This design comes from an exercise in tuning for small area and a short achievable clock period on the open sky130 flow, not from production work.
Function was checked by simulation only, so behaviour that the tests miss may differ from the original.
The series may have gaps, and a smaller design here may also do less where the tests do not look.
Power and IR drop assume default switching activity.

[flow/design.v]
`timescale 1ns / 1ps
module cpu(clk, rst, display, f, imem_addr, imem_data, dmem_addr, dmem_we, dmem_wdata, dmem_rdata);
	input clk, rst;
	input [3:0] display;
	output reg [31:0] f;
	output [5:0] imem_addr;
	input [31:0] imem_data;
	output [5:0] dmem_addr;
	output dmem_we;
	output [31:0] dmem_wdata;
	input [31:0] dmem_rdata;
	reg [31:0] PC;
	reg [1023:0] rf;
	reg [31:0] valid;
	wire [31:0] I = imem_data;
	wire [5:0] opcode = I[31:26];
	wire [4:0] rs = I[25:21];
	wire [4:0] rt = I[20:16];
	wire [4:0] rd = I[15:11];
	wire [5:0] func = I[5:0];
	wire [15:0] imm = I[15:0];
	wire op_r    = opcode == 6'b000000;
	wire op_j    = opcode == 6'b000010;
	wire op_jal  = opcode == 6'b000011;
	wire op_addi = opcode == 6'b001000;
	wire op_andi = opcode == 6'b001100;
	wire op_xori = opcode == 6'b001110;
	wire op_sltiu= opcode == 6'b001011;
	wire op_lw   = opcode == 6'b100011;
	wire op_sw   = opcode == 6'b101011;
	wire op_beq  = opcode == 6'b000100;
	wire op_bne  = opcode == 6'b000101;
	wire f_sub  = op_r & (func == 6'b100010);
	wire f_and  = op_r & (func == 6'b100100);
	wire f_or   = op_r & (func == 6'b100101);
	wire f_xor  = op_r & (func == 6'b100110);
	wire f_nor  = op_r & (func == 6'b100111);
	wire f_sltu = op_r & (func == 6'b101011);
	wire f_sllv = op_r & (func == 6'b000100);
	wire f_jr   = op_r & (func == 6'b001000);
	wire use_imm = op_addi | op_andi | op_xori | op_sltiu | op_lw | op_sw;
	wire sext    = op_addi | op_lw | op_sw;
	wire alu_and = f_and | op_andi;
	wire alu_or  = f_or;
	wire alu_xor = f_xor | op_xori;
	wire alu_nor = f_nor;
	wire alu_slt = f_sltu | op_sltiu;
	wire alu_sll = f_sllv;
	wire alu_sub = f_sub | op_beq | op_bne;
	wire alu_add = ~(alu_and | alu_or | alu_xor | alu_nor | alu_slt | alu_sll | alu_sub);
	wire do_sub  = alu_sub | alu_slt;
	wire write_reg = ~(f_jr | op_j | op_sw | op_beq | op_bne);
	wire wr_rt     = op_addi | op_andi | op_xori | op_sltiu | op_lw;
	wire [4:0] W_Addr = op_jal ? 5'b11111 : (wr_rt ? rt : rd);
	wire [31:0] selA = valid & (32'b1 << rs);
	wire [31:0] selB = valid & (32'b1 << rt);
	reg [31:0] A, RB;
	integer i;
	always @(*) begin
		A = 32'b0; RB = 32'b0;
		for (i = 0; i < 32; i = i + 1) begin
			A  = A  | (rf[i*32 +: 32] & {32{selA[i]}});
			RB = RB | (rf[i*32 +: 32] & {32{selB[i]}});
		end
	end
	wire [31:0] imm_ext = {{16{sext & imm[15]}}, imm};
	wire [31:0] B = use_imm ? imm_ext : RB;
	wire [31:0] Bx = B ^ {32{do_sub}};
	wire [32:0] sum = {1'b0, A} + {1'b0, Bx} + {32'b0, do_sub};
	wire [31:0] S = sum[31:0];
	wire cout = sum[32];
	wire lt = ~cout;
	wire [31:0] shl = (|A[31:5]) ? 32'b0 : (B << A[4:0]);
	wire [31:0] F = ({32{alu_add | alu_sub}} & S)
	              | ({32{alu_and}} & (A & B))
	              | ({32{alu_or}}  & (A | B))
	              | ({32{alu_xor}} & (A ^ B))
	              | ({32{alu_nor}} & ~(A | B))
	              | ({32{alu_slt}} & {31'b0, lt})
	              | ({32{alu_sll}} & shl);
	wire ZF = ~|F;
	wire OF = (alu_add | alu_sub) & (A[31] ^ B[31] ^ S[31] ^ (alu_sub ? lt : cout));
	wire [31:0] PC4 = PC + 32'd4;
	wire take_br = (op_beq & ZF) | (op_bne & ~ZF);
	always @(posedge clk or posedge rst) begin
		if (rst) PC <= 32'b0;
		else if (f_jr) PC <= A;
		else if (op_j | op_jal) PC <= {PC4[31:28], I[25:0], 2'b00};
		else if (take_br) PC <= PC4 + {14'b0, imm, 2'b00};
		else PC <= PC4;
	end
	wire [31:0] W_Data = op_jal ? PC4 : (op_lw ? dmem_rdata : F);
	wire [31:0] wsel = {32{write_reg}} & (32'b1 << W_Addr);
	always @(posedge clk or posedge rst) begin
		if (rst) valid <= 32'b0;
		else valid <= valid | wsel;
	end
	always @(posedge clk) begin
		for (i = 0; i < 32; i = i + 1)
			if (wsel[i]) rf[i*32 +: 32] <= W_Data;
	end
	assign imem_addr = PC[7:2];
	assign dmem_addr = F[7:2];
	assign dmem_we = op_sw;
	assign dmem_wdata = RB;
	always @(*) begin
		case (display)
		4'b1000: f = PC;
		4'b0100: f = {30'b0, ZF, OF};
		4'b0010: f = dmem_rdata;
		4'b0001: f = F;
		default: f = 32'b0;
		endcase
	end
endmodule
[flow/run.sh]
#!/bin/bash
# synth_recipe.tcl (not shown) runs the flow's synth.tcl, then flattens the netlist and writes it again
# the make line also repeats each setting of config.mk as NAME=value (left out here)
make -C /OpenROAD-flow-scripts/flow DESIGN_CONFIG=/design/flow/config.mk WORK_HOME=/design/flow/orfs CLKGATE_MAP_FILE= SYNTH_SCRIPT=/design/flow/synth_recipe.tcl finish
[flow/config.mk]
export PLATFORM = sky130hd
export DESIGN_NAME = cpu
export DESIGN_NICKNAME = cpu
export VERILOG_FILES = /design/flow/design.v
export SDC_FILE = /design/flow/constraint.sdc
export NUM_CORES = 4
export LEC_CHECK = 0
export ABC_AREA = 1
export CAP_MARGIN = 20
export CORE_MARGIN = 2
export CORE_UTILIZATION = 45
export PLACE_DENSITY = 0.6
export SETUP_SLACK_MARGIN = 0.5
export SLEW_MARGIN = 20
[flow/constraint.sdc]
create_clock -name core_clock -period 12.0 [get_ports {clk}]
set_input_delay 2.4000 -clock core_clock [delete_from_list [all_inputs] [get_ports {clk}]]
set_output_delay 2.4000 -clock core_clock [all_outputs]
set_load 0.01 [all_outputs]
Run 1, supply network:
Scale bar: 100 µm. Pins as bars on the die edge. Tap cells in grey.
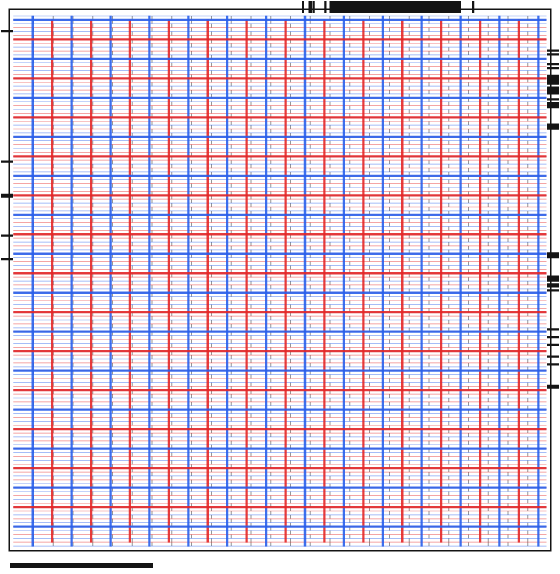
| colour | net |
|---|---|
| red | VDD |
| blue | VSS |
met1 rails: 137
met4 straps: 27
met5 straps: 27
tap cells: 1,794
rows: 136

Run 1, cells coloured by class:
Scale bar: 100 µm.
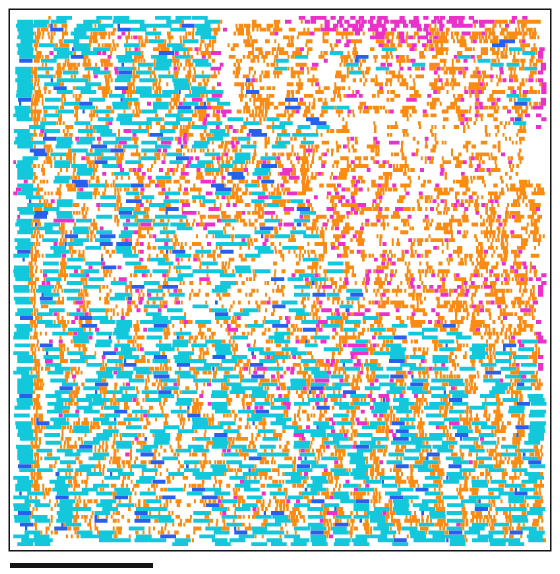
| colour | class | cells | share of their area |
|---|---|---|---|
| orange | remaining logic cells | 6,237 | 41% |
| magenta | remaining buffers and delay cells | 707 | 8.7% |
| blue | clock drivers and dummy loads | 220 | 5.6% |
| cyan | registers | 1,088 | 45% |

Run 1, routed clock nets over the placement:
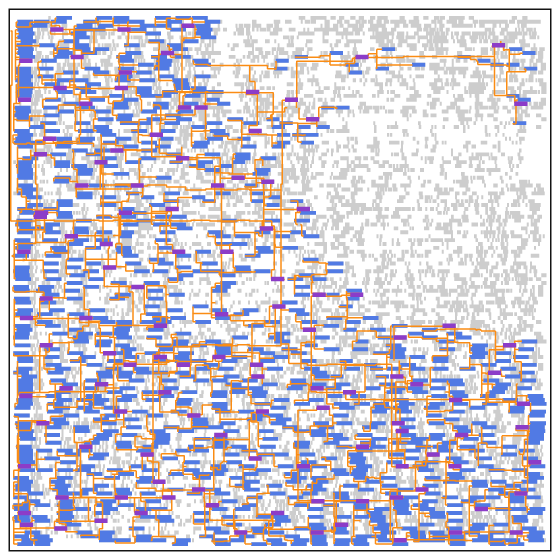
[orange] clock wires | length: 14,400 µm
[purple] clock-net drivers | count: 120
[blue] flip-flops | count: 1,088
routed clock nets: 121
flops lie: widely spread

==> results.py, run 1 <==
metrics = {
    "placed_design": {
        "gp_congestion": 1.075,
        "dpl.cell_count": 9806,
        "placement.setup.worst_slack_ps": 337.4,
        "place_area_um2": 69820,
        "hpwl_um": 247500,
        "portBuffers": 146,
    },
    "setup_path": {
        "worst_ep_arrival_time_ps": 8890,
        "r2r_slack_ps": 5020,
        "end_kind": "output pin",
        "rr_startpoint": "valid[10]$_DFF_PP0_",
        "cp_slowest_cell": "clkdlybuf4s50_1",
        "reg2regPathDepth": 41,
        "crit_fanout": 36,
        "path_class": "in -> out",
        "worst_ep_required_time_ps": 9600,
        "crit_path_max_incr_delay_ps": 590,
        "worstSetupStartpointType": "primary input",
        "timing.rr.end": "PC[17]$_DFF_PP0_",
    },
    "yosys": {
        "ys.flop_type": "edfxtp_1",
        "synth_compound_area_share_pct": 7.126,
        "ys_ff_latch": 1088,
        "synth_top_area_share_pct": 49.16,
        "synthSimpleGateAreaFrac_pct": 31.04,
        "syn_area_per_cell_um2": 8.132,
        "syn-cell-area_um2": 62540,
        "yosysWarnings": 1,
        "synth_top_family_by_area": "simple AND/OR/NAND/NOR gates",
        "ys_types": 58,
        "synth_edf_count": 1024,
        "synth-xor-area-share_pct": 1.134,
        "ys_top_cells_by_area": "edfxtp_1 49%, nand2_1 15%, nor2_1 5.3%, nand3_1 5.0%, o21ai_0 4.1%",
        "yosys.area.top_type": "edfxtp_1",
        "muxShareOfSynthArea_pct": 0.01600,
        "synth_fa_ha_area_share_pct": 2.325,
        "synth_cells": 7691,
        "synth_seq_area_share_pct": 51.73,
        "synth_nets": 7876,
        "async_flop_share_pct": 5.882,
    },
    "power_and_ir_drop": {
        "power-per-cell-area_nw_per_um2": 181.4,
        "combPwrFrac_pct": 33.6,
        "internal_power_mw": 8.309,
        "clockPowerShare_pct": 28.7,
        "p_switching_mw": 5.167,
        "power.total_mw": 13.48,
        "power_leakage_nw": 32.28,
        "peakVddDrop_mv": 0.1352,
        "swShare_pct": 38.34,
        "seqPwrFrac_pct": 37.7,
    },
    "timing": {
        "clock.fmax_ghz": 0.08854,
        "setup_ws_ps": 705.5,
        "rsz0062_at_grt": "no",
        "relSlewSlack_pct": 11.95,
        "setup_viol": 0,
        "tns_ps": 0,
        "worst_pin_slew_ps": 1321,
        "layout_min_cycle_time_ps": 11290,
        "finalHoldViolations": 0,
        "finalClockSkew_ps": 84.00,
        "report.final.slew_viol_count": 0,
        "fin_hold_ws_ps": 496.4,
        "finalCritPeriodShare_pct": 94.12,
    },
    "clock_network": {
        "cts_tree": "yes",
        "numClockSinks": 1088,
        "clk_pin_slew_ps": 60,
        "clk_path_buf_depth": 3,
        "cts_buffers": 120,
        "htreeDepth": 3,
        "hold_buffers": 0,
        "insertion_delay_ps": 820,
        "cts-root-buf": "clkbuf_16",
    },
    "detailed_routing": {
        "dr_total_vias": 63150,
        "wl_per_cell_um": 34.07,
        "drc": 0,
        "vias_per_cell": 6.274,
        "firstDrtPassIters": 6,
        "postRouteAntennaNets": 0,
        "routed_wirelength_um": 342900,
        "dr.first_iter.drc_count": 10500,
    },
    "finish": {
        "num-nets-final": 8339,
        "fin_cells": 10070,
        "final_common_cell": "nand2_1",
        "utilization_pct": 53.95,
        "area_delta_synth_final_pct": 18.75,
        "layout_common_cells": "2,532 x nand2_1, 1,024 x edfxtp_1, 802 x nor2_1",
        "drive_gt1_share_pct": 11.79,
        "fin_area_um2": 74270,
    },
    "floorplanning": {
        "ios": 147,
        "die_area_um2": 142000,
        "die_w_um": 376.8,
        "die_y_um": 376.8,
        "core_area_um2": 137700,
        "initial_core_util_pct": 45.43,
        "rows": 136,
    },
    "hold_path": {
        "hold_path_class": "reg -> reg",
        "whs_path_depth": 2,
        "min_to": "valid[7]$_DFF_PP0_",
        "hold_start": "valid[7]$_DFF_PP0_",
    },
    "flow_run": {
        "maxCapViolations": 0,
    },
    "global_route": {
        "grt_pass1_vias": 57970,
        "antenna_found_initial": 27,
        "grt_remaining_overflow": 0,
        "grt_max_degree": 77,
        "grt_util_all_layers_pct": 47.18,
        "grt_pass1_wl_um": 461600,
    },
    "outcome": {
        "outcome": "complete, no violations",
    },
}
run 1: layer usage:
layer	share of wire (%)	vias to the layer above	wire, µm	track usage [%]
li1	-	26880	-	-
met1	36	30050	124000	59.92
met2	41	5073	140900	67.49
met3	14	1139	48720	15.95
met4	8.5	18	29180	32.81
met5	0.034	-	117	0
run 1: worst max-delay path: cells and delay by family:
family,cells,cell delay (ps)
AND/OR/NAND/NOR,17,2610
buffers and inverters,8,2340
AO/OA/AOI/OAI,4,950
adder cells (fa/ha/maj),1,320
XOR/XNOR,1,180
run 1: registers in the layout, summed over array words and instances (netlist names):
name   flops
rf      1024
valid     32
PC        32
run 1: power by group through the flow:
stage               combinational [mW]  clock [mW]  sequential [mW]
floorplan                         1.86           0             5.15
global placement                  4.29           0             5.15
detailed placement                4.29           0             5.15
CTS                               4.30        3.85             5.07
global route                      4.64        4.00             5.09
finish                            4.53        3.87             5.08
run 1: worst max path at each step:
stage            to          start  slack (ps)
6_report       f[1]  imem_data[18]         710
3_5_place_dp   f[1]  imem_data[16]         340
3_3_place_gp   f[1]  imem_data[16]         370
5_1_grt        f[1]  imem_data[18]         500
2_1_floorplan  f[1]  imem_data[31]        2540
4_1_cts        f[1]  imem_data[16]         510
run 1: what timing repair did:
action | CTS | global route
pin swaps | 2 | 5
gates cloned | 0 | 2
setup buffers | 4 | 12
setup endpoints to repair | 1 | 7
resized for setup | 3 | 34
run 1: final cells by class:
type,instances,area [µm²]
Fill cell,12880,63390
Sequential cell,1088,32350
Multi-Input combinational cell,5595,26940
Timing Repair Buffer,707,6226
Clock buffer,142,3117
Inverter,642,2414
Tap cell,1794,2245
Clock inverter,78,930.9
Antenna cell,19,47.55
run 1: Yosys cell counts (all sizes together) (2+ instances only):
library cell / n
clkbuf: 181
a21boi: 5
nand4: 384
a21oi: 140
a22oi: 27
a211oi: 3
xor2: 72
edfxtp: 1024
nand3: 635
nand2: 2549
fa: 2
o31ai: 5
o22ai: 9
o21bai: 5
nor4: 10
a221oi: 25
o211ai: 9
dfrtp: 64
o21a: 6
inv: 628
buf: 187
nor3: 52
nor2: 912
o21ai: 526
nand3b: 7
clkinv: 14
or2: 29
o221ai: 21
ha: 113
nor3b: 4
o2111ai: 8
and2: 2
a31oi: 19
xnor2: 9
run 1: cell families (layout without fill, tap and decap cells):
group	count (synthesis)	in the layout
buffers and inverters	1010	1569
other	0	19
DFF	1088	1088
xor gates and xnor gates	81	81
and+or+nand+nor	4585	4587
adders and majority gates	115	115
AOI/OAI and AO/OA	811	811
muxes	1	1
Run 1, finished layout with every layer on:
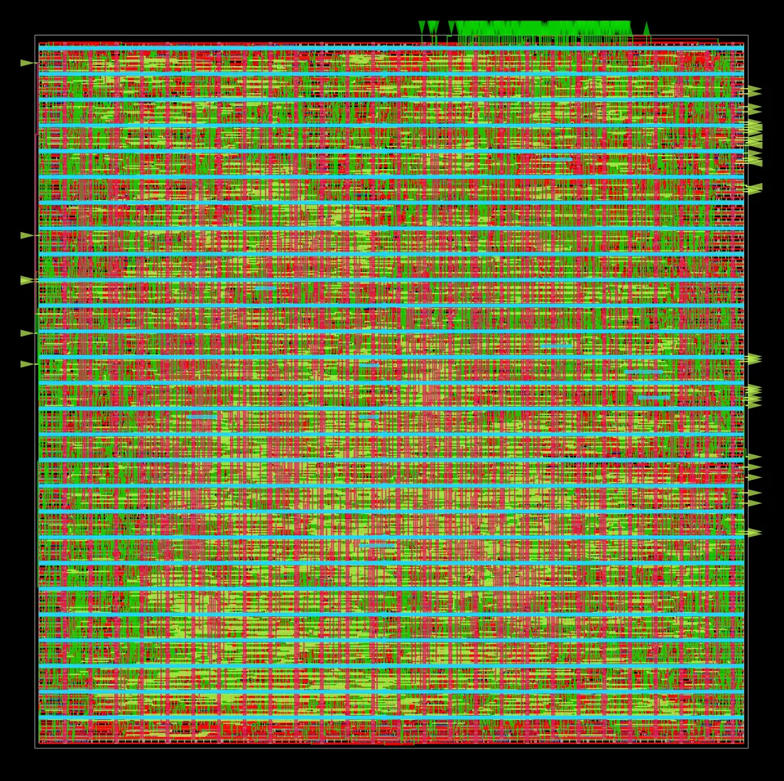

--- run 2 (changed files replaced; the others as in run 1) ---
removed: flow/run.sh
==> flow/design.v <==
`timescale 1ns / 1ps
module g_inv(input a, output y);
	assign y = ~a;
endmodule
module g_nand2(input a, b, output y);
	assign y = ~(a & b);
endmodule
module g_nor2(input a, b, output y);
	assign y = ~(a | b);
endmodule
module g_xor2(input a, b, output y);
	assign y = a ^ b;
endmodule
module g_xnor2(input a, b, output y);
	assign y = ~(a ^ b);
endmodule
module g_aoi21(input a1, a2, b1, output y);
	assign y = ~((a1 & a2) | b1);
endmodule
module g_oai21(input a1, a2, b1, output y);
	assign y = ~((a1 | a2) & b1);
endmodule
module g_nmaj3(input a, b, c, output y);
	assign y = ~((a & b) | (c & (a | b)));
endmodule
module g_a222oi(input a1, a2, b1, b2, c1, c2, output y);
	assign y = ~((a1 & a2) | (b1 & b2) | (c1 & c2));
endmodule
module g_a22oi(input a1, a2, b1, b2, output y);
	assign y = ~((a1 & a2) | (b1 & b2));
endmodule
module g_nand4(input a, b, c, d, output y);
	assign y = ~(a & b & c & d);
endmodule
module g_nand3(input a, b, c, output y);
	assign y = ~(a & b & c);
endmodule
module g_nor3(input a, b, c, output y);
	assign y = ~(a | b | c);
endmodule
module rdbit(input [31:0] d, input [31:0] s, output yn);
	wire [10:0] t;
	genvar k;
	generate for (k = 0; k < 10; k = k + 1) begin : g
		g_a222oi u(.a1(d[3*k]), .a2(s[3*k]), .b1(d[3*k+1]), .b2(s[3*k+1]), .c1(d[3*k+2]), .c2(s[3*k+2]), .y(t[k]));
	end endgenerate
	g_a22oi u10(.a1(d[30]), .a2(s[30]), .b1(d[31]), .b2(s[31]), .y(t[10]));
	wire n0, n1, n2;
	g_nand4 v0(.a(t[0]), .b(t[1]), .c(t[2]), .d(t[3]), .y(n0));
	g_nand4 v1(.a(t[4]), .b(t[5]), .c(t[6]), .d(t[7]), .y(n1));
	g_nand3 v2(.a(t[8]), .b(t[9]), .c(t[10]), .y(n2));
	g_nor3 w(.a(n0), .b(n1), .c(n2), .y(yn));
endmodule
module ksadd(input [31:0] a, input [31:0] b, input cin, output [31:0] s, output cout, output [31:0] gn, output [31:0] pn);
	wire [31:0] p0n;
	wire g0_0, p0_0;
	g_nmaj3 ug0_0(.a(a[0]), .b(b[0]), .c(cin), .y(g0_0));
	g_xnor2 up0_0(.a(a[0]), .b(b[0]), .y(p0_0));
	assign p0n[0] = p0_0;
	assign gn[0] = g0_0;
	assign pn[0] = p0_0;
	wire g0_1, p0_1;
	g_nand2 ug0_1(.a(a[1]), .b(b[1]), .y(g0_1));
	g_xnor2 up0_1(.a(a[1]), .b(b[1]), .y(p0_1));
	assign p0n[1] = p0_1;
	assign gn[1] = g0_1;
	assign pn[1] = p0_1;
	wire g0_2, p0_2;
	g_nand2 ug0_2(.a(a[2]), .b(b[2]), .y(g0_2));
	g_xnor2 up0_2(.a(a[2]), .b(b[2]), .y(p0_2));
	assign p0n[2] = p0_2;
	assign gn[2] = g0_2;
	assign pn[2] = p0_2;
	wire g0_3, p0_3;
	g_nand2 ug0_3(.a(a[3]), .b(b[3]), .y(g0_3));
	g_xnor2 up0_3(.a(a[3]), .b(b[3]), .y(p0_3));
	assign p0n[3] = p0_3;
	assign gn[3] = g0_3;
	assign pn[3] = p0_3;
	wire g0_4, p0_4;
	g_nand2 ug0_4(.a(a[4]), .b(b[4]), .y(g0_4));
	g_xnor2 up0_4(.a(a[4]), .b(b[4]), .y(p0_4));
	assign p0n[4] = p0_4;
	assign gn[4] = g0_4;
	assign pn[4] = p0_4;
	wire g0_5, p0_5;
	g_nand2 ug0_5(.a(a[5]), .b(b[5]), .y(g0_5));
	g_xnor2 up0_5(.a(a[5]), .b(b[5]), .y(p0_5));
	assign p0n[5] = p0_5;
	assign gn[5] = g0_5;
	assign pn[5] = p0_5;
	wire g0_6, p0_6;
	g_nand2 ug0_6(.a(a[6]), .b(b[6]), .y(g0_6));
	g_xnor2 up0_6(.a(a[6]), .b(b[6]), .y(p0_6));
	assign p0n[6] = p0_6;
	assign gn[6] = g0_6;
	assign pn[6] = p0_6;
	wire g0_7, p0_7;
	g_nand2 ug0_7(.a(a[7]), .b(b[7]), .y(g0_7));
	g_xnor2 up0_7(.a(a[7]), .b(b[7]), .y(p0_7));
	assign p0n[7] = p0_7;
	assign gn[7] = g0_7;
	assign pn[7] = p0_7;
	wire g0_8, p0_8;
	g_nand2 ug0_8(.a(a[8]), .b(b[8]), .y(g0_8));
	g_xnor2 up0_8(.a(a[8]), .b(b[8]), .y(p0_8));
	assign p0n[8] = p0_8;
	assign gn[8] = g0_8;
	assign pn[8] = p0_8;
	wire g0_9, p0_9;
	g_nand2 ug0_9(.a(a[9]), .b(b[9]), .y(g0_9));
	g_xnor2 up0_9(.a(a[9]), .b(b[9]), .y(p0_9));
	assign p0n[9] = p0_9;
	assign gn[9] = g0_9;
	assign pn[9] = p0_9;
	wire g0_10, p0_10;
	g_nand2 ug0_10(.a(a[10]), .b(b[10]), .y(g0_10));
	g_xnor2 up0_10(.a(a[10]), .b(b[10]), .y(p0_10));
	assign p0n[10] = p0_10;
	assign gn[10] = g0_10;
	assign pn[10] = p0_10;
	wire g0_11, p0_11;
	g_nand2 ug0_11(.a(a[11]), .b(b[11]), .y(g0_11));
	g_xnor2 up0_11(.a(a[11]), .b(b[11]), .y(p0_11));
	assign p0n[11] = p0_11;
	assign gn[11] = g0_11;
	assign pn[11] = p0_11;
	wire g0_12, p0_12;
	g_nand2 ug0_12(.a(a[12]), .b(b[12]), .y(g0_12));
	g_xnor2 up0_12(.a(a[12]), .b(b[12]), .y(p0_12));
	assign p0n[12] = p0_12;
	assign gn[12] = g0_12;
	assign pn[12] = p0_12;
	wire g0_13, p0_13;
	g_nand2 ug0_13(.a(a[13]), .b(b[13]), .y(g0_13));
	g_xnor2 up0_13(.a(a[13]), .b(b[13]), .y(p0_13));
	assign p0n[13] = p0_13;
	assign gn[13] = g0_13;
	assign pn[13] = p0_13;
	wire g0_14, p0_14;
	g_nand2 ug0_14(.a(a[14]), .b(b[14]), .y(g0_14));
	g_xnor2 up0_14(.a(a[14]), .b(b[14]), .y(p0_14));
	assign p0n[14] = p0_14;
	assign gn[14] = g0_14;
	assign pn[14] = p0_14;
	wire g0_15, p0_15;
	g_nand2 ug0_15(.a(a[15]), .b(b[15]), .y(g0_15));
	g_xnor2 up0_15(.a(a[15]), .b(b[15]), .y(p0_15));
	assign p0n[15] = p0_15;
	assign gn[15] = g0_15;
	assign pn[15] = p0_15;
	wire g0_16, p0_16;
	g_nand2 ug0_16(.a(a[16]), .b(b[16]), .y(g0_16));
	g_xnor2 up0_16(.a(a[16]), .b(b[16]), .y(p0_16));
	assign p0n[16] = p0_16;
	assign gn[16] = g0_16;
	assign pn[16] = p0_16;
	wire g0_17, p0_17;
	g_nand2 ug0_17(.a(a[17]), .b(b[17]), .y(g0_17));
	g_xnor2 up0_17(.a(a[17]), .b(b[17]), .y(p0_17));
	assign p0n[17] = p0_17;
	assign gn[17] = g0_17;
	assign pn[17] = p0_17;
	wire g0_18, p0_18;
	g_nand2 ug0_18(.a(a[18]), .b(b[18]), .y(g0_18));
	g_xnor2 up0_18(.a(a[18]), .b(b[18]), .y(p0_18));
	assign p0n[18] = p0_18;
	assign gn[18] = g0_18;
	assign pn[18] = p0_18;
	wire g0_19, p0_19;
	g_nand2 ug0_19(.a(a[19]), .b(b[19]), .y(g0_19));
	g_xnor2 up0_19(.a(a[19]), .b(b[19]), .y(p0_19));
	assign p0n[19] = p0_19;
	assign gn[19] = g0_19;
	assign pn[19] = p0_19;
	wire g0_20, p0_20;
	g_nand2 ug0_20(.a(a[20]), .b(b[20]), .y(g0_20));
	g_xnor2 up0_20(.a(a[20]), .b(b[20]), .y(p0_20));
	assign p0n[20] = p0_20;
	assign gn[20] = g0_20;
	assign pn[20] = p0_20;
	wire g0_21, p0_21;
	g_nand2 ug0_21(.a(a[21]), .b(b[21]), .y(g0_21));
	g_xnor2 up0_21(.a(a[21]), .b(b[21]), .y(p0_21));
	assign p0n[21] = p0_21;
	assign gn[21] = g0_21;
	assign pn[21] = p0_21;
	wire g0_22, p0_22;
	g_nand2 ug0_22(.a(a[22]), .b(b[22]), .y(g0_22));
	g_xnor2 up0_22(.a(a[22]), .b(b[22]), .y(p0_22));
	assign p0n[22] = p0_22;
	assign gn[22] = g0_22;
	assign pn[22] = p0_22;
	wire g0_23, p0_23;
	g_nand2 ug0_23(.a(a[23]), .b(b[23]), .y(g0_23));
	g_xnor2 up0_23(.a(a[23]), .b(b[23]), .y(p0_23));
	assign p0n[23] = p0_23;
	assign gn[23] = g0_23;
	assign pn[23] = p0_23;
	wire g0_24, p0_24;
	g_nand2 ug0_24(.a(a[24]), .b(b[24]), .y(g0_24));
	g_xnor2 up0_24(.a(a[24]), .b(b[24]), .y(p0_24));
	assign p0n[24] = p0_24;
	assign gn[24] = g0_24;
	assign pn[24] = p0_24;
	wire g0_25, p0_25;
	g_nand2 ug0_25(.a(a[25]), .b(b[25]), .y(g0_25));
	g_xnor2 up0_25(.a(a[25]), .b(b[25]), .y(p0_25));
	assign p0n[25] = p0_25;
	assign gn[25] = g0_25;
	assign pn[25] = p0_25;
	wire g0_26, p0_26;
	g_nand2 ug0_26(.a(a[26]), .b(b[26]), .y(g0_26));
	g_xnor2 up0_26(.a(a[26]), .b(b[26]), .y(p0_26));
	assign p0n[26] = p0_26;
	assign gn[26] = g0_26;
	assign pn[26] = p0_26;
	wire g0_27, p0_27;
	g_nand2 ug0_27(.a(a[27]), .b(b[27]), .y(g0_27));
	g_xnor2 up0_27(.a(a[27]), .b(b[27]), .y(p0_27));
	assign p0n[27] = p0_27;
	assign gn[27] = g0_27;
	assign pn[27] = p0_27;
	wire g0_28, p0_28;
	g_nand2 ug0_28(.a(a[28]), .b(b[28]), .y(g0_28));
	g_xnor2 up0_28(.a(a[28]), .b(b[28]), .y(p0_28));
	assign p0n[28] = p0_28;
	assign gn[28] = g0_28;
	assign pn[28] = p0_28;
	wire g0_29, p0_29;
	g_nand2 ug0_29(.a(a[29]), .b(b[29]), .y(g0_29));
	g_xnor2 up0_29(.a(a[29]), .b(b[29]), .y(p0_29));
	assign p0n[29] = p0_29;
	assign gn[29] = g0_29;
	assign pn[29] = p0_29;
	wire g0_30, p0_30;
	g_nand2 ug0_30(.a(a[30]), .b(b[30]), .y(g0_30));
	g_xnor2 up0_30(.a(a[30]), .b(b[30]), .y(p0_30));
	assign p0n[30] = p0_30;
	assign gn[30] = g0_30;
	assign pn[30] = p0_30;
	wire g0_31, p0_31;
	g_nand2 ug0_31(.a(a[31]), .b(b[31]), .y(g0_31));
	g_xnor2 up0_31(.a(a[31]), .b(b[31]), .y(p0_31));
	assign p0n[31] = p0_31;
	assign gn[31] = g0_31;
	assign pn[31] = p0_31;
	wire g1_1;
	g_oai21 ug1_1(.a1(p0_1), .a2(g0_0), .b1(g0_1), .y(g1_1));
	wire g1_2;
	g_oai21 ug1_2(.a1(p0_2), .a2(g0_1), .b1(g0_2), .y(g1_2));
	wire p1_2;
	g_nor2 up1_2(.a(p0_2), .b(p0_1), .y(p1_2));
	wire g1_3;
	g_oai21 ug1_3(.a1(p0_3), .a2(g0_2), .b1(g0_3), .y(g1_3));
	wire p1_3;
	g_nor2 up1_3(.a(p0_3), .b(p0_2), .y(p1_3));
	wire g1_4;
	g_oai21 ug1_4(.a1(p0_4), .a2(g0_3), .b1(g0_4), .y(g1_4));
	wire p1_4;
	g_nor2 up1_4(.a(p0_4), .b(p0_3), .y(p1_4));
	wire g1_5;
	g_oai21 ug1_5(.a1(p0_5), .a2(g0_4), .b1(g0_5), .y(g1_5));
	wire p1_5;
	g_nor2 up1_5(.a(p0_5), .b(p0_4), .y(p1_5));
	wire g1_6;
	g_oai21 ug1_6(.a1(p0_6), .a2(g0_5), .b1(g0_6), .y(g1_6));
	wire p1_6;
	g_nor2 up1_6(.a(p0_6), .b(p0_5), .y(p1_6));
	wire g1_7;
	g_oai21 ug1_7(.a1(p0_7), .a2(g0_6), .b1(g0_7), .y(g1_7));
	wire p1_7;
	g_nor2 up1_7(.a(p0_7), .b(p0_6), .y(p1_7));
	wire g1_8;
	g_oai21 ug1_8(.a1(p0_8), .a2(g0_7), .b1(g0_8), .y(g1_8));
	wire p1_8;
	g_nor2 up1_8(.a(p0_8), .b(p0_7), .y(p1_8));
	wire g1_9;
	g_oai21 ug1_9(.a1(p0_9), .a2(g0_8), .b1(g0_9), .y(g1_9));
	wire p1_9;
	g_nor2 up1_9(.a(p0_9), .b(p0_8), .y(p1_9));
	wire g1_10;
	g_oai21 ug1_10(.a1(p0_10), .a2(g0_9), .b1(g0_10), .y(g1_10));
	wire p1_10;
	g_nor2 up1_10(.a(p0_10), .b(p0_9), .y(p1_10));
	wire g1_11;
	g_oai21 ug1_11(.a1(p0_11), .a2(g0_10), .b1(g0_11), .y(g1_11));
	wire p1_11;
	g_nor2 up1_11(.a(p0_11), .b(p0_10), .y(p1_11));
	wire g1_12;
	g_oai21 ug1_12(.a1(p0_12), .a2(g0_11), .b1(g0_12), .y(g1_12));
	wire p1_12;
	g_nor2 up1_12(.a(p0_12), .b(p0_11), .y(p1_12));
	wire g1_13;
	g_oai21 ug1_13(.a1(p0_13), .a2(g0_12), .b1(g0_13), .y(g1_13));
	wire p1_13;
	g_nor2 up1_13(.a(p0_13), .b(p0_12), .y(p1_13));
	wire g1_14;
	g_oai21 ug1_14(.a1(p0_14), .a2(g0_13), .b1(g0_14), .y(g1_14));
	wire p1_14;
	g_nor2 up1_14(.a(p0_14), .b(p0_13), .y(p1_14));
	wire g1_15;
	g_oai21 ug1_15(.a1(p0_15), .a2(g0_14), .b1(g0_15), .y(g1_15));
	wire p1_15;
	g_nor2 up1_15(.a(p0_15), .b(p0_14), .y(p1_15));
	wire g1_16;
	g_oai21 ug1_16(.a1(p0_16), .a2(g0_15), .b1(g0_16), .y(g1_16));
	wire p1_16;
	g_nor2 up1_16(.a(p0_16), .b(p0_15), .y(p1_16));
	wire g1_17;
	g_oai21 ug1_17(.a1(p0_17), .a2(g0_16), .b1(g0_17), .y(g1_17));
	wire p1_17;
	g_nor2 up1_17(.a(p0_17), .b(p0_16), .y(p1_17));
	wire g1_18;
	g_oai21 ug1_18(.a1(p0_18), .a2(g0_17), .b1(g0_18), .y(g1_18));
	wire p1_18;
	g_nor2 up1_18(.a(p0_18), .b(p0_17), .y(p1_18));
	wire g1_19;
	g_oai21 ug1_19(.a1(p0_19), .a2(g0_18), .b1(g0_19), .y(g1_19));
	wire p1_19;
	g_nor2 up1_19(.a(p0_19), .b(p0_18), .y(p1_19));
	wire g1_20;
	g_oai21 ug1_20(.a1(p0_20), .a2(g0_19), .b1(g0_20), .y(g1_20));
	wire p1_20;
	g_nor2 up1_20(.a(p0_20), .b(p0_19), .y(p1_20));
	wire g1_21;
	g_oai21 ug1_21(.a1(p0_21), .a2(g0_20), .b1(g0_21), .y(g1_21));
	wire p1_21;
	g_nor2 up1_21(.a(p0_21), .b(p0_20), .y(p1_21));
	wire g1_22;
	g_oai21 ug1_22(.a1(p0_22), .a2(g0_21), .b1(g0_22), .y(g1_22));
	wire p1_22;
	g_nor2 up1_22(.a(p0_22), .b(p0_21), .y(p1_22));
	wire g1_23;
	g_oai21 ug1_23(.a1(p0_23), .a2(g0_22), .b1(g0_23), .y(g1_23));
	wire p1_23;
	g_nor2 up1_23(.a(p0_23), .b(p0_22), .y(p1_23));
	wire g1_24;
	g_oai21 ug1_24(.a1(p0_24), .a2(g0_23), .b1(g0_24), .y(g1_24));
	wire p1_24;
	g_nor2 up1_24(.a(p0_24), .b(p0_23), .y(p1_24));
	wire g1_25;
	g_oai21 ug1_25(.a1(p0_25), .a2(g0_24), .b1(g0_25), .y(g1_25));
	wire p1_25;
	g_nor2 up1_25(.a(p0_25), .b(p0_24), .y(p1_25));
	wire g1_26;
	g_oai21 ug1_26(.a1(p0_26), .a2(g0_25), .b1(g0_26), .y(g1_26));
	wire p1_26;
	g_nor2 up1_26(.a(p0_26), .b(p0_25), .y(p1_26));
	wire g1_27;
	g_oai21 ug1_27(.a1(p0_27), .a2(g0_26), .b1(g0_27), .y(g1_27));
	wire p1_27;
	g_nor2 up1_27(.a(p0_27), .b(p0_26), .y(p1_27));
	wire g1_28;
	g_oai21 ug1_28(.a1(p0_28), .a2(g0_27), .b1(g0_28), .y(g1_28));
	wire p1_28;
	g_nor2 up1_28(.a(p0_28), .b(p0_27), .y(p1_28));
	wire g1_29;
	g_oai21 ug1_29(.a1(p0_29), .a2(g0_28), .b1(g0_29), .y(g1_29));
	wire p1_29;
	g_nor2 up1_29(.a(p0_29), .b(p0_28), .y(p1_29));
	wire g1_30;
	g_oai21 ug1_30(.a1(p0_30), .a2(g0_29), .b1(g0_30), .y(g1_30));
	wire p1_30;
	g_nor2 up1_30(.a(p0_30), .b(p0_29), .y(p1_30));
	wire g1_31;
	g_oai21 ug1_31(.a1(p0_31), .a2(g0_30), .b1(g0_31), .y(g1_31));
	wire p1_31;
	g_nor2 up1_31(.a(p0_31), .b(p0_30), .y(p1_31));
	wire gi_0;
	g_inv ugi_0(.a(g0_0), .y(gi_0));
	wire g2_2;
	g_aoi21 ug2_2(.a1(p1_2), .a2(gi_0), .b1(g1_2), .y(g2_2));
	wire g2_3;
	g_aoi21 ug2_3(.a1(p1_3), .a2(g1_1), .b1(g1_3), .y(g2_3));
	wire g2_4;
	g_aoi21 ug2_4(.a1(p1_4), .a2(g1_2), .b1(g1_4), .y(g2_4));
	wire p2_4;
	g_nand2 up2_4(.a(p1_4), .b(p1_2), .y(p2_4));
	wire g2_5;
	g_aoi21 ug2_5(.a1(p1_5), .a2(g1_3), .b1(g1_5), .y(g2_5));
	wire p2_5;
	g_nand2 up2_5(.a(p1_5), .b(p1_3), .y(p2_5));
	wire g2_6;
	g_aoi21 ug2_6(.a1(p1_6), .a2(g1_4), .b1(g1_6), .y(g2_6));
	wire p2_6;
	g_nand2 up2_6(.a(p1_6), .b(p1_4), .y(p2_6));
	wire g2_7;
	g_aoi21 ug2_7(.a1(p1_7), .a2(g1_5), .b1(g1_7), .y(g2_7));
	wire p2_7;
	g_nand2 up2_7(.a(p1_7), .b(p1_5), .y(p2_7));
	wire g2_8;
	g_aoi21 ug2_8(.a1(p1_8), .a2(g1_6), .b1(g1_8), .y(g2_8));
	wire p2_8;
	g_nand2 up2_8(.a(p1_8), .b(p1_6), .y(p2_8));
	wire g2_9;
	g_aoi21 ug2_9(.a1(p1_9), .a2(g1_7), .b1(g1_9), .y(g2_9));
	wire p2_9;
	g_nand2 up2_9(.a(p1_9), .b(p1_7), .y(p2_9));
	wire g2_10;
	g_aoi21 ug2_10(.a1(p1_10), .a2(g1_8), .b1(g1_10), .y(g2_10));
	wire p2_10;
	g_nand2 up2_10(.a(p1_10), .b(p1_8), .y(p2_10));
	wire g2_11;
	g_aoi21 ug2_11(.a1(p1_11), .a2(g1_9), .b1(g1_11), .y(g2_11));
	wire p2_11;
	g_nand2 up2_11(.a(p1_11), .b(p1_9), .y(p2_11));
	wire g2_12;
	g_aoi21 ug2_12(.a1(p1_12), .a2(g1_10), .b1(g1_12), .y(g2_12));
	wire p2_12;
	g_nand2 up2_12(.a(p1_12), .b(p1_10), .y(p2_12));
	wire g2_13;
	g_aoi21 ug2_13(.a1(p1_13), .a2(g1_11), .b1(g1_13), .y(g2_13));
	wire p2_13;
	g_nand2 up2_13(.a(p1_13), .b(p1_11), .y(p2_13));
	wire g2_14;
	g_aoi21 ug2_14(.a1(p1_14), .a2(g1_12), .b1(g1_14), .y(g2_14));
	wire p2_14;
	g_nand2 up2_14(.a(p1_14), .b(p1_12), .y(p2_14));
	wire g2_15;
	g_aoi21 ug2_15(.a1(p1_15), .a2(g1_13), .b1(g1_15), .y(g2_15));
	wire p2_15;
	g_nand2 up2_15(.a(p1_15), .b(p1_13), .y(p2_15));
	wire g2_16;
	g_aoi21 ug2_16(.a1(p1_16), .a2(g1_14), .b1(g1_16), .y(g2_16));
	wire p2_16;
	g_nand2 up2_16(.a(p1_16), .b(p1_14), .y(p2_16));
	wire g2_17;
	g_aoi21 ug2_17(.a1(p1_17), .a2(g1_15), .b1(g1_17), .y(g2_17));
	wire p2_17;
	g_nand2 up2_17(.a(p1_17), .b(p1_15), .y(p2_17));
	wire g2_18;
	g_aoi21 ug2_18(.a1(p1_18), .a2(g1_16), .b1(g1_18), .y(g2_18));
	wire p2_18;
	g_nand2 up2_18(.a(p1_18), .b(p1_16), .y(p2_18));
	wire g2_19;
	g_aoi21 ug2_19(.a1(p1_19), .a2(g1_17), .b1(g1_19), .y(g2_19));
	wire p2_19;
	g_nand2 up2_19(.a(p1_19), .b(p1_17), .y(p2_19));
	wire g2_20;
	g_aoi21 ug2_20(.a1(p1_20), .a2(g1_18), .b1(g1_20), .y(g2_20));
	wire p2_20;
	g_nand2 up2_20(.a(p1_20), .b(p1_18), .y(p2_20));
	wire g2_21;
	g_aoi21 ug2_21(.a1(p1_21), .a2(g1_19), .b1(g1_21), .y(g2_21));
	wire p2_21;
	g_nand2 up2_21(.a(p1_21), .b(p1_19), .y(p2_21));
	wire g2_22;
	g_aoi21 ug2_22(.a1(p1_22), .a2(g1_20), .b1(g1_22), .y(g2_22));
	wire p2_22;
	g_nand2 up2_22(.a(p1_22), .b(p1_20), .y(p2_22));
	wire g2_23;
	g_aoi21 ug2_23(.a1(p1_23), .a2(g1_21), .b1(g1_23), .y(g2_23));
	wire p2_23;
	g_nand2 up2_23(.a(p1_23), .b(p1_21), .y(p2_23));
	wire g2_24;
	g_aoi21 ug2_24(.a1(p1_24), .a2(g1_22), .b1(g1_24), .y(g2_24));
	wire p2_24;
	g_nand2 up2_24(.a(p1_24), .b(p1_22), .y(p2_24));
	wire g2_25;
	g_aoi21 ug2_25(.a1(p1_25), .a2(g1_23), .b1(g1_25), .y(g2_25));
	wire p2_25;
	g_nand2 up2_25(.a(p1_25), .b(p1_23), .y(p2_25));
	wire g2_26;
	g_aoi21 ug2_26(.a1(p1_26), .a2(g1_24), .b1(g1_26), .y(g2_26));
	wire p2_26;
	g_nand2 up2_26(.a(p1_26), .b(p1_24), .y(p2_26));
	wire g2_27;
	g_aoi21 ug2_27(.a1(p1_27), .a2(g1_25), .b1(g1_27), .y(g2_27));
	wire p2_27;
	g_nand2 up2_27(.a(p1_27), .b(p1_25), .y(p2_27));
	wire g2_28;
	g_aoi21 ug2_28(.a1(p1_28), .a2(g1_26), .b1(g1_28), .y(g2_28));
	wire p2_28;
	g_nand2 up2_28(.a(p1_28), .b(p1_26), .y(p2_28));
	wire g2_29;
	g_aoi21 ug2_29(.a1(p1_29), .a2(g1_27), .b1(g1_29), .y(g2_29));
	wire p2_29;
	g_nand2 up2_29(.a(p1_29), .b(p1_27), .y(p2_29));
	wire g2_30;
	g_aoi21 ug2_30(.a1(p1_30), .a2(g1_28), .b1(g1_30), .y(g2_30));
	wire p2_30;
	g_nand2 up2_30(.a(p1_30), .b(p1_28), .y(p2_30));
	wire g2_31;
	g_aoi21 ug2_31(.a1(p1_31), .a2(g1_29), .b1(g1_31), .y(g2_31));
	wire p2_31;
	g_nand2 up2_31(.a(p1_31), .b(p1_29), .y(p2_31));
	wire g3_4;
	g_oai21 ug3_4(.a1(p2_4), .a2(g0_0), .b1(g2_4), .y(g3_4));
	wire gi_1;
	g_inv ugi_1(.a(g1_1), .y(gi_1));
	wire g3_5;
	g_oai21 ug3_5(.a1(p2_5), .a2(gi_1), .b1(g2_5), .y(g3_5));
	wire g3_6;
	g_oai21 ug3_6(.a1(p2_6), .a2(g2_2), .b1(g2_6), .y(g3_6));
	wire g3_7;
	g_oai21 ug3_7(.a1(p2_7), .a2(g2_3), .b1(g2_7), .y(g3_7));
	wire g3_8;
	g_oai21 ug3_8(.a1(p2_8), .a2(g2_4), .b1(g2_8), .y(g3_8));
	wire p3_8;
	g_nor2 up3_8(.a(p2_8), .b(p2_4), .y(p3_8));
	wire g3_9;
	g_oai21 ug3_9(.a1(p2_9), .a2(g2_5), .b1(g2_9), .y(g3_9));
	wire p3_9;
	g_nor2 up3_9(.a(p2_9), .b(p2_5), .y(p3_9));
	wire g3_10;
	g_oai21 ug3_10(.a1(p2_10), .a2(g2_6), .b1(g2_10), .y(g3_10));
	wire p3_10;
	g_nor2 up3_10(.a(p2_10), .b(p2_6), .y(p3_10));
	wire g3_11;
	g_oai21 ug3_11(.a1(p2_11), .a2(g2_7), .b1(g2_11), .y(g3_11));
	wire p3_11;
	g_nor2 up3_11(.a(p2_11), .b(p2_7), .y(p3_11));
	wire g3_12;
	g_oai21 ug3_12(.a1(p2_12), .a2(g2_8), .b1(g2_12), .y(g3_12));
	wire p3_12;
	g_nor2 up3_12(.a(p2_12), .b(p2_8), .y(p3_12));
	wire g3_13;
	g_oai21 ug3_13(.a1(p2_13), .a2(g2_9), .b1(g2_13), .y(g3_13));
	wire p3_13;
	g_nor2 up3_13(.a(p2_13), .b(p2_9), .y(p3_13));
	wire g3_14;
	g_oai21 ug3_14(.a1(p2_14), .a2(g2_10), .b1(g2_14), .y(g3_14));
	wire p3_14;
	g_nor2 up3_14(.a(p2_14), .b(p2_10), .y(p3_14));
	wire g3_15;
	g_oai21 ug3_15(.a1(p2_15), .a2(g2_11), .b1(g2_15), .y(g3_15));
	wire p3_15;
	g_nor2 up3_15(.a(p2_15), .b(p2_11), .y(p3_15));
	wire g3_16;
	g_oai21 ug3_16(.a1(p2_16), .a2(g2_12), .b1(g2_16), .y(g3_16));
	wire p3_16;
	g_nor2 up3_16(.a(p2_16), .b(p2_12), .y(p3_16));
	wire g3_17;
	g_oai21 ug3_17(.a1(p2_17), .a2(g2_13), .b1(g2_17), .y(g3_17));
	wire p3_17;
	g_nor2 up3_17(.a(p2_17), .b(p2_13), .y(p3_17));
	wire g3_18;
	g_oai21 ug3_18(.a1(p2_18), .a2(g2_14), .b1(g2_18), .y(g3_18));
	wire p3_18;
	g_nor2 up3_18(.a(p2_18), .b(p2_14), .y(p3_18));
	wire g3_19;
	g_oai21 ug3_19(.a1(p2_19), .a2(g2_15), .b1(g2_19), .y(g3_19));
	wire p3_19;
	g_nor2 up3_19(.a(p2_19), .b(p2_15), .y(p3_19));
	wire g3_20;
	g_oai21 ug3_20(.a1(p2_20), .a2(g2_16), .b1(g2_20), .y(g3_20));
	wire p3_20;
	g_nor2 up3_20(.a(p2_20), .b(p2_16), .y(p3_20));
	wire g3_21;
	g_oai21 ug3_21(.a1(p2_21), .a2(g2_17), .b1(g2_21), .y(g3_21));
	wire p3_21;
	g_nor2 up3_21(.a(p2_21), .b(p2_17), .y(p3_21));
	wire g3_22;
	g_oai21 ug3_22(.a1(p2_22), .a2(g2_18), .b1(g2_22), .y(g3_22));
	wire p3_22;
	g_nor2 up3_22(.a(p2_22), .b(p2_18), .y(p3_22));
	wire g3_23;
	g_oai21 ug3_23(.a1(p2_23), .a2(g2_19), .b1(g2_23), .y(g3_23));
	wire p3_23;
	g_nor2 up3_23(.a(p2_23), .b(p2_19), .y(p3_23));
	wire g3_24;
	g_oai21 ug3_24(.a1(p2_24), .a2(g2_20), .b1(g2_24), .y(g3_24));
	wire p3_24;
	g_nor2 up3_24(.a(p2_24), .b(p2_20), .y(p3_24));
	wire g3_25;
	g_oai21 ug3_25(.a1(p2_25), .a2(g2_21), .b1(g2_25), .y(g3_25));
	wire p3_25;
	g_nor2 up3_25(.a(p2_25), .b(p2_21), .y(p3_25));
	wire g3_26;
	g_oai21 ug3_26(.a1(p2_26), .a2(g2_22), .b1(g2_26), .y(g3_26));
	wire p3_26;
	g_nor2 up3_26(.a(p2_26), .b(p2_22), .y(p3_26));
	wire g3_27;
	g_oai21 ug3_27(.a1(p2_27), .a2(g2_23), .b1(g2_27), .y(g3_27));
	wire p3_27;
	g_nor2 up3_27(.a(p2_27), .b(p2_23), .y(p3_27));
	wire g3_28;
	g_oai21 ug3_28(.a1(p2_28), .a2(g2_24), .b1(g2_28), .y(g3_28));
	wire p3_28;
	g_nor2 up3_28(.a(p2_28), .b(p2_24), .y(p3_28));
	wire g3_29;
	g_oai21 ug3_29(.a1(p2_29), .a2(g2_25), .b1(g2_29), .y(g3_29));
	wire p3_29;
	g_nor2 up3_29(.a(p2_29), .b(p2_25), .y(p3_29));
	wire g3_30;
	g_oai21 ug3_30(.a1(p2_30), .a2(g2_26), .b1(g2_30), .y(g3_30));
	wire p3_30;
	g_nor2 up3_30(.a(p2_30), .b(p2_26), .y(p3_30));
	wire g3_31;
	g_oai21 ug3_31(.a1(p2_31), .a2(g2_27), .b1(g2_31), .y(g3_31));
	wire p3_31;
	g_nor2 up3_31(.a(p2_31), .b(p2_27), .y(p3_31));
	wire g4_8;
	g_aoi21 ug4_8(.a1(p3_8), .a2(gi_0), .b1(g3_8), .y(g4_8));
	wire g4_9;
	g_aoi21 ug4_9(.a1(p3_9), .a2(g1_1), .b1(g3_9), .y(g4_9));
	wire gi_2;
	g_inv ugi_2(.a(g2_2), .y(gi_2));
	wire g4_10;
	g_aoi21 ug4_10(.a1(p3_10), .a2(gi_2), .b1(g3_10), .y(g4_10));
	wire gi_3;
	g_inv ugi_3(.a(g2_3), .y(gi_3));
	wire g4_11;
	g_aoi21 ug4_11(.a1(p3_11), .a2(gi_3), .b1(g3_11), .y(g4_11));
	wire g4_12;
	g_aoi21 ug4_12(.a1(p3_12), .a2(g3_4), .b1(g3_12), .y(g4_12));
	wire g4_13;
	g_aoi21 ug4_13(.a1(p3_13), .a2(g3_5), .b1(g3_13), .y(g4_13));
	wire g4_14;
	g_aoi21 ug4_14(.a1(p3_14), .a2(g3_6), .b1(g3_14), .y(g4_14));
	wire g4_15;
	g_aoi21 ug4_15(.a1(p3_15), .a2(g3_7), .b1(g3_15), .y(g4_15));
	wire g4_16;
	g_aoi21 ug4_16(.a1(p3_16), .a2(g3_8), .b1(g3_16), .y(g4_16));
	wire p4_16;
	g_nand2 up4_16(.a(p3_16), .b(p3_8), .y(p4_16));
	wire g4_17;
	g_aoi21 ug4_17(.a1(p3_17), .a2(g3_9), .b1(g3_17), .y(g4_17));
	wire p4_17;
	g_nand2 up4_17(.a(p3_17), .b(p3_9), .y(p4_17));
	wire g4_18;
	g_aoi21 ug4_18(.a1(p3_18), .a2(g3_10), .b1(g3_18), .y(g4_18));
	wire p4_18;
	g_nand2 up4_18(.a(p3_18), .b(p3_10), .y(p4_18));
	wire g4_19;
	g_aoi21 ug4_19(.a1(p3_19), .a2(g3_11), .b1(g3_19), .y(g4_19));
	wire p4_19;
	g_nand2 up4_19(.a(p3_19), .b(p3_11), .y(p4_19));
	wire g4_20;
	g_aoi21 ug4_20(.a1(p3_20), .a2(g3_12), .b1(g3_20), .y(g4_20));
	wire p4_20;
	g_nand2 up4_20(.a(p3_20), .b(p3_12), .y(p4_20));
	wire g4_21;
	g_aoi21 ug4_21(.a1(p3_21), .a2(g3_13), .b1(g3_21), .y(g4_21));
	wire p4_21;
	g_nand2 up4_21(.a(p3_21), .b(p3_13), .y(p4_21));
	wire g4_22;
	g_aoi21 ug4_22(.a1(p3_22), .a2(g3_14), .b1(g3_22), .y(g4_22));
	wire p4_22;
	g_nand2 up4_22(.a(p3_22), .b(p3_14), .y(p4_22));
	wire g4_23;
	g_aoi21 ug4_23(.a1(p3_23), .a2(g3_15), .b1(g3_23), .y(g4_23));
	wire p4_23;
	g_nand2 up4_23(.a(p3_23), .b(p3_15), .y(p4_23));
	wire g4_24;
	g_aoi21 ug4_24(.a1(p3_24), .a2(g3_16), .b1(g3_24), .y(g4_24));
	wire p4_24;
	g_nand2 up4_24(.a(p3_24), .b(p3_16), .y(p4_24));
	wire g4_25;
	g_aoi21 ug4_25(.a1(p3_25), .a2(g3_17), .b1(g3_25), .y(g4_25));
	wire p4_25;
	g_nand2 up4_25(.a(p3_25), .b(p3_17), .y(p4_25));
	wire g4_26;
	g_aoi21 ug4_26(.a1(p3_26), .a2(g3_18), .b1(g3_26), .y(g4_26));
	wire p4_26;
	g_nand2 up4_26(.a(p3_26), .b(p3_18), .y(p4_26));
	wire g4_27;
	g_aoi21 ug4_27(.a1(p3_27), .a2(g3_19), .b1(g3_27), .y(g4_27));
	wire p4_27;
	g_nand2 up4_27(.a(p3_27), .b(p3_19), .y(p4_27));
	wire g4_28;
	g_aoi21 ug4_28(.a1(p3_28), .a2(g3_20), .b1(g3_28), .y(g4_28));
	wire p4_28;
	g_nand2 up4_28(.a(p3_28), .b(p3_20), .y(p4_28));
	wire g4_29;
	g_aoi21 ug4_29(.a1(p3_29), .a2(g3_21), .b1(g3_29), .y(g4_29));
	wire p4_29;
	g_nand2 up4_29(.a(p3_29), .b(p3_21), .y(p4_29));
	wire g4_30;
	g_aoi21 ug4_30(.a1(p3_30), .a2(g3_22), .b1(g3_30), .y(g4_30));
	wire p4_30;
	g_nand2 up4_30(.a(p3_30), .b(p3_22), .y(p4_30));
	wire g4_31;
	g_aoi21 ug4_31(.a1(p3_31), .a2(g3_23), .b1(g3_31), .y(g4_31));
	wire p4_31;
	g_nand2 up4_31(.a(p3_31), .b(p3_23), .y(p4_31));
	wire g5_16;
	g_oai21 ug5_16(.a1(p4_16), .a2(g0_0), .b1(g4_16), .y(g5_16));
	wire g5_17;
	g_oai21 ug5_17(.a1(p4_17), .a2(gi_1), .b1(g4_17), .y(g5_17));
	wire g5_18;
	g_oai21 ug5_18(.a1(p4_18), .a2(g2_2), .b1(g4_18), .y(g5_18));
	wire g5_19;
	g_oai21 ug5_19(.a1(p4_19), .a2(g2_3), .b1(g4_19), .y(g5_19));
	wire gi_4;
	g_inv ugi_4(.a(g3_4), .y(gi_4));
	wire g5_20;
	g_oai21 ug5_20(.a1(p4_20), .a2(gi_4), .b1(g4_20), .y(g5_20));
	wire gi_5;
	g_inv ugi_5(.a(g3_5), .y(gi_5));
	wire g5_21;
	g_oai21 ug5_21(.a1(p4_21), .a2(gi_5), .b1(g4_21), .y(g5_21));
	wire gi_6;
	g_inv ugi_6(.a(g3_6), .y(gi_6));
	wire g5_22;
	g_oai21 ug5_22(.a1(p4_22), .a2(gi_6), .b1(g4_22), .y(g5_22));
	wire gi_7;
	g_inv ugi_7(.a(g3_7), .y(gi_7));
	wire g5_23;
	g_oai21 ug5_23(.a1(p4_23), .a2(gi_7), .b1(g4_23), .y(g5_23));
	wire g5_24;
	g_oai21 ug5_24(.a1(p4_24), .a2(g4_8), .b1(g4_24), .y(g5_24));
	wire g5_25;
	g_oai21 ug5_25(.a1(p4_25), .a2(g4_9), .b1(g4_25), .y(g5_25));
	wire g5_26;
	g_oai21 ug5_26(.a1(p4_26), .a2(g4_10), .b1(g4_26), .y(g5_26));
	wire g5_27;
	g_oai21 ug5_27(.a1(p4_27), .a2(g4_11), .b1(g4_27), .y(g5_27));
	wire g5_28;
	g_oai21 ug5_28(.a1(p4_28), .a2(g4_12), .b1(g4_28), .y(g5_28));
	wire g5_29;
	g_oai21 ug5_29(.a1(p4_29), .a2(g4_13), .b1(g4_29), .y(g5_29));
	wire g5_30;
	g_oai21 ug5_30(.a1(p4_30), .a2(g4_14), .b1(g4_30), .y(g5_30));
	wire g5_31;
	g_oai21 ug5_31(.a1(p4_31), .a2(g4_15), .b1(g4_31), .y(g5_31));
	g_xnor2 us0(.a(p0_0), .b(cin), .y(s[0]));
	g_xor2 us1(.a(p0_1), .b(g0_0), .y(s[1]));
	g_xnor2 us2(.a(p0_2), .b(g1_1), .y(s[2]));
	g_xor2 us3(.a(p0_3), .b(g2_2), .y(s[3]));
	g_xor2 us4(.a(p0_4), .b(g2_3), .y(s[4]));
	g_xnor2 us5(.a(p0_5), .b(g3_4), .y(s[5]));
	g_xnor2 us6(.a(p0_6), .b(g3_5), .y(s[6]));
	g_xnor2 us7(.a(p0_7), .b(g3_6), .y(s[7]));
	g_xnor2 us8(.a(p0_8), .b(g3_7), .y(s[8]));
	g_xor2 us9(.a(p0_9), .b(g4_8), .y(s[9]));
	g_xor2 us10(.a(p0_10), .b(g4_9), .y(s[10]));
	g_xor2 us11(.a(p0_11), .b(g4_10), .y(s[11]));
	g_xor2 us12(.a(p0_12), .b(g4_11), .y(s[12]));
	g_xor2 us13(.a(p0_13), .b(g4_12), .y(s[13]));
	g_xor2 us14(.a(p0_14), .b(g4_13), .y(s[14]));
	g_xor2 us15(.a(p0_15), .b(g4_14), .y(s[15]));
	g_xor2 us16(.a(p0_16), .b(g4_15), .y(s[16]));
	g_xnor2 us17(.a(p0_17), .b(g5_16), .y(s[17]));
	g_xnor2 us18(.a(p0_18), .b(g5_17), .y(s[18]));
	g_xnor2 us19(.a(p0_19), .b(g5_18), .y(s[19]));
	g_xnor2 us20(.a(p0_20), .b(g5_19), .y(s[20]));
	g_xnor2 us21(.a(p0_21), .b(g5_20), .y(s[21]));
	g_xnor2 us22(.a(p0_22), .b(g5_21), .y(s[22]));
	g_xnor2 us23(.a(p0_23), .b(g5_22), .y(s[23]));
	g_xnor2 us24(.a(p0_24), .b(g5_23), .y(s[24]));
	g_xnor2 us25(.a(p0_25), .b(g5_24), .y(s[25]));
	g_xnor2 us26(.a(p0_26), .b(g5_25), .y(s[26]));
	g_xnor2 us27(.a(p0_27), .b(g5_26), .y(s[27]));
	g_xnor2 us28(.a(p0_28), .b(g5_27), .y(s[28]));
	g_xnor2 us29(.a(p0_29), .b(g5_28), .y(s[29]));
	g_xnor2 us30(.a(p0_30), .b(g5_29), .y(s[30]));
	g_xnor2 us31(.a(p0_31), .b(g5_30), .y(s[31]));
	assign cout = g5_31;
endmodule
module cpu(clk, rst, display, f, imem_addr, imem_data, dmem_addr, dmem_we, dmem_wdata, dmem_rdata);
	input clk, rst;
	input [3:0] display;
	output reg [31:0] f;
	output [5:0] imem_addr;
	input [31:0] imem_data;
	output [5:0] dmem_addr;
	output dmem_we;
	output [31:0] dmem_wdata;
	input [31:0] dmem_rdata;
	reg [31:0] PC;
	reg [1023:0] rf;
	reg [31:0] valid;
	wire [31:0] I = imem_data;
	wire [5:0] opcode = I[31:26];
	wire [4:0] rs = I[25:21];
	wire [4:0] rt = I[20:16];
	wire [4:0] rd = I[15:11];
	wire [5:0] func = I[5:0];
	wire [15:0] imm = I[15:0];
	wire op_r    = opcode == 6'b000000;
	wire op_j    = opcode == 6'b000010;
	wire op_jal  = opcode == 6'b000011;
	wire op_addi = opcode == 6'b001000;
	wire op_andi = opcode == 6'b001100;
	wire op_xori = opcode == 6'b001110;
	wire op_sltiu= opcode == 6'b001011;
	wire op_lw   = opcode == 6'b100011;
	wire op_sw   = opcode == 6'b101011;
	wire op_beq  = opcode == 6'b000100;
	wire op_bne  = opcode == 6'b000101;
	wire f_sub  = op_r & (func == 6'b100010);
	wire f_and  = op_r & (func == 6'b100100);
	wire f_or   = op_r & (func == 6'b100101);
	wire f_xor  = op_r & (func == 6'b100110);
	wire f_nor  = op_r & (func == 6'b100111);
	wire f_sltu = op_r & (func == 6'b101011);
	wire f_sllv = op_r & (func == 6'b000100);
	wire f_jr   = op_r & (func == 6'b001000);
	wire use_imm = op_addi | op_andi | op_xori | op_sltiu | op_lw | op_sw;
	wire sext    = op_addi | op_lw | op_sw;
	wire alu_and = f_and | op_andi;
	wire alu_or  = f_or;
	wire alu_xor = f_xor | op_xori;
	wire alu_nor = f_nor;
	wire alu_slt = f_sltu | op_sltiu;
	wire alu_sll = f_sllv;
	wire alu_sub = f_sub | op_beq | op_bne;
	wire alu_log = alu_and | alu_or | alu_xor | alu_nor;
	wire alu_ari = ~(alu_log | alu_slt | alu_sll);
	wire do_sub  = alu_sub | alu_slt;
	wire write_reg = ~(f_jr | op_j | op_sw | op_beq | op_bne);
	wire wr_rt     = op_addi | op_andi | op_xori | op_sltiu | op_lw;
	wire [4:0] W_Addr = op_jal ? 5'b11111 : (wr_rt ? rt : rd);
	wire [31:0] selA = valid & (32'b1 << rs);
	wire [31:0] selB = valid & (32'b1 << rt);
	wire [31:0] An, RBn;
	wire [31:0] A = ~An;
	wire [31:0] RB = ~RBn;
	genvar gb, gr;
	generate for (gb = 0; gb < 32; gb = gb + 1) begin : rb
		wire [31:0] col;
		for (gr = 0; gr < 32; gr = gr + 1) begin : c
			assign col[gr] = rf[gr*32 + gb];
		end
		rdbit ua(.d(col), .s(selA), .yn(An[gb]));
		rdbit ub(.d(col), .s(selB), .yn(RBn[gb]));
	end endgenerate
	integer i;
	wire [31:0] imm_ext = {{16{sext & imm[15]}}, imm};
	wire [31:0] Bx = use_imm ? (imm_ext ^ {32{do_sub}}) : (RB ^ {32{do_sub}});
	wire [31:0] S, gn, pn;
	wire cout;
	ksadd adder(.a(A), .b(Bx), .cin(do_sub), .s(S), .cout(cout), .gn(gn), .pn(pn));
	wire lt = ~cout;
	wire [31:0] sh0 = A[0] ? {Bx[30:0], 1'b0} : Bx;
	wire [31:0] sh1 = A[1] ? {sh0[29:0], 2'b0} : sh0;
	wire [31:0] sh2 = A[2] ? {sh1[27:0], 4'b0} : sh1;
	wire [31:0] sh3 = A[3] ? {sh2[23:0], 8'b0} : sh2;
	wire [31:0] sh4 = A[4] ? {sh3[15:0], 16'b0} : sh3;
	wire [31:0] shl = (|A[31:5]) ? 32'b0 : sh4;
	wire [31:0] AorB = ~(gn & pn);
	wire [31:0] L = ({32{alu_and}} & ~gn)
	              | ({32{alu_or}}  & AorB)
	              | ({32{alu_xor}} & ~pn)
	              | ({32{alu_nor}} & ~AorB);
	wire [31:0] F = ({32{alu_ari}} & S)
	              | ({32{alu_slt}} & {31'b0, lt})
	              | ({32{alu_sll}} & shl)
	              | L;
	wire z_add = ~|(~pn ^ {AorB[30:0], 1'b0});
	wire z_sub = ~|pn;
	wire z_sll = (|A[31:5]) | ~|(Bx & (32'hffffffff >> A[4:0]));
	wire [16:0] icl;
	wire [14:0] ich;
	assign icl[0] = 1'b1;
	assign ich[0] = 1'b1;
	genvar gk;
	generate for (gk = 0; gk < 16; gk = gk + 1) begin : incl
		assign icl[gk+1] = icl[gk] & PC[gk+2];
	end
	for (gk = 0; gk < 14; gk = gk + 1) begin : inch
		assign ich[gk+1] = ich[gk] & PC[gk+18];
	end endgenerate
	wire [13:0] PChi1 = PC[31:18] ^ ich[13:0];
	wire [31:0] PC4 = {icl[16] ? PChi1 : PC[31:18], PC[17:2] ^ icl[15:0], PC[1:0]};
	wire [17:0] brl = {1'b0, PC[17:2], 1'b1} + {1'b0, imm, 1'b1};
	wire [31:0] BR = {brl[17] ? PChi1 : PC[31:18], brl[16:1], PC[1:0]};
	wire take_br = (op_beq & z_sub) | (op_bne & ~z_sub);
	always @(posedge clk or posedge rst) begin
		if (rst) PC <= 32'b0;
		else if (f_jr) PC <= A;
		else if (op_j | op_jal) PC <= {PC4[31:28], I[25:0], 2'b00};
		else if (take_br) PC <= BR;
		else PC <= PC4;
	end
	wire [31:0] W_Data = op_jal ? PC4 : (op_lw ? dmem_rdata : F);
	wire [31:0] wsel = {32{write_reg}} & (32'b1 << W_Addr);
	always @(posedge clk or posedge rst) begin
		if (rst) valid <= 32'b0;
		else valid <= valid | wsel;
	end
	always @(posedge clk) begin
		for (i = 0; i < 32; i = i + 1)
			if (wsel[i]) rf[i*32 +: 32] <= W_Data;
	end
	assign imem_addr = PC[7:2];
	assign dmem_addr = F[7:2];
	assign dmem_we = op_sw;
	assign dmem_wdata = RB;
	wire d_pc = display == 4'b1000;
	wire d_fl = display == 4'b0100;
	wire d_rd = display == 4'b0010;
	wire d_f  = display == 4'b0001;
	wire s_ari = d_f & alu_ari;
	wire s_sll = d_f & alu_sll;
	wire s_slt = d_f & alu_slt;
	wire s_of  = d_fl & alu_ari;
	wire s_zsub = d_fl & alu_sub;
	wire s_zadd = d_fl & alu_ari & ~alu_sub;
	wire s_zslt = d_fl & alu_slt;
	wire s_zsll = d_fl & alu_sll;
	wire s_zlog = d_fl & alu_log;
	wire [31:0] f_early = ({32{d_pc}} & PC) | ({32{d_rd}} & dmem_rdata) | ({32{d_f}} & L);
	always @(*) begin
		f = ({32{s_ari}} & S) | ({32{s_sll}} & shl) | f_early;
		f[0] = f[0] | (s_slt & lt) | (s_of & (A[31] ~^ Bx[31]) & (S[31] ^ A[31]));
		f[1] = f[1] | (z_sub & s_zsub) | (z_add & s_zadd) | (~lt & s_zslt)
		            | (z_sll & s_zsll) | (~|L & s_zlog);
	end
endmodule
==> flow/flow/run.sh <==
#!/bin/bash
# Layout flow: the standard ORFS flow (standard.sh: standard synthesis, floorplan, place,
# CTS, route, finish), unchanged except that buffer_ports buffers the ports with plain
# buffers (sky130 buf_1, which the resizer may size up later) instead of the delay buffers
# (clkdlybuf4s50_1) it picks on its own. Every port still gets its buffer.
# make's output goes to standard_flow.log; ORFS keeps each step's full log under orfs/logs/.
set -euo pipefail
export BUFFER_PORTS_ARGS="-buffer_cell sky130_fd_sc_hd__buf_1"
bash standard.sh finish > standard_flow.log 2>&1
==> flow/standard.sh <==
#!/bin/bash
# synth_recipe.tcl (not shown) runs the flow's synth.tcl, then flattens the netlist and writes it again
# the make line also repeats each setting of config.mk as NAME=value (left out here)
make -C /OpenROAD-flow-scripts/flow DESIGN_CONFIG=/design/flow/config.mk WORK_HOME=/design/flow/orfs CLKGATE_MAP_FILE= SYNTH_SCRIPT=/design/flow/synth_recipe.tcl "${@:-finish}"
==> flow/config.mk <==
export PLATFORM = sky130hd
export DESIGN_NAME = cpu
export DESIGN_NICKNAME = cpu
export VERILOG_FILES = /design/flow/design.v
export SDC_FILE = /design/flow/constraint.sdc
export NUM_CORES = 4
export LEC_CHECK = 0
export CAP_MARGIN = 20
export CORE_MARGIN = 2
export CORE_UTILIZATION = 55
export CTS_BUF_LIST = sky130_fd_sc_hd__clkbuf_8
export PLACE_DENSITY = 0.65
export SETUP_SLACK_MARGIN = 2.5
export SLEW_MARGIN = 20
export SYNTH_HIERARCHICAL = 1
Run 2, finished layout with every layer on:
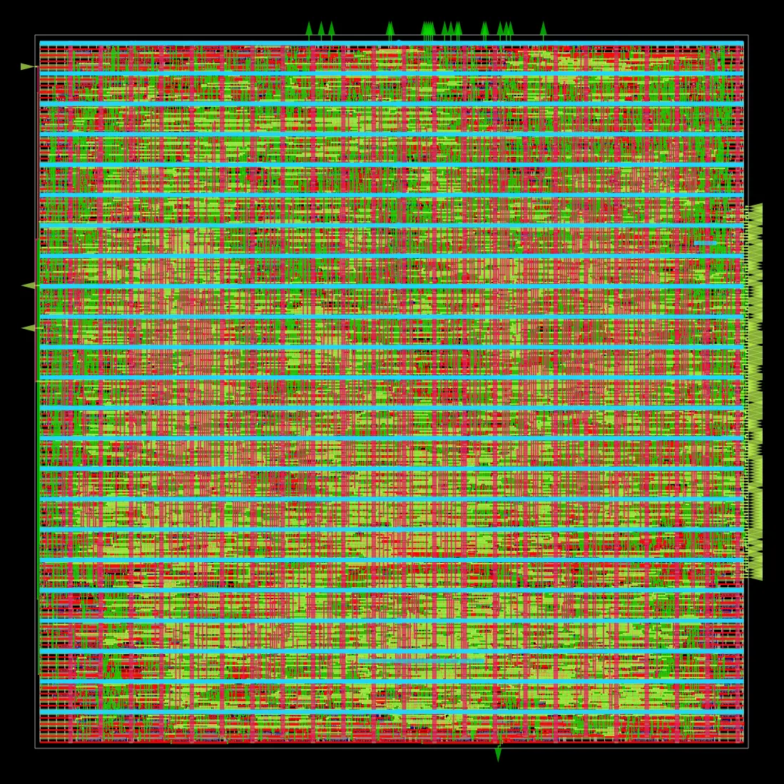
Final Non-Filler Cells: 6,222
Ports: 147
fin util: 67.81%
post-route cell area: 66,740 µm²

Run 2, signal wires by layer:
Scale bar: 100 µm. Two of the layers only.
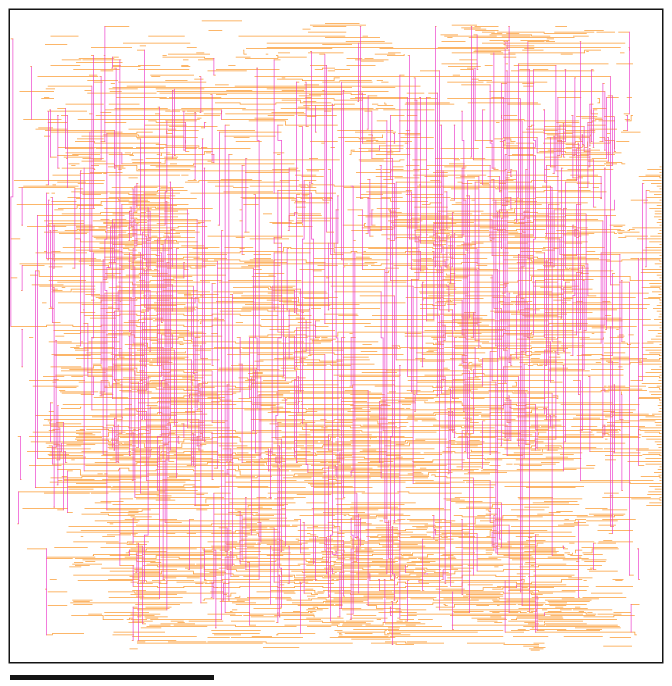
| colour | layer | wire length |
|---|---|---|
| magenta | M4 | 24.8 mm |
| orange | M3 | 46.5 mm |
via count: 50,500
final WL: 261,400 µm
GRT Resource Usage Total: 49.82%

Run 2, cells coloured by class:
Scale bar: 100 µm.
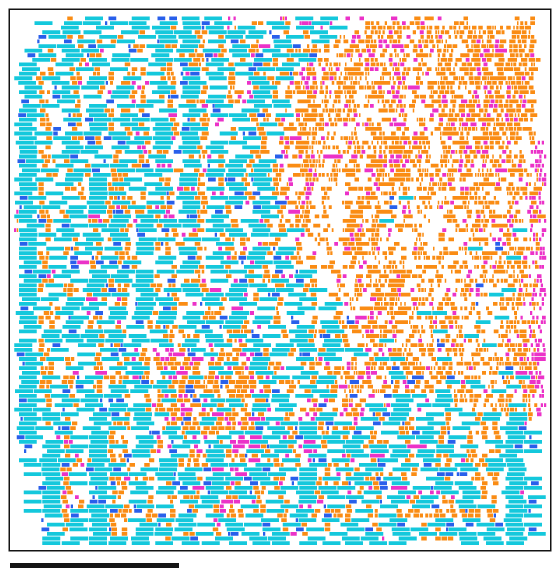
| colour | class | cells | share of their area |
|---|---|---|---|
| magenta | remaining buffers and delay cells | 633 | 7.6% |
| orange | remaining logic cells | 2,910 | 38% |
| blue | clock drivers and dummy loads | 293 | 4.6% |
| cyan | registers | 1,088 | 50% |

Run 2, routed clock nets over the placement:
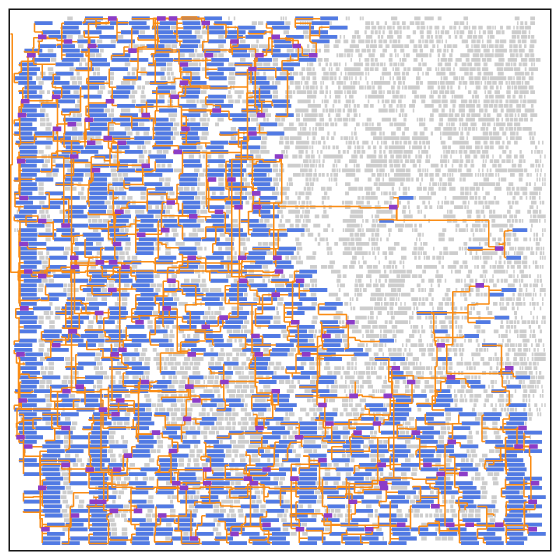
[blue] flip-flops | count: 1,088
[orange] clock wires | length: 13,000 µm
[purple] clock-net drivers | count: 170
routed clock nets: 171

==> run 2 against run 1 <==
Still clean. Routed wire length decreased by 24%. Cell count decreased by 38%. Final area fell by 10%. Via count down 20%. Critical endpoint unchanged. Largest power group unchanged.
==> results.py, run 2 <==
metrics = {
    "outcome": {
        "outcome": "complete, no violations",
    },
    "setup_path": {
        "timing.rr.end": "rf[860]$_DFFE_PP_",
        "rr_startpoint": "valid[0]$_DFF_PP0_",
        "reg2regPathDepth": 21,
        "path_class": "in -> out",
        "end_kind": "output pin",
        "worst_ep_required_time_ps": 9600,
        "worst_ep_arrival_time_ps": 7690,
        "r2r_slack_ps": 5560,
        "worstSetupStartpointType": "primary input",
        "crit_fanout": 6,
    },
    "yosys": {
        "ys_types": 87,
        "synth_edf_count": 1024,
        "yosysMostFrequentCell": "edfxtp_1",
        "syn-cell-area_um2": 54630,
        "ys_ff_latch": 1088,
        "synth_nets": 4274,
        "synth_commonest_cells": "1,024 x edfxtp_1, 643 x a222oi_1, 280 x nand2_1, 176 x nor2_1, 153 x nand4_1",
        "synth_seq_area_share_pct": 59.22,
        "yosysWarnings": 7,
        "syn_area_per_cell_um2": 13.13,
        "synth_cells": 4160,
        "yosys.area.top_type": "edfxtp_1",
        "synth_top_area_share_pct": 56.29,
        "ys_top_cells_by_area": "edfxtp_1 56%, a222oi_1 12%, dfrtp_1 2.9%, xnor2_1 2.3%, nand2_1 1.9%",
        "ys.flop_type": "edfxtp_1",
        "async_flop_share_pct": 5.882,
    },
    "global_route": {
        "grt_remaining_overflow": 0,
        "grt_max_degree": 65,
        "grt_pass1_wl_um": 354500,
        "antenna_found_initial": 10,
        "grt_pass1_vias": 46210,
    },
    "clock_network": {
        "clk_path_buf_depth": 3,
        "insertion_delay_ps": 930,
        "cts_buffers": 170,
        "htreeDepth": 4,
        "numClockSinks": 1088,
        "clk_pin_slew_ps": 60,
        "cts-root-buf": "clkbuf_8",
        "hold_buffers": 0,
        "cts_tree": "yes",
    },
    "timing": {
        "worst_pin_slew_ps": 1192,
        "rsz0062_at_grt": "yes",
        "setup_viol": 0,
        "tns_ps": 0,
        "relSlewSlack_pct": 20.33,
        "finalClockSkew_ps": 78.81,
        "finalHoldViolations": 0,
        "finalCritPeriodShare_pct": 84.07,
        "report.final.slew_viol_count": 0,
        "layout_min_cycle_time_ps": 10090,
        "clock.fmax_ghz": 0.09913,
    },
    "power_and_ir_drop": {
        "swShare_pct": 39.29,
        "power_leakage_nw": 23.00,
        "power.total_mw": 13.26,
        "peakVddDrop_mv": 0.1255,
        "combPwrFrac_pct": 38.3,
        "internal_power_mw": 8.053,
        "p_switching_mw": 5.212,
        "clockPowerShare_pct": 21.6,
        "seqPwrFrac_pct": 40.1,
        "power-per-cell-area_nw_per_um2": 198.7,
    },
    "finish": {
        "reg.largest.list": "rf (1024), PC (32), valid (32)",
        "fill_cells": 7245,
        "num-nets-final": 4917,
        "layout_common_cells": "1,024 x edfxtp_1, 643 x a222oi_1, 415 x buf_4",
        "area_delta_synth_final_pct": 22.18,
        "drive_gt1_share_pct": 30.10,
        "multi_input_comb_area_um2": 24350,
        "largest_register": "rf",
        "final_common_cell": "edfxtp_1",
        "largest_reg_flops": 1024,
        "seq_area_um2": 32350,
    },
    "flow_run": {
        "maxCapViolations": 0,
    },
    "floorplanning": {
        "initial_core_util_pct": 55.50,
        "die_w_um": 319.2,
        "rows": 115,
        "die_area_um2": 101900,
        "die_y_um": 319.2,
        "core_area_um2": 98420,
    },
    "hold_path": {
        "hold_start": "valid[27]$_DFF_PP0_",
        "whs_path_depth": 1,
        "hold_path_class": "reg -> reg",
        "min_to": "valid[27]$_DFF_PP0_",
    },
    "detailed_routing": {
        "vias_per_cell": 8.116,
        "wl_per_cell_um": 42.02,
        "drc": 0,
        "postRouteAntennaNets": 0,
        "dr.first_iter.drc_count": 13440,
        "firstDrtPassIters": 17,
    },
    "placed_design": {
        "gp_congestion": 1.076,
        "hpwl_um": 160200,
        "place_area_um2": 58140,
        "portBuffers": 146,
        "dpl.cell_count": 5639,
    },
}
[run 2: changes by cell type after synthesis, sizes merged, moves of 135 or more]
cell    delta
nand2   -2269
nor2     -736
a222oi   +643
inv      -516
nand3    -508
o21ai    -346
nand4    -231
xnor2    +135
[run 2: layer usage]
metal / vias to the layer above / GRT usage, % / wire [µm]
met3: 1159 / 20.70 / 46530
met4: 4 / 36.05 / 24790
met2: 5379 / 68.78 / 104400
li1: 19480 / - / -
met5: - / 0.4255 / 62
met1: 24470 / 62.89 / 85600
[run 2: Yosys stat by module (local to each module, per instance), excerpt]
module	cell area, µm²	cells	times used
cpu	43240	2804	1
ksadd	480.5	64	1
g_a22oi	12.51	1	64
g_nmaj3	12.51	2	1
g_a222oi	10.01	1	640
g_nor3	10.01	1	64
g_aoi21	8.758	1	54
g_xnor2	8.758	1	53
g_xor2	8.758	1	11
g_nand4	6.256	1	128
g_nand3	5.005	1	64
g_oai21	5.005	1	75
g_inv	3.754	1	8
g_nand2	3.754	1	75
g_nor2	3.754	1	54
[run 2: worst max-delay path, stage by stage]
cell	delay (ps)
buf_12	120
buf_6	120
and3_4	240
and3_4	230
buf_4	170
buf_12	130
buf_4	150
a222oi_1	270
nand4_1	580
nor3_4	420
buf_4	170
nor2_1	50
a21oi_2	270
nand2_1	260
xnor2_1	180
a31oi_1	720
nand4_1	310
nor4_4	390
nand4b_1	170
a31o_2	170
buf_6	120
[run 2: layout make-up]
class,instances,share of cell area [%]
clock inverters,121,0.9336
repair buffers,633,7.448
clock buffers,172,3.547
multi-input cells,2797,36.49
inverters,113,0.6561
well taps,1287,2.413
flip-flops and latches,1088,48.47
diodes,11,0.04124
[run 2: cells by family after synthesis]
family                   after synthesis  synth area share, %
multiplexers                         105                2.517
adder cells (fa/ha/maj)               44                1.022
AO/OA/AOI/OAI                       1380                21.54
flip-flops                          1088                59.22
buffers and inverters                314                2.726
XOR/XNOR                             171                2.755
AND/OR/NAND/NOR                     1058                10.21
[run 2: worst max path at each step]
stage                     cells after the start  slack [ps]     to          start
after floorplan                              22        2520   f[1]  imem_data[24]
after global placement                       23         690  f[17]  imem_data[18]
after detailed placement                     21         650  f[26]  imem_data[18]
after CTS                                    24        2160  f[26]  imem_data[19]
after global routing                         25        1910  f[25]  imem_data[16]
final                                        21        1910   f[1]  imem_data[16]
[run 2: timing repair]
| item | 4_1_cts | 5_1_grt |
|---|---|---|
| setup endpoints to repair | 38 | 36 |
| buffers inserted | 158 | 78 |
| gates resized for setup | 543 | 192 |
| pin swaps | 176 | 125 |
| cloned | 39 | 4 |
[run 2: power by group through the flow]
stage	combinational [mW]	sequential, mW	clock, mW
after CTS	4.56	5.29	2.86
after detailed placement	3.99	5.32	0
after global placement	3.97	5.31	0
after floorplan	2.16	5.30	0
final	5.08	5.32	2.87
after global routing	5.17	5.32	3.03
[run 2: through the flow]
step	hold WS [ps]	worst slack [ps]
after floorplan	445.0	2520
after global placement	462.3	689.3
after detailed placement	461.2	650.0
after CTS	486.7	2162
after global routing	522.4	1915
final	494.8	1912
Run 2, supply network:
Scale bar: 100 µm. Pins as bars on the die edge. Tap cells in grey.
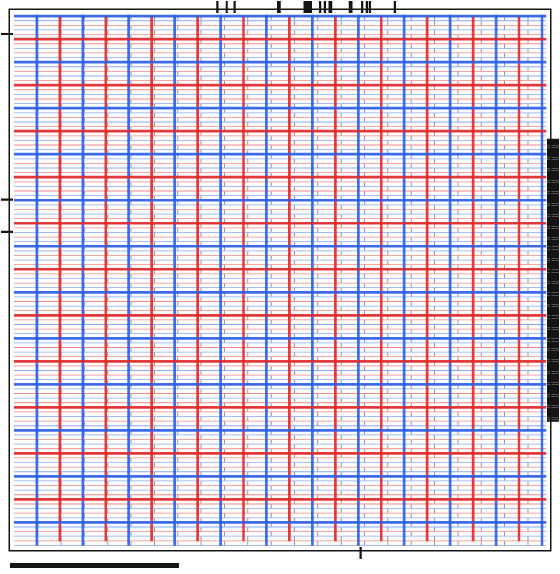

==> run 3: too many edits to list; what changed since run 2 <==
flow/design.v: 902 -> 940 lines; modules unchanged: 14
  g_mux2i: new, 3 lines
  g_maj3nn: new, 3 lines
  g_or3: new, 3 lines
  g_fsel: new, 3 lines
  g_fsel5: new, 3 lines
  rdbit2: new, 14 lines
  ksadd: edited, 698 -> 666 lines
  shl32: new, 32 lines
  cpu: edited, 151 -> 160 lines
==> module rdbit2 as of run 3 <==
module rdbit2(input [31:0] d, input [31:0] s, output yn, output y);
	wire [10:0] t;
	genvar k;
	generate for (k = 0; k < 10; k = k + 1) begin : g
		g_a222oi u(.a1(d[3*k]), .a2(s[3*k]), .b1(d[3*k+1]), .b2(s[3*k+1]), .c1(d[3*k+2]), .c2(s[3*k+2]), .y(t[k]));
	end endgenerate
	g_a22oi u10(.a1(d[30]), .a2(s[30]), .b1(d[31]), .b2(s[31]), .y(t[10]));
	wire n0, n1, n2;
	g_nand4 v0(.a(t[0]), .b(t[1]), .c(t[2]), .d(t[3]), .y(n0));
	g_nand4 v1(.a(t[4]), .b(t[5]), .c(t[6]), .d(t[7]), .y(n1));
	g_nand3 v2(.a(t[8]), .b(t[9]), .c(t[10]), .y(n2));
	g_nor3 w(.a(n0), .b(n1), .c(n2), .y(yn));
	g_or3 x(.a(n0), .b(n1), .c(n2), .y(y));
endmodule
==> module g_fsel as of run 3 <==
module g_fsel(input a, b, c, d, e, output y);
	assign y = (a & b) | (c & d) | e;
endmodule
==> module g_maj3nn as of run 3 <==
module g_maj3nn(input an, bn, c, output y);
	assign y = (~an & ~bn) | (c & (~an | ~bn));
endmodule
==> module g_fsel5 as of run 3 <==
module g_fsel5(input a, b, c, d, e, g, h, output y);
	assign y = (a & b) | (c & d) | e | g | h;
endmodule
==> module cpu as of run 3 <==
module cpu(clk, rst, display, f, imem_addr, imem_data, dmem_addr, dmem_we, dmem_wdata, dmem_rdata);
	input clk, rst;
	input [3:0] display;
	output [31:0] f;
	output [5:0] imem_addr;
	input [31:0] imem_data;
	output [5:0] dmem_addr;
	output dmem_we;
	output [31:0] dmem_wdata;
	input [31:0] dmem_rdata;
	reg [31:0] PC;
	reg [1023:0] rf;
	reg [31:0] valid;
	wire [31:0] I = imem_data;
	wire [5:0] opcode = I[31:26];
	wire [4:0] rs = I[25:21];
	wire [4:0] rt = I[20:16];
	wire [4:0] rd = I[15:11];
	wire [5:0] func = I[5:0];
	wire [15:0] imm = I[15:0];
	wire op_r    = opcode == 6'b000000;
	wire op_j    = opcode == 6'b000010;
	wire op_jal  = opcode == 6'b000011;
	wire op_addi = opcode == 6'b001000;
	wire op_andi = opcode == 6'b001100;
	wire op_xori = opcode == 6'b001110;
	wire op_sltiu= opcode == 6'b001011;
	wire op_lw   = opcode == 6'b100011;
	wire op_sw   = opcode == 6'b101011;
	wire op_beq  = opcode == 6'b000100;
	wire op_bne  = opcode == 6'b000101;
	wire f_sub  = op_r & (func == 6'b100010);
	wire f_and  = op_r & (func == 6'b100100);
	wire f_or   = op_r & (func == 6'b100101);
	wire f_xor  = op_r & (func == 6'b100110);
	wire f_nor  = op_r & (func == 6'b100111);
	wire f_sltu = op_r & (func == 6'b101011);
	wire f_sllv = op_r & (func == 6'b000100);
	wire f_jr   = op_r & (func == 6'b001000);
	wire use_imm = op_addi | op_andi | op_xori | op_sltiu | op_lw | op_sw;
	wire sext    = op_addi | op_lw | op_sw;
	wire alu_and = f_and | op_andi;
	wire alu_or  = f_or;
	wire alu_xor = f_xor | op_xori;
	wire alu_nor = f_nor;
	wire alu_slt = f_sltu | op_sltiu;
	wire alu_sll = f_sllv;
	wire alu_sub = f_sub | op_beq | op_bne;
	wire alu_log = alu_and | alu_or | alu_xor | alu_nor;
	wire alu_ari = ~(alu_log | alu_slt | alu_sll);
	wire do_sub  = alu_sub | alu_slt;
	wire write_reg = ~(f_jr | op_j | op_sw | op_beq | op_bne);
	wire wr_rt     = op_addi | op_andi | op_xori | op_sltiu | op_lw;
	wire [4:0] W_Addr = op_jal ? 5'b11111 : (wr_rt ? rt : rd);
	wire [31:0] selA = valid & (32'b1 << rs);
	wire [31:0] selB = valid & (32'b1 << rt);
	wire [31:0] An, RBn, RB;
	wire [31:0] A = ~An;
	genvar gb, gr;
	generate for (gb = 0; gb < 32; gb = gb + 1) begin : rb
		wire [31:0] col;
		for (gr = 0; gr < 32; gr = gr + 1) begin : c
			assign col[gr] = rf[gr*32 + gb];
		end
		rdbit ua(.d(col), .s(selA), .yn(An[gb]));
		rdbit2 ub(.d(col), .s(selB), .yn(RBn[gb]), .y(RB[gb]));
	end endgenerate
	integer i;
	wire [31:0] imm_ext = {{16{sext & imm[15]}}, imm};
	wire [31:0] immx = imm_ext ^ {32{do_sub}};
	wire s_bimm = use_imm;
	wire s_badd = ~use_imm & ~do_sub;
	wire s_bsub = ~use_imm & do_sub;
	wire [31:0] Bxn;
	generate for (gb = 0; gb < 32; gb = gb + 1) begin : bx
		g_a222oi u(.a1(s_bimm), .a2(immx[gb]), .b1(s_badd), .b2(RB[gb]), .c1(s_bsub), .c2(RBn[gb]), .y(Bxn[gb]));
	end endgenerate
	wire [31:0] Bx = ~Bxn;
	wire [31:0] S, g, p;
	wire coutn;
	ksadd adder(.an(An), .bn(Bxn), .cin(do_sub), .s(S), .coutn(coutn), .g(g), .p(p));
	wire lt = coutn;
	wire [31:0] shl_raw;
	shl32 shifter(.bn(Bxn), .s(A[4:0]), .y(shl_raw));
	wire big = |A[31:5];
	wire [31:0] shl = big ? 32'b0 : shl_raw;
	wire [31:0] AorB = g | p;
	wire [31:0] L = ({32{alu_and}} & g)
	              | ({32{alu_or}}  & AorB)
	              | ({32{alu_xor}} & p)
	              | ({32{alu_nor}} & ~AorB);
	wire [31:0] F = ({32{alu_ari}} & S)
	              | ({32{alu_slt}} & {31'b0, lt})
	              | ({32{alu_sll}} & shl)
	              | L;
	wire z_add = ~|(p ^ {AorB[30:0], 1'b0});
	wire z_sub = &p;
	wire z_sll = (|A[31:5]) | ~|(Bx & (32'hffffffff >> A[4:0]));
	wire [16:0] icl;
	wire [14:0] ich;
	assign icl[0] = 1'b1;
	assign ich[0] = 1'b1;
	genvar gk;
	generate for (gk = 0; gk < 16; gk = gk + 1) begin : incl
		assign icl[gk+1] = icl[gk] & PC[gk+2];
	end
	for (gk = 0; gk < 14; gk = gk + 1) begin : inch
		assign ich[gk+1] = ich[gk] & PC[gk+18];
	end endgenerate
	wire [13:0] PChi1 = PC[31:18] ^ ich[13:0];
	wire [31:0] PC4 = {icl[16] ? PChi1 : PC[31:18], PC[17:2] ^ icl[15:0], PC[1:0]};
	wire [17:0] brl = {1'b0, PC[17:2], 1'b1} + {1'b0, imm, 1'b1};
	wire [31:0] BR = {brl[17] ? PChi1 : PC[31:18], brl[16:1], PC[1:0]};
	wire take_br = (op_beq & z_sub) | (op_bne & ~z_sub);
	always @(posedge clk or posedge rst) begin
		if (rst) PC <= 32'b0;
		else if (f_jr) PC <= A;
		else if (op_j | op_jal) PC <= {PC4[31:28], I[25:0], 2'b00};
		else if (take_br) PC <= BR;
		else PC <= PC4;
	end
	wire [31:0] W_Data = op_jal ? PC4 : (op_lw ? dmem_rdata : F);
	wire [31:0] wsel = {32{write_reg}} & (32'b1 << W_Addr);
	always @(posedge clk or posedge rst) begin
		if (rst) valid <= 32'b0;
		else valid <= valid | wsel;
	end
	always @(posedge clk) begin
		for (i = 0; i < 32; i = i + 1)
			if (wsel[i]) rf[i*32 +: 32] <= W_Data;
	end
	assign imem_addr = PC[7:2];
	assign dmem_addr = F[7:2];
	assign dmem_we = op_sw;
	assign dmem_wdata = RB;
	wire d_pc = display == 4'b1000;
	wire d_fl = display == 4'b0100;
	wire d_rd = display == 4'b0010;
	wire d_f  = display == 4'b0001;
	wire s_ari = d_f & alu_ari;
	wire s_sll = d_f & alu_sll;
	wire s_slt = d_f & alu_slt;
	wire s_of  = d_fl & alu_ari;
	wire s_zsub = d_fl & alu_sub;
	wire s_zadd = d_fl & alu_ari & ~alu_sub;
	wire s_zslt = d_fl & alu_slt;
	wire s_zsll = d_fl & alu_sll;
	wire s_zlog = d_fl & alu_log;
	wire [31:0] f_early = ({32{d_pc}} & PC) | ({32{d_rd}} & dmem_rdata) | ({32{d_f}} & L);
	wire s_sllx = s_sll & ~big;
	wire f0_slt = s_slt & lt;
	wire f0_of  = s_of & (A[31] ~^ Bx[31]) & (S[31] ^ A[31]);
	wire f1_a = (z_sub & s_zsub) | (z_add & s_zadd);
	wire f1_b = (~lt & s_zslt) | (z_sll & s_zsll) | (~|L & s_zlog);
	g_fsel5 uf0(.a(s_ari), .b(S[0]), .c(s_sllx), .d(shl_raw[0]), .e(f_early[0]), .g(f0_slt), .h(f0_of), .y(f[0]));
	g_fsel5 uf1(.a(s_ari), .b(S[1]), .c(s_sllx), .d(shl_raw[1]), .e(f_early[1]), .g(f1_a), .h(f1_b), .y(f[1]));
	generate for (gb = 2; gb < 32; gb = gb + 1) begin : fo
		g_fsel u(.a(s_ari), .b(S[gb]), .c(s_sllx), .d(shl_raw[gb]), .e(f_early[gb]), .y(f[gb]));
	end endgenerate
endmodule
==> module g_mux2i as of run 3 <==
module g_mux2i(input a0, a1, s, output y);
	assign y = ~(s ? a1 : a0);
endmodule
==> module shl32 as of run 3 <==
module shl32(input [31:0] bn, input [4:0] s, output [31:0] y);
	wire [31:0] l0, l1, l2, l3;
	wire [4:0] sn = ~s;
	genvar i;
	generate for (i = 0; i < 32; i = i + 1) begin : st
		if (i >= 1) begin : a0
			g_mux2i m(.a0(bn[i]), .a1(bn[i-1]), .s(s[0]), .y(l0[i]));
		end else begin : z0
			g_nor2 m(.a(bn[i]), .b(s[0]), .y(l0[i]));
		end
		if (i >= 2) begin : a1
			g_mux2i m(.a0(l0[i]), .a1(l0[i-2]), .s(s[1]), .y(l1[i]));
		end else begin : z1
			g_nand2 m(.a(l0[i]), .b(sn[1]), .y(l1[i]));
		end
		if (i >= 4) begin : a2
			g_mux2i m(.a0(l1[i]), .a1(l1[i-4]), .s(s[2]), .y(l2[i]));
		end else begin : z2
			g_nor2 m(.a(l1[i]), .b(s[2]), .y(l2[i]));
		end
		if (i >= 8) begin : a3
			g_mux2i m(.a0(l2[i]), .a1(l2[i-8]), .s(s[3]), .y(l3[i]));
		end else begin : z3
			g_nand2 m(.a(l2[i]), .b(sn[3]), .y(l3[i]));
		end
		if (i >= 16) begin : a4
			g_mux2i m(.a0(l3[i]), .a1(l3[i-16]), .s(s[4]), .y(y[i]));
		end else begin : z4
			g_nor2 m(.a(l3[i]), .b(s[4]), .y(y[i]));
		end
	end endgenerate
endmodule
==> module g_or3 as of run 3 <==
module g_or3(input a, b, c, output y);
	assign y = a | b | c;
endmodule
--- a/flow/config.mk
+++ b/flow/config.mk
@@ -10,6 +10,8 @@
 export CORE_UTILIZATION = 55
 export CTS_BUF_LIST = sky130_fd_sc_hd__clkbuf_8
+export CTS_CLUSTER_DIAMETER = 50
+export CTS_CLUSTER_SIZE = 16
 export PLACE_DENSITY = 0.65
-export SETUP_SLACK_MARGIN = 2.5
+export SETUP_SLACK_MARGIN = 2.0
 export SLEW_MARGIN = 20
 export SYNTH_HIERARCHICAL = 1
Run 3, supply network:
Scale bar: 100 µm. Pins as bars on the die edge. Tap cells in grey.
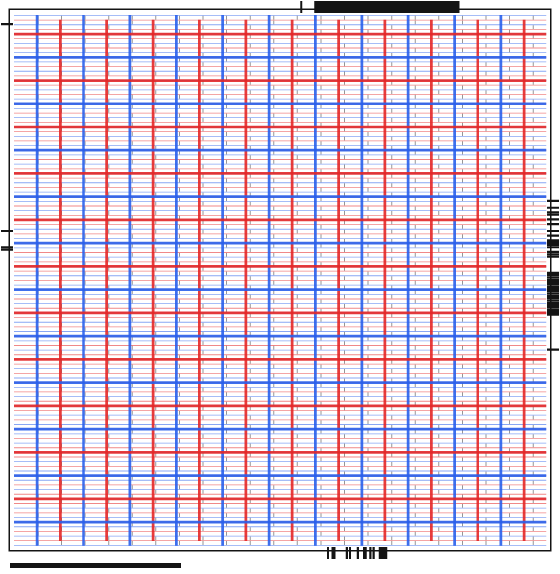
| colour | net |
|---|---|
| blue | VSS |
| red | VDD |
tap cells: 1,276
signal pins: 147
met5 straps: 22
met4 straps: 22

Run 3, cells coloured by class:
Scale bar: 100 µm.
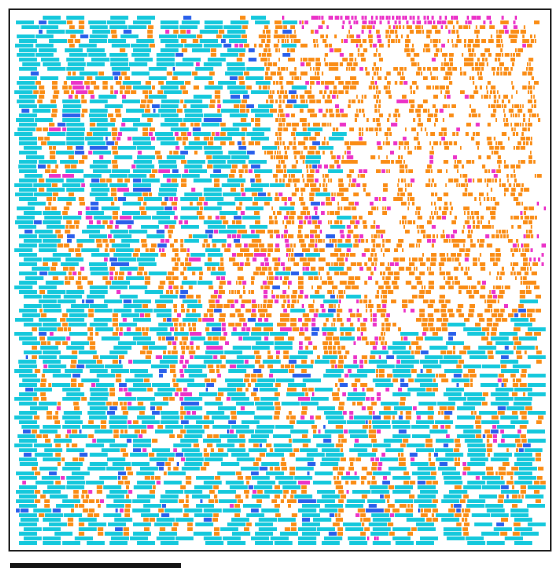
| colour | class | cells | share of their area |
|---|---|---|---|
| magenta | remaining buffers and delay cells | 517 | 6.1% |
| orange | remaining logic cells | 2,639 | 36% |
| blue | clock drivers and dummy loads | 187 | 4.0% |
| cyan | registers | 1,088 | 54% |

Run 3, signal wires by layer:
Scale bar: 100 µm. Two of the layers only.
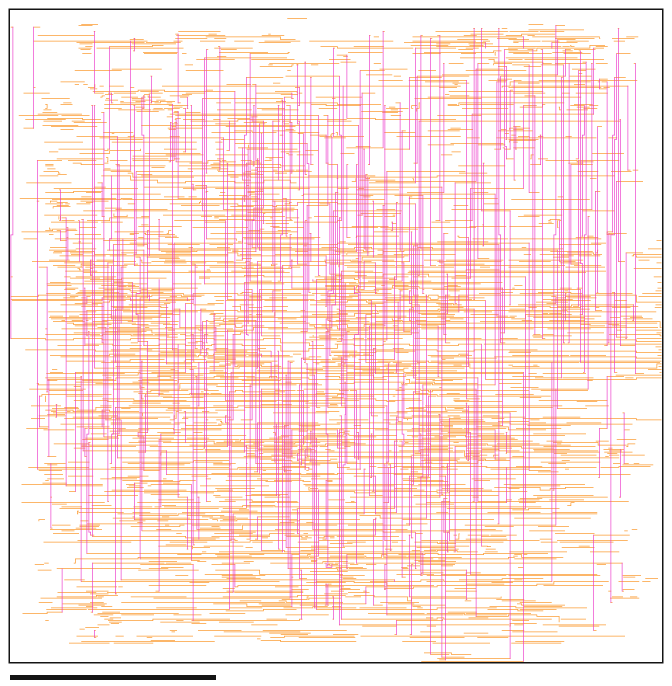
| colour | layer | wire length |
|---|---|---|
| magenta | M4 | 22.1 mm |
| orange | M3 | 40.9 mm |
via count: 46,760
drt wl/cell: 43.39 µm
final WL: 248,000 µm
GRT Resource Usage Total: 48.53%

Run 3, routed clock nets over the placement:
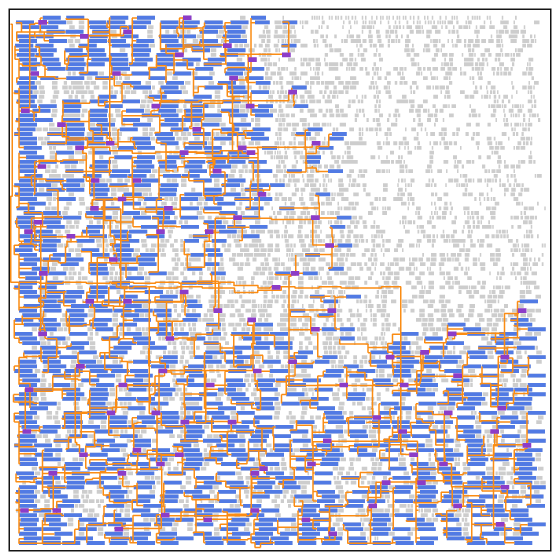
[purple] clock-net drivers | count: 104
[orange] clock wires | length: 11,800 µm
[blue] flip-flops | count: 1,088
flops lie: widely spread
routed clock nets: 105

==> run 3 against run 2 <==
Clock-buffer cell count fell by 64. Sequential power rose by 2%. Largest cell class unchanged. Routed wire length fell by 5.1%. Register-to-register slack got worse by 490 ps. Area after synthesis fell by 2.0%. Final area fell by 8.4%. Highest routed layer unchanged. Worst hold slack barely moved. Sequential share of layout area rose by 4.4 points. Synthesized cell count fell by 6.8%. Critical path type unchanged. Utilization fell by 4.5 points.
==> results.py, run 3 <==
metrics = {
    "setup_path": {
        "end_kind": "output pin",
        "r2r_slack_ps": 5070,
        "worstSetupStartpointType": "primary input",
        "crit_fanout": 33,
        "reg2regPathDepth": 16,
        "worst_ep_arrival_time_ps": 7710,
        "worst_ep_required_time_ps": 9600,
    },
    "detailed_routing": {
        "postRouteAntennaNets": 0,
        "firstDrtPassIters": 13,
        "dr.first_iter.drc_count": 12330,
        "drc": 0,
        "vias_per_cell": 8.178,
    },
    "finish": {
        "final_common_cell": "edfxtp_1",
        "largest_register": "rf",
        "layout_common_cells": "1,024 x edfxtp_1, 686 x a222oi_1, 343 x buf_4",
        "num-nets-final": 4464,
        "fill_cells": 7390,
        "reg.largest.list": "rf (1024), PC (32), valid (32)",
        "utilization_pct": 63.33,
        "area_delta_synth_final_pct": 14.25,
        "largest_reg_flops": 1024,
        "drive_gt1_share_pct": 21.64,
    },
    "yosys": {
        "synth_edf_count": 1024,
        "syn_area_per_cell_um2": 13.80,
        "async_flop_share_pct": 5.882,
        "synth_seq_area_share_pct": 60.43,
        "yosysWarnings": 7,
        "synth_top_area_share_pct": 57.44,
        "ys_ff_latch": 1088,
        "ys_top_cells_by_area": "edfxtp_1 57%, a222oi_1 13%, dfrtp_1 3.0%, mux2i_1 3.0%, nand4_1 1.8%",
        "ys.flop_type": "edfxtp_1",
        "syn-cell-area_um2": 53530,
        "yosys.area.top_type": "edfxtp_1",
        "synth_commonest_cells": "1,024 x edfxtp_1, 686 x a222oi_1, 238 x nor2_1, 160 x mux2i_1, 153 x nand4_1",
        "yosysMostFrequentCell": "edfxtp_1",
        "synth_cells": 3878,
        "synth_nets": 3992,
    },
    "global_route": {
        "busiest_layer": "met2",
        "grt_use_met1_pct": 61.36,
        "grt_pass1_wl_um": 335500,
        "grt_pass1_vias": 42270,
        "grt_remaining_overflow": 0,
        "antenna_found_initial": 21,
        "grt_use_met3_pct": 19.43,
        "grt_max_degree": 65,
    },
    "floorplanning": {
        "rows": 114,
        "die_y_um": 316.0,
        "die_w_um": 316.0,
        "ios": 147,
        "die_area_um2": 99840,
        "core_area_um2": 96570,
        "initial_core_util_pct": 55.44,
    },
    "clock_network": {
        "insertion_delay_ps": 850,
        "clk_pin_slew_ps": 90,
        "htreeDepth": 3,
        "numClockSinks": 1088,
        "cts_buffers": 104,
    },
    "timing": {
        "finalCritPeriodShare_pct": 84.22,
        "report.final.slew_viol_count": 0,
        "rsz0062_at_grt": "no",
        "clock.fmax_ghz": 0.09895,
        "setup_viol": 0,
        "fin_hold_ws_ps": 495.2,
        "finalHoldViolations": 0,
        "finalClockSkew_ps": 69.54,
        "relSlewSlack_pct": 24.46,
        "layout_min_cycle_time_ps": 10110,
        "worst_pin_slew_ps": 1133,
    },
    "power_and_ir_drop": {
        "power_leakage_nw": 20.36,
        "p_switching_mw": 5.029,
        "swShare_pct": 40.11,
        "internal_power_mw": 7.511,
        "seqPwrFrac_pct": 43.1,
        "peakVddDrop_mv": 0.1950,
        "power-per-cell-area_nw_per_um2": 205.0,
        "combPwrFrac_pct": 36.5,
    },
    "placed_design": {
        "hpwl_um": 172700,
        "gp_congestion": 1.117,
        "portBuffers": 146,
    },
    "hold_path": {
        "hold_path_class": "reg -> reg",
        "hold_start": "valid[6]$_DFF_PP0_",
        "whs_path_depth": 1,
        "min_to": "valid[6]$_DFF_PP0_",
    },
    "outcome": {
        "outcome": "complete, no violations",
    },
}
==> run 3: cell types whose count changed in the layout (fill, tap and decap cells not counted), sizes merged, moves of 28 or more <==
cell    change
nand2     -151
buf       -116
xnor2     -111
inv       -100
mux2i      +95
clkbuf     -63
nor2       +62
xor2       +50
a222oi     +43
and3       -37
o22ai      -30
nand3      -29
nor3       -28
or3        +28
==> run 3: cell type report <==
type                       instances  area (µm²)  share of cell area (%)
antenna                           10       25.02                 0.04092
clock buffer                     108        1486                   2.430
clock inverter                    79       872.1                   1.426
inverter                          54       202.7                  0.3314
multi-input combinational       2585       21000                   34.33
sequential                      1088       32350                   52.90
tap                             1276        1597                   2.610
timing repair buffer             517        3630                   5.935
==> run 3: per-stage QoR <==
step	worst slack (ps)	power, mW	cells	instance area [µm²]
after detailed placement	1047	9.652	5438	57430
after floorplan	2271	7.570	3878	53530
after global placement	707.0	9.623	5434	57380
after global routing	1958	12.76	5708	61140
final	1894	12.54	5717	61160
after CTS	1979	12.19	5681	60620
==> run 3: how the worst max path moves through the flow <==
stage                  start    end  cells past startpoint
4_1_cts        imem_data[16]   f[0]                     25
6_report       imem_data[24]  f[31]                     16
2_1_floorplan  imem_data[30]   f[0]                     19
3_5_place_dp   imem_data[16]   f[0]                     23
5_1_grt        imem_data[18]   f[0]                     24
3_3_place_gp   imem_data[26]   f[0]                     20
==> run 3: repair_timing <==
action | 4_1_cts | 5_1_grt
buffers inserted | 56 | 25
hold endpoints to repair | 0 | 0
cloned | 0 | 1
endpoints found under the setup margin | 38 | 25
resized for setup | 87 | 77
pin swaps | 48 | 39
hold buffers | 0 | 0
==> run 3: per-layer routing <==
metal / vias up / wire length (µm)
met5: - / 304
met4: 20 / 22070
met3: 903 / 40940
met2: 4472 / 101800
met1: 23080 / 82940
li1: 18280 / -
==> run 3: modules after synthesis (local to each module, per instance), excerpt <==
module | times used | area, µm² | cells
g_xor2 | 44 | 8.758 | 1
g_maj3nn | 1 | 18.77 | 3
g_fsel | 30 | 10.01 | 1
ksadd | 1 | 473.0 | 63
g_oai21 | 54 | 5.005 | 1
cpu | 1 | 39790 | 2259
g_inv | 8 | 3.754 | 1
g_or3 | 32 | 6.256 | 1
g_aoi21 | 75 | 8.758 | 1
shl32 | 1 | 7.507 | 2
g_nand4 | 128 | 6.256 | 1
g_fsel5 | 2 | 21.27 | 3
g_nor3 | 64 | 10.01 | 1
==> run 3: kinds of logic (layout without fill, tap and decap cells) <==
family | count (synthesis) | in the layout | share of synthesized area [%]
adders and majority gates | 46 | 46 | 1.082
buffers and inverters | 205 | 758 | 2.113
muxes | 164 | 164 | 3.076
other | 0 | 10 | 0
AOI/OAI and AO/OA | 1347 | 1347 | 22.08
xor gates and xnor gates | 110 | 110 | 1.800
and+or+nand+nor | 918 | 918 | 9.422
DFF | 1088 | 1088 | 60.43
==> run 3: critical path, stage by stage <==
cell and delay, ps:
buf_2 260, and3b_1 280, and3_1 380, buf_4 290
a222oi_1 450, nand4_1 560, nor3_2 320, buf_4 290
inv_1 160, buf_4 330, mux2i_1 380, mux2i_1 190
mux2i_1 600, mux2i_1 260, a221o_1 360, buf_1 150
==> run 3: power by group through the flow <==
stage | registers, mW | clock network [mW] | logic, mW
finish | 5.41 | 2.55 | 4.58
global route | 5.42 | 2.69 | 4.65
CTS | 5.39 | 2.54 | 4.27
detailed placement | 5.47 | 0 | 4.18
global placement | 5.47 | 0 | 4.16
floorplan | 5.42 | 0 | 2.15
Run 3, finished layout with every layer on:
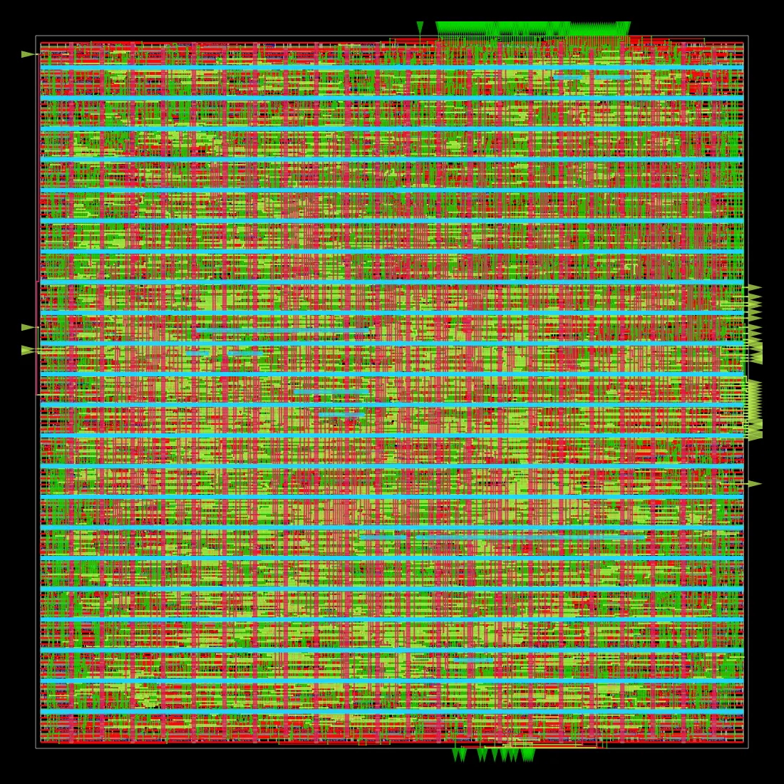

==> inputs of run 4 (changes only) <==
--- a/flow/config.mk
+++ b/flow/config.mk
@@ -11,7 +11,7 @@
 export CTS_BUF_LIST = sky130_fd_sc_hd__clkbuf_8
 export CTS_CLUSTER_DIAMETER = 50
 export CTS_CLUSTER_SIZE = 16
-export PLACE_DENSITY = 0.65
+export PLACE_DENSITY = 0.72
 export SETUP_SLACK_MARGIN = 2.0
 export SLEW_MARGIN = 20
 export SYNTH_HIERARCHICAL = 1
Run 4, finished layout with every layer on:
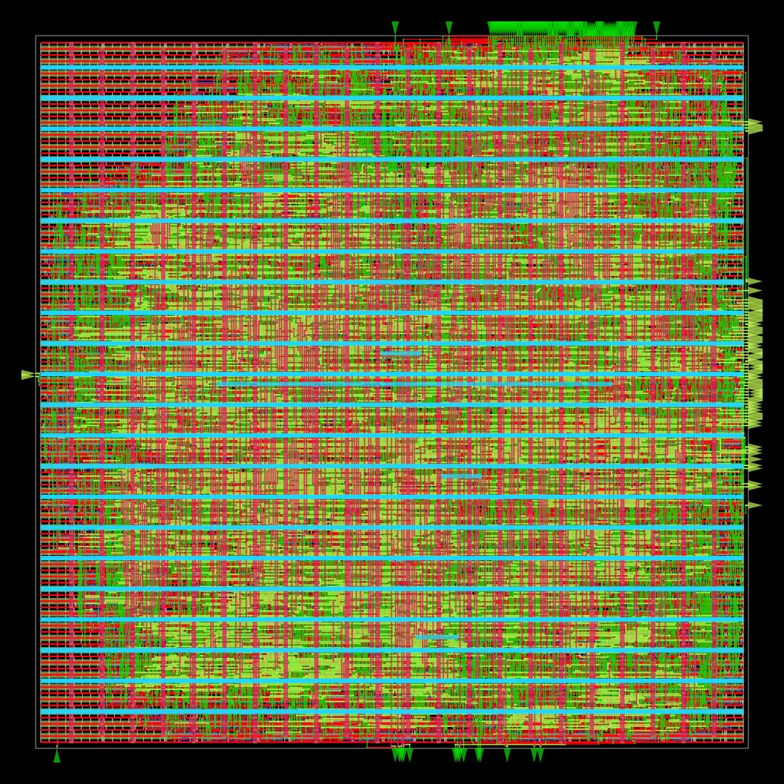
final WL: 239,100 µm
die area: 99,840 µm²
Site Rows: 114

Run 4, supply network:
Scale bar: 100 µm. Pins as bars on the die edge. Tap cells in grey.
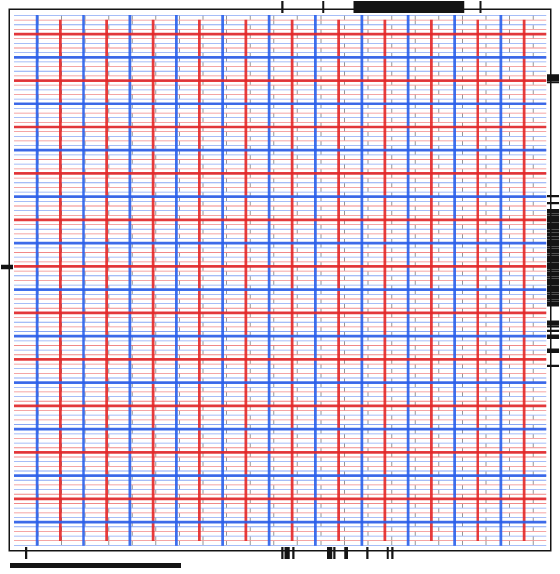
| colour | net |
|---|---|
| blue | VSS |
| red | VDD |
met1 rails: 115
rows: 114
met4 straps: 22
signal pins: 147
met5 straps: 22
Peak VDD IR: 0.2729 mV
core area: 96,570 µm²
Die H: 316.0 µm
Chip Width: 316.0 µm

Run 4, signal wires by layer:
Scale bar: 100 µm. Two of the layers only.
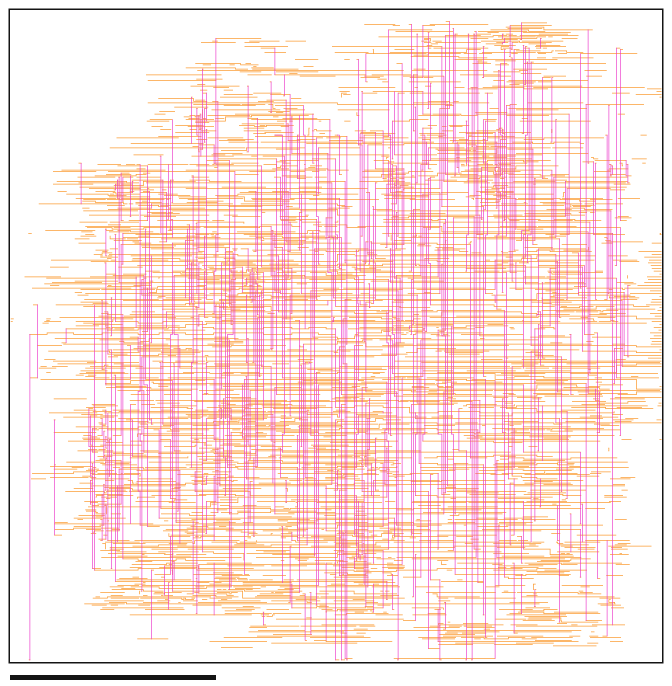
| colour | layer | wire length |
|---|---|---|
| magenta | M4 | 22.9 mm |
| orange | M3 | 42.8 mm |

Run 4, cells coloured by class:
Scale bar: 100 µm.
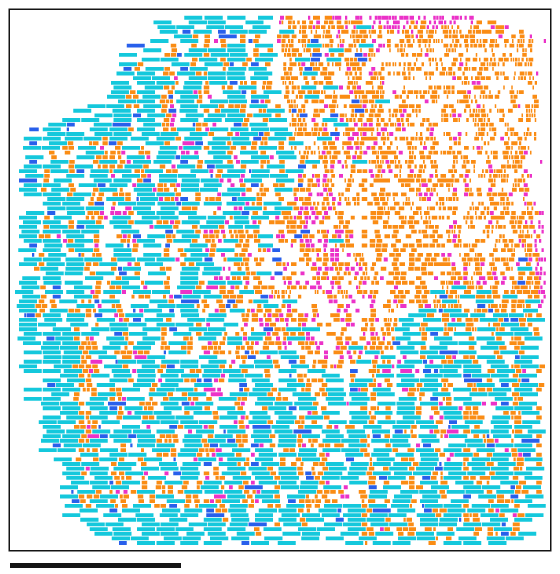
| colour | class | cells | share of their area |
|---|---|---|---|
| orange | remaining logic cells | 2,641 | 36% |
| magenta | remaining buffers and delay cells | 554 | 6.4% |
| cyan | registers | 1,088 | 54% |
| blue | clock drivers and dummy loads | 188 | 4.1% |

==> run 4 against run 3 <==
Still clean on timing, DRC and antenna. Worst hold slack worse by 13 ps. Sequential power barely moved. Utilization up 0.59 points. Non-clock buffer count rose by 37. Combinational power shrank 1%. Register-to-register slack better by 240 ps. Global-route usage down 1.9 points. First-iteration DRC count is 14% higher. Final area up 0.94%. Area after synthesis is the same. Sequential share of layout area down 0.49 points. Clock-buffer cell count increased by 1. Largest cell class unchanged. Highest routed layer unchanged.
==> results.py, run 4 <==
metrics = {
    "timing": {
        "finalClockSkew_ps": 82.78,
        "rsz0062_at_grt": "yes",
        "setup_viol": 0,
        "worst_pin_slew_ps": 1147,
        "tns_ps": 0,
        "setup_ws_ps": 1847,
        "finalHoldViolations": 0,
        "report.final.slew_viol_count": 0,
        "layout_min_cycle_time_ps": 10150,
    },
    "yosys": {
        "syn_area_per_cell_um2": 13.80,
        "synth_cells": 3878,
        "yosysMostFrequentCell": "edfxtp_1",
        "synth_top_family_by_area": "compound AO/OA/AOI/OAI gates",
        "synth-xor-area-share_pct": 1.800,
        "synth_compound_area_share_pct": 22.08,
        "synth_edf_count": 1024,
        "syn-cell-area_um2": 53530,
        "ys_types": 88,
        "muxShareOfSynthArea_pct": 3.076,
        "yosysWarnings": 7,
        "synth_nets": 3992,
        "ys.flop_type": "edfxtp_1",
        "synth_fa_ha_area_share_pct": 1.082,
        "ys_top_cells_by_area": "edfxtp_1 57%, a222oi_1 13%, dfrtp_1 3.0%, mux2i_1 3.0%, nand4_1 1.8%",
    },
    "setup_path": {
        "path_class": "in -> out",
        "worst_ep_arrival_time_ps": 7750,
        "rr_startpoint": "valid[17]$_DFF_PP0_",
        "worst_ep_required_time_ps": 9600,
        "timing.rr.end": "rf[458]$_DFFE_PP_",
        "end_kind": "output pin",
        "reg2regPathDepth": 16,
    },
    "detailed_routing": {
        "wl_met1_um": 75960,
        "wl_met3_um": 42770,
        "top_layer_used": "met5",
        "drc": 0,
        "dr.first_iter.drc_count": 14110,
    },
    "global_route": {
        "grt_pass1_wl_um": 327000,
        "grt_util_all_layers_pct": 46.67,
        "grt_remaining_overflow": 0,
        "grt_max_degree": 65,
        "grt_pass1_vias": 42970,
    },
    "placed_design": {
        "hpwl_um": 161800,
        "gp_congestion": 1.100,
        "placement.setup.worst_slack_ps": 696.4,
        "place_area_um2": 57370,
    },
    "clock_network": {
        "cts_tree": "yes",
        "hold_buffers": 0,
        "clk_pin_slew_ps": 90,
        "clk_path_buf_depth": 3,
        "htreeDepth": 3,
        "cts_buffers": 104,
        "cts-root-buf": "clkbuf_8",
        "numClockSinks": 1088,
    },
    "finish": {
        "final_common_cell": "edfxtp_1",
        "fill_cells": 7159,
        "largest_register": "rf",
        "largest_reg_flops": 1024,
        "fin_area_um2": 61730,
    },
    "flow_run": {
        "maxCapViolations": 0,
    },
    "outcome": {
        "outcome": "complete, no violations",
    },
    "power_and_ir_drop": {
        "power_leakage_nw": 20.63,
    },
    "floorplanning": {
        "initial_core_util_pct": 55.44,
    },
    "hold_path": {
        "hold_path_class": "reg -> reg",
        "whs_path_depth": 1,
        "min_to": "valid[6]$_DFF_PP0_",
    },
}
## run 4: cell types whose count changed in the layout (fill, tap and decap cells not counted), sizes merged
cell	delta
clkdlybuf4s15	-1
clkinvlp	-3
diode	-6
inv	-7
and3	+1
xor2	+1
bufinv	+5
buf	+39
clkinv	+5
## run 4: how the worst max path moves through the flow
stage / to / slack, ps / start
final: f[1] / 1850 / imem_data[18]
after global routing: f[0] / 1950 / imem_data[18]
after CTS: f[0] / 2000 / imem_data[19]
after detailed placement: f[0] / 700 / imem_data[17]
after global placement: f[1] / 720 / imem_data[17]
after floorplan: f[0] / 2270 / imem_data[30]
## run 4: modules after synthesis (local to each module, per instance), excerpt
module / flip-flops and latches / times used / area [µm²]
g_mux2i: 0 / 129 / 10.01
g_xnor2: 0 / 20 / 8.758
g_nand4: 0 / 128 / 6.256
shl32: 0 / 1 / 7.507
ksadd: 0 / 1 / 473.0
g_aoi21: 0 / 75 / 8.758
g_a22oi: 0 / 64 / 12.51
g_nor3: 0 / 64 / 10.01
g_fsel: 0 / 30 / 10.01
## run 4: cells by family (layout without fill, tap and decap cells)
logic type / after synthesis / in the layout
xor gates and xnor gates: 110 / 111
AOI/OAI and AO/OA: 1347 / 1347
DFF: 1088 / 1088
adders and majority gates: 46 / 46
buffers and inverters: 205 / 796
other: 0 / 4
muxes: 164 / 164
and+or+nand+nor: 918 / 919
## run 4: through the flow
step	power, mW	util (%)	cells
6_report	12.55	63.93	5751
5_1_grt	12.79	63.92	5748
4_1_cts	12.14	62.90	5679
3_5_place_dp	9.492	59.41	5433
3_3_place_gp	9.444	59.37	5431
2_1_floorplan	7.570	-	3878
## run 4: where the power goes
group | total, mW | leakage (nW) | switching, mW | internal, mW
logic | 4.52 | 9.43 | 3.30 | 1.22
clock network | 2.65 | 1.25 | 1.42 | 1.22
registers | 5.39 | 9.96 | 0.169 | 5.22
## run 4: cell type report
class / instances / area, µm² / share of cell area (%)
inverter: 54 / 206.4 / 0.3344
tap: 1276 / 1597 / 2.586
multi-input combinational: 2587 / 21240 / 34.40
clock buffer: 109 / 1500 / 2.430
timing repair buffer: 554 / 3852 / 6.241
sequential: 1088 / 32350 / 52.41
antenna: 4 / 10.01 / 0.01621
clock inverter: 79 / 977.2 / 1.583
## run 4: critical path: stages
cell	delay, ps
buf_2	170
buf_4	190
and3b_2	280
and3_4	260
buf_6	200
a222oi_1	560
nand4_1	370
or3_4	470
a222oi_1	320
buf_4	260
buf_4	130
o21ai_0	70
a221o_1	340
o41ai_1	590
a41oi_1	370
o22ai_1	250
nand2b_1	100
o31ai_2	70
nor3_2	50
nand2_1	110
buf_1	170
## run 4: repair_timing
| action | 4_1_cts | 5_1_grt |
|---|---|---|
| pin swaps | 49 | 69 |
| gates cloned | 0 | 2 |
| buffers inserted | 58 | 65 |
| setup endpoints to repair | 38 | 24 |
| gates resized for setup | 122 | 102 |
## run 4: metal layers
| layer | vias to the layer above | track usage (%) |
|---|---|---|
| met4 | 8 | 33.42 |
| li1 | 18340 | - |
| met2 | 4898 | 65.58 |
| met1 | 22920 | 57.65 |
| met5 | - | 1.184 |
| met3 | 1101 | 19.97 |

-- static timing again, ports no longer ideal --
The results above use ideal ports. As a check the final layouts listed here were re-extracted and re-timed, cells and wires unchanged. Step 1 (the two cells are an assumption about what drives the block):
set clk [get_ports {clk}]
set_driving_cell -lib_cell sky130_fd_sc_hd__clkbuf_16 $clk
set_driving_cell -lib_cell sky130_fd_sc_hd__buf_2 [delete_from_list [all_inputs] $clk]
Step 2, shift: input delay + t, output delay - t, t = (earliest + latest rising clock arrival at the registers) / 2. This alone moves slack from input paths to output paths. Slacks: ideal ports / drivers / drivers and shift; pairs: ideal ports / drivers.
| run | t (ns) | setup slack, ns | worst register clock-pin slew, ns | worst data-port slew with drivers (ns) | cell pins on the clock port's net |
|---|---|---|---|---|---|
| run 1 | 0.863 | 0.706 / 0.664 / 0.664 | 0.07 / 0.07 | 0.15 | 1 |
| run 2 | 0.961 | 1.912 / 1.859 / 1.859 | 0.07 / 0.07 | 0.08 | 1 |
| run 3 | 0.889 | 1.894 / 1.792 / 1.792 | 0.10 / 0.10 | 0.18 | 1 |
| run 4 | 0.881 | 1.847 / 1.752 / 1.752 | 0.10 / 0.10 | 0.17 | 1 |
After both steps setup and hold are still met in every run listed. The setup slack of run 3, which loses most, moves by -0.102 ns with the drivers and by -0.102 ns with both steps.
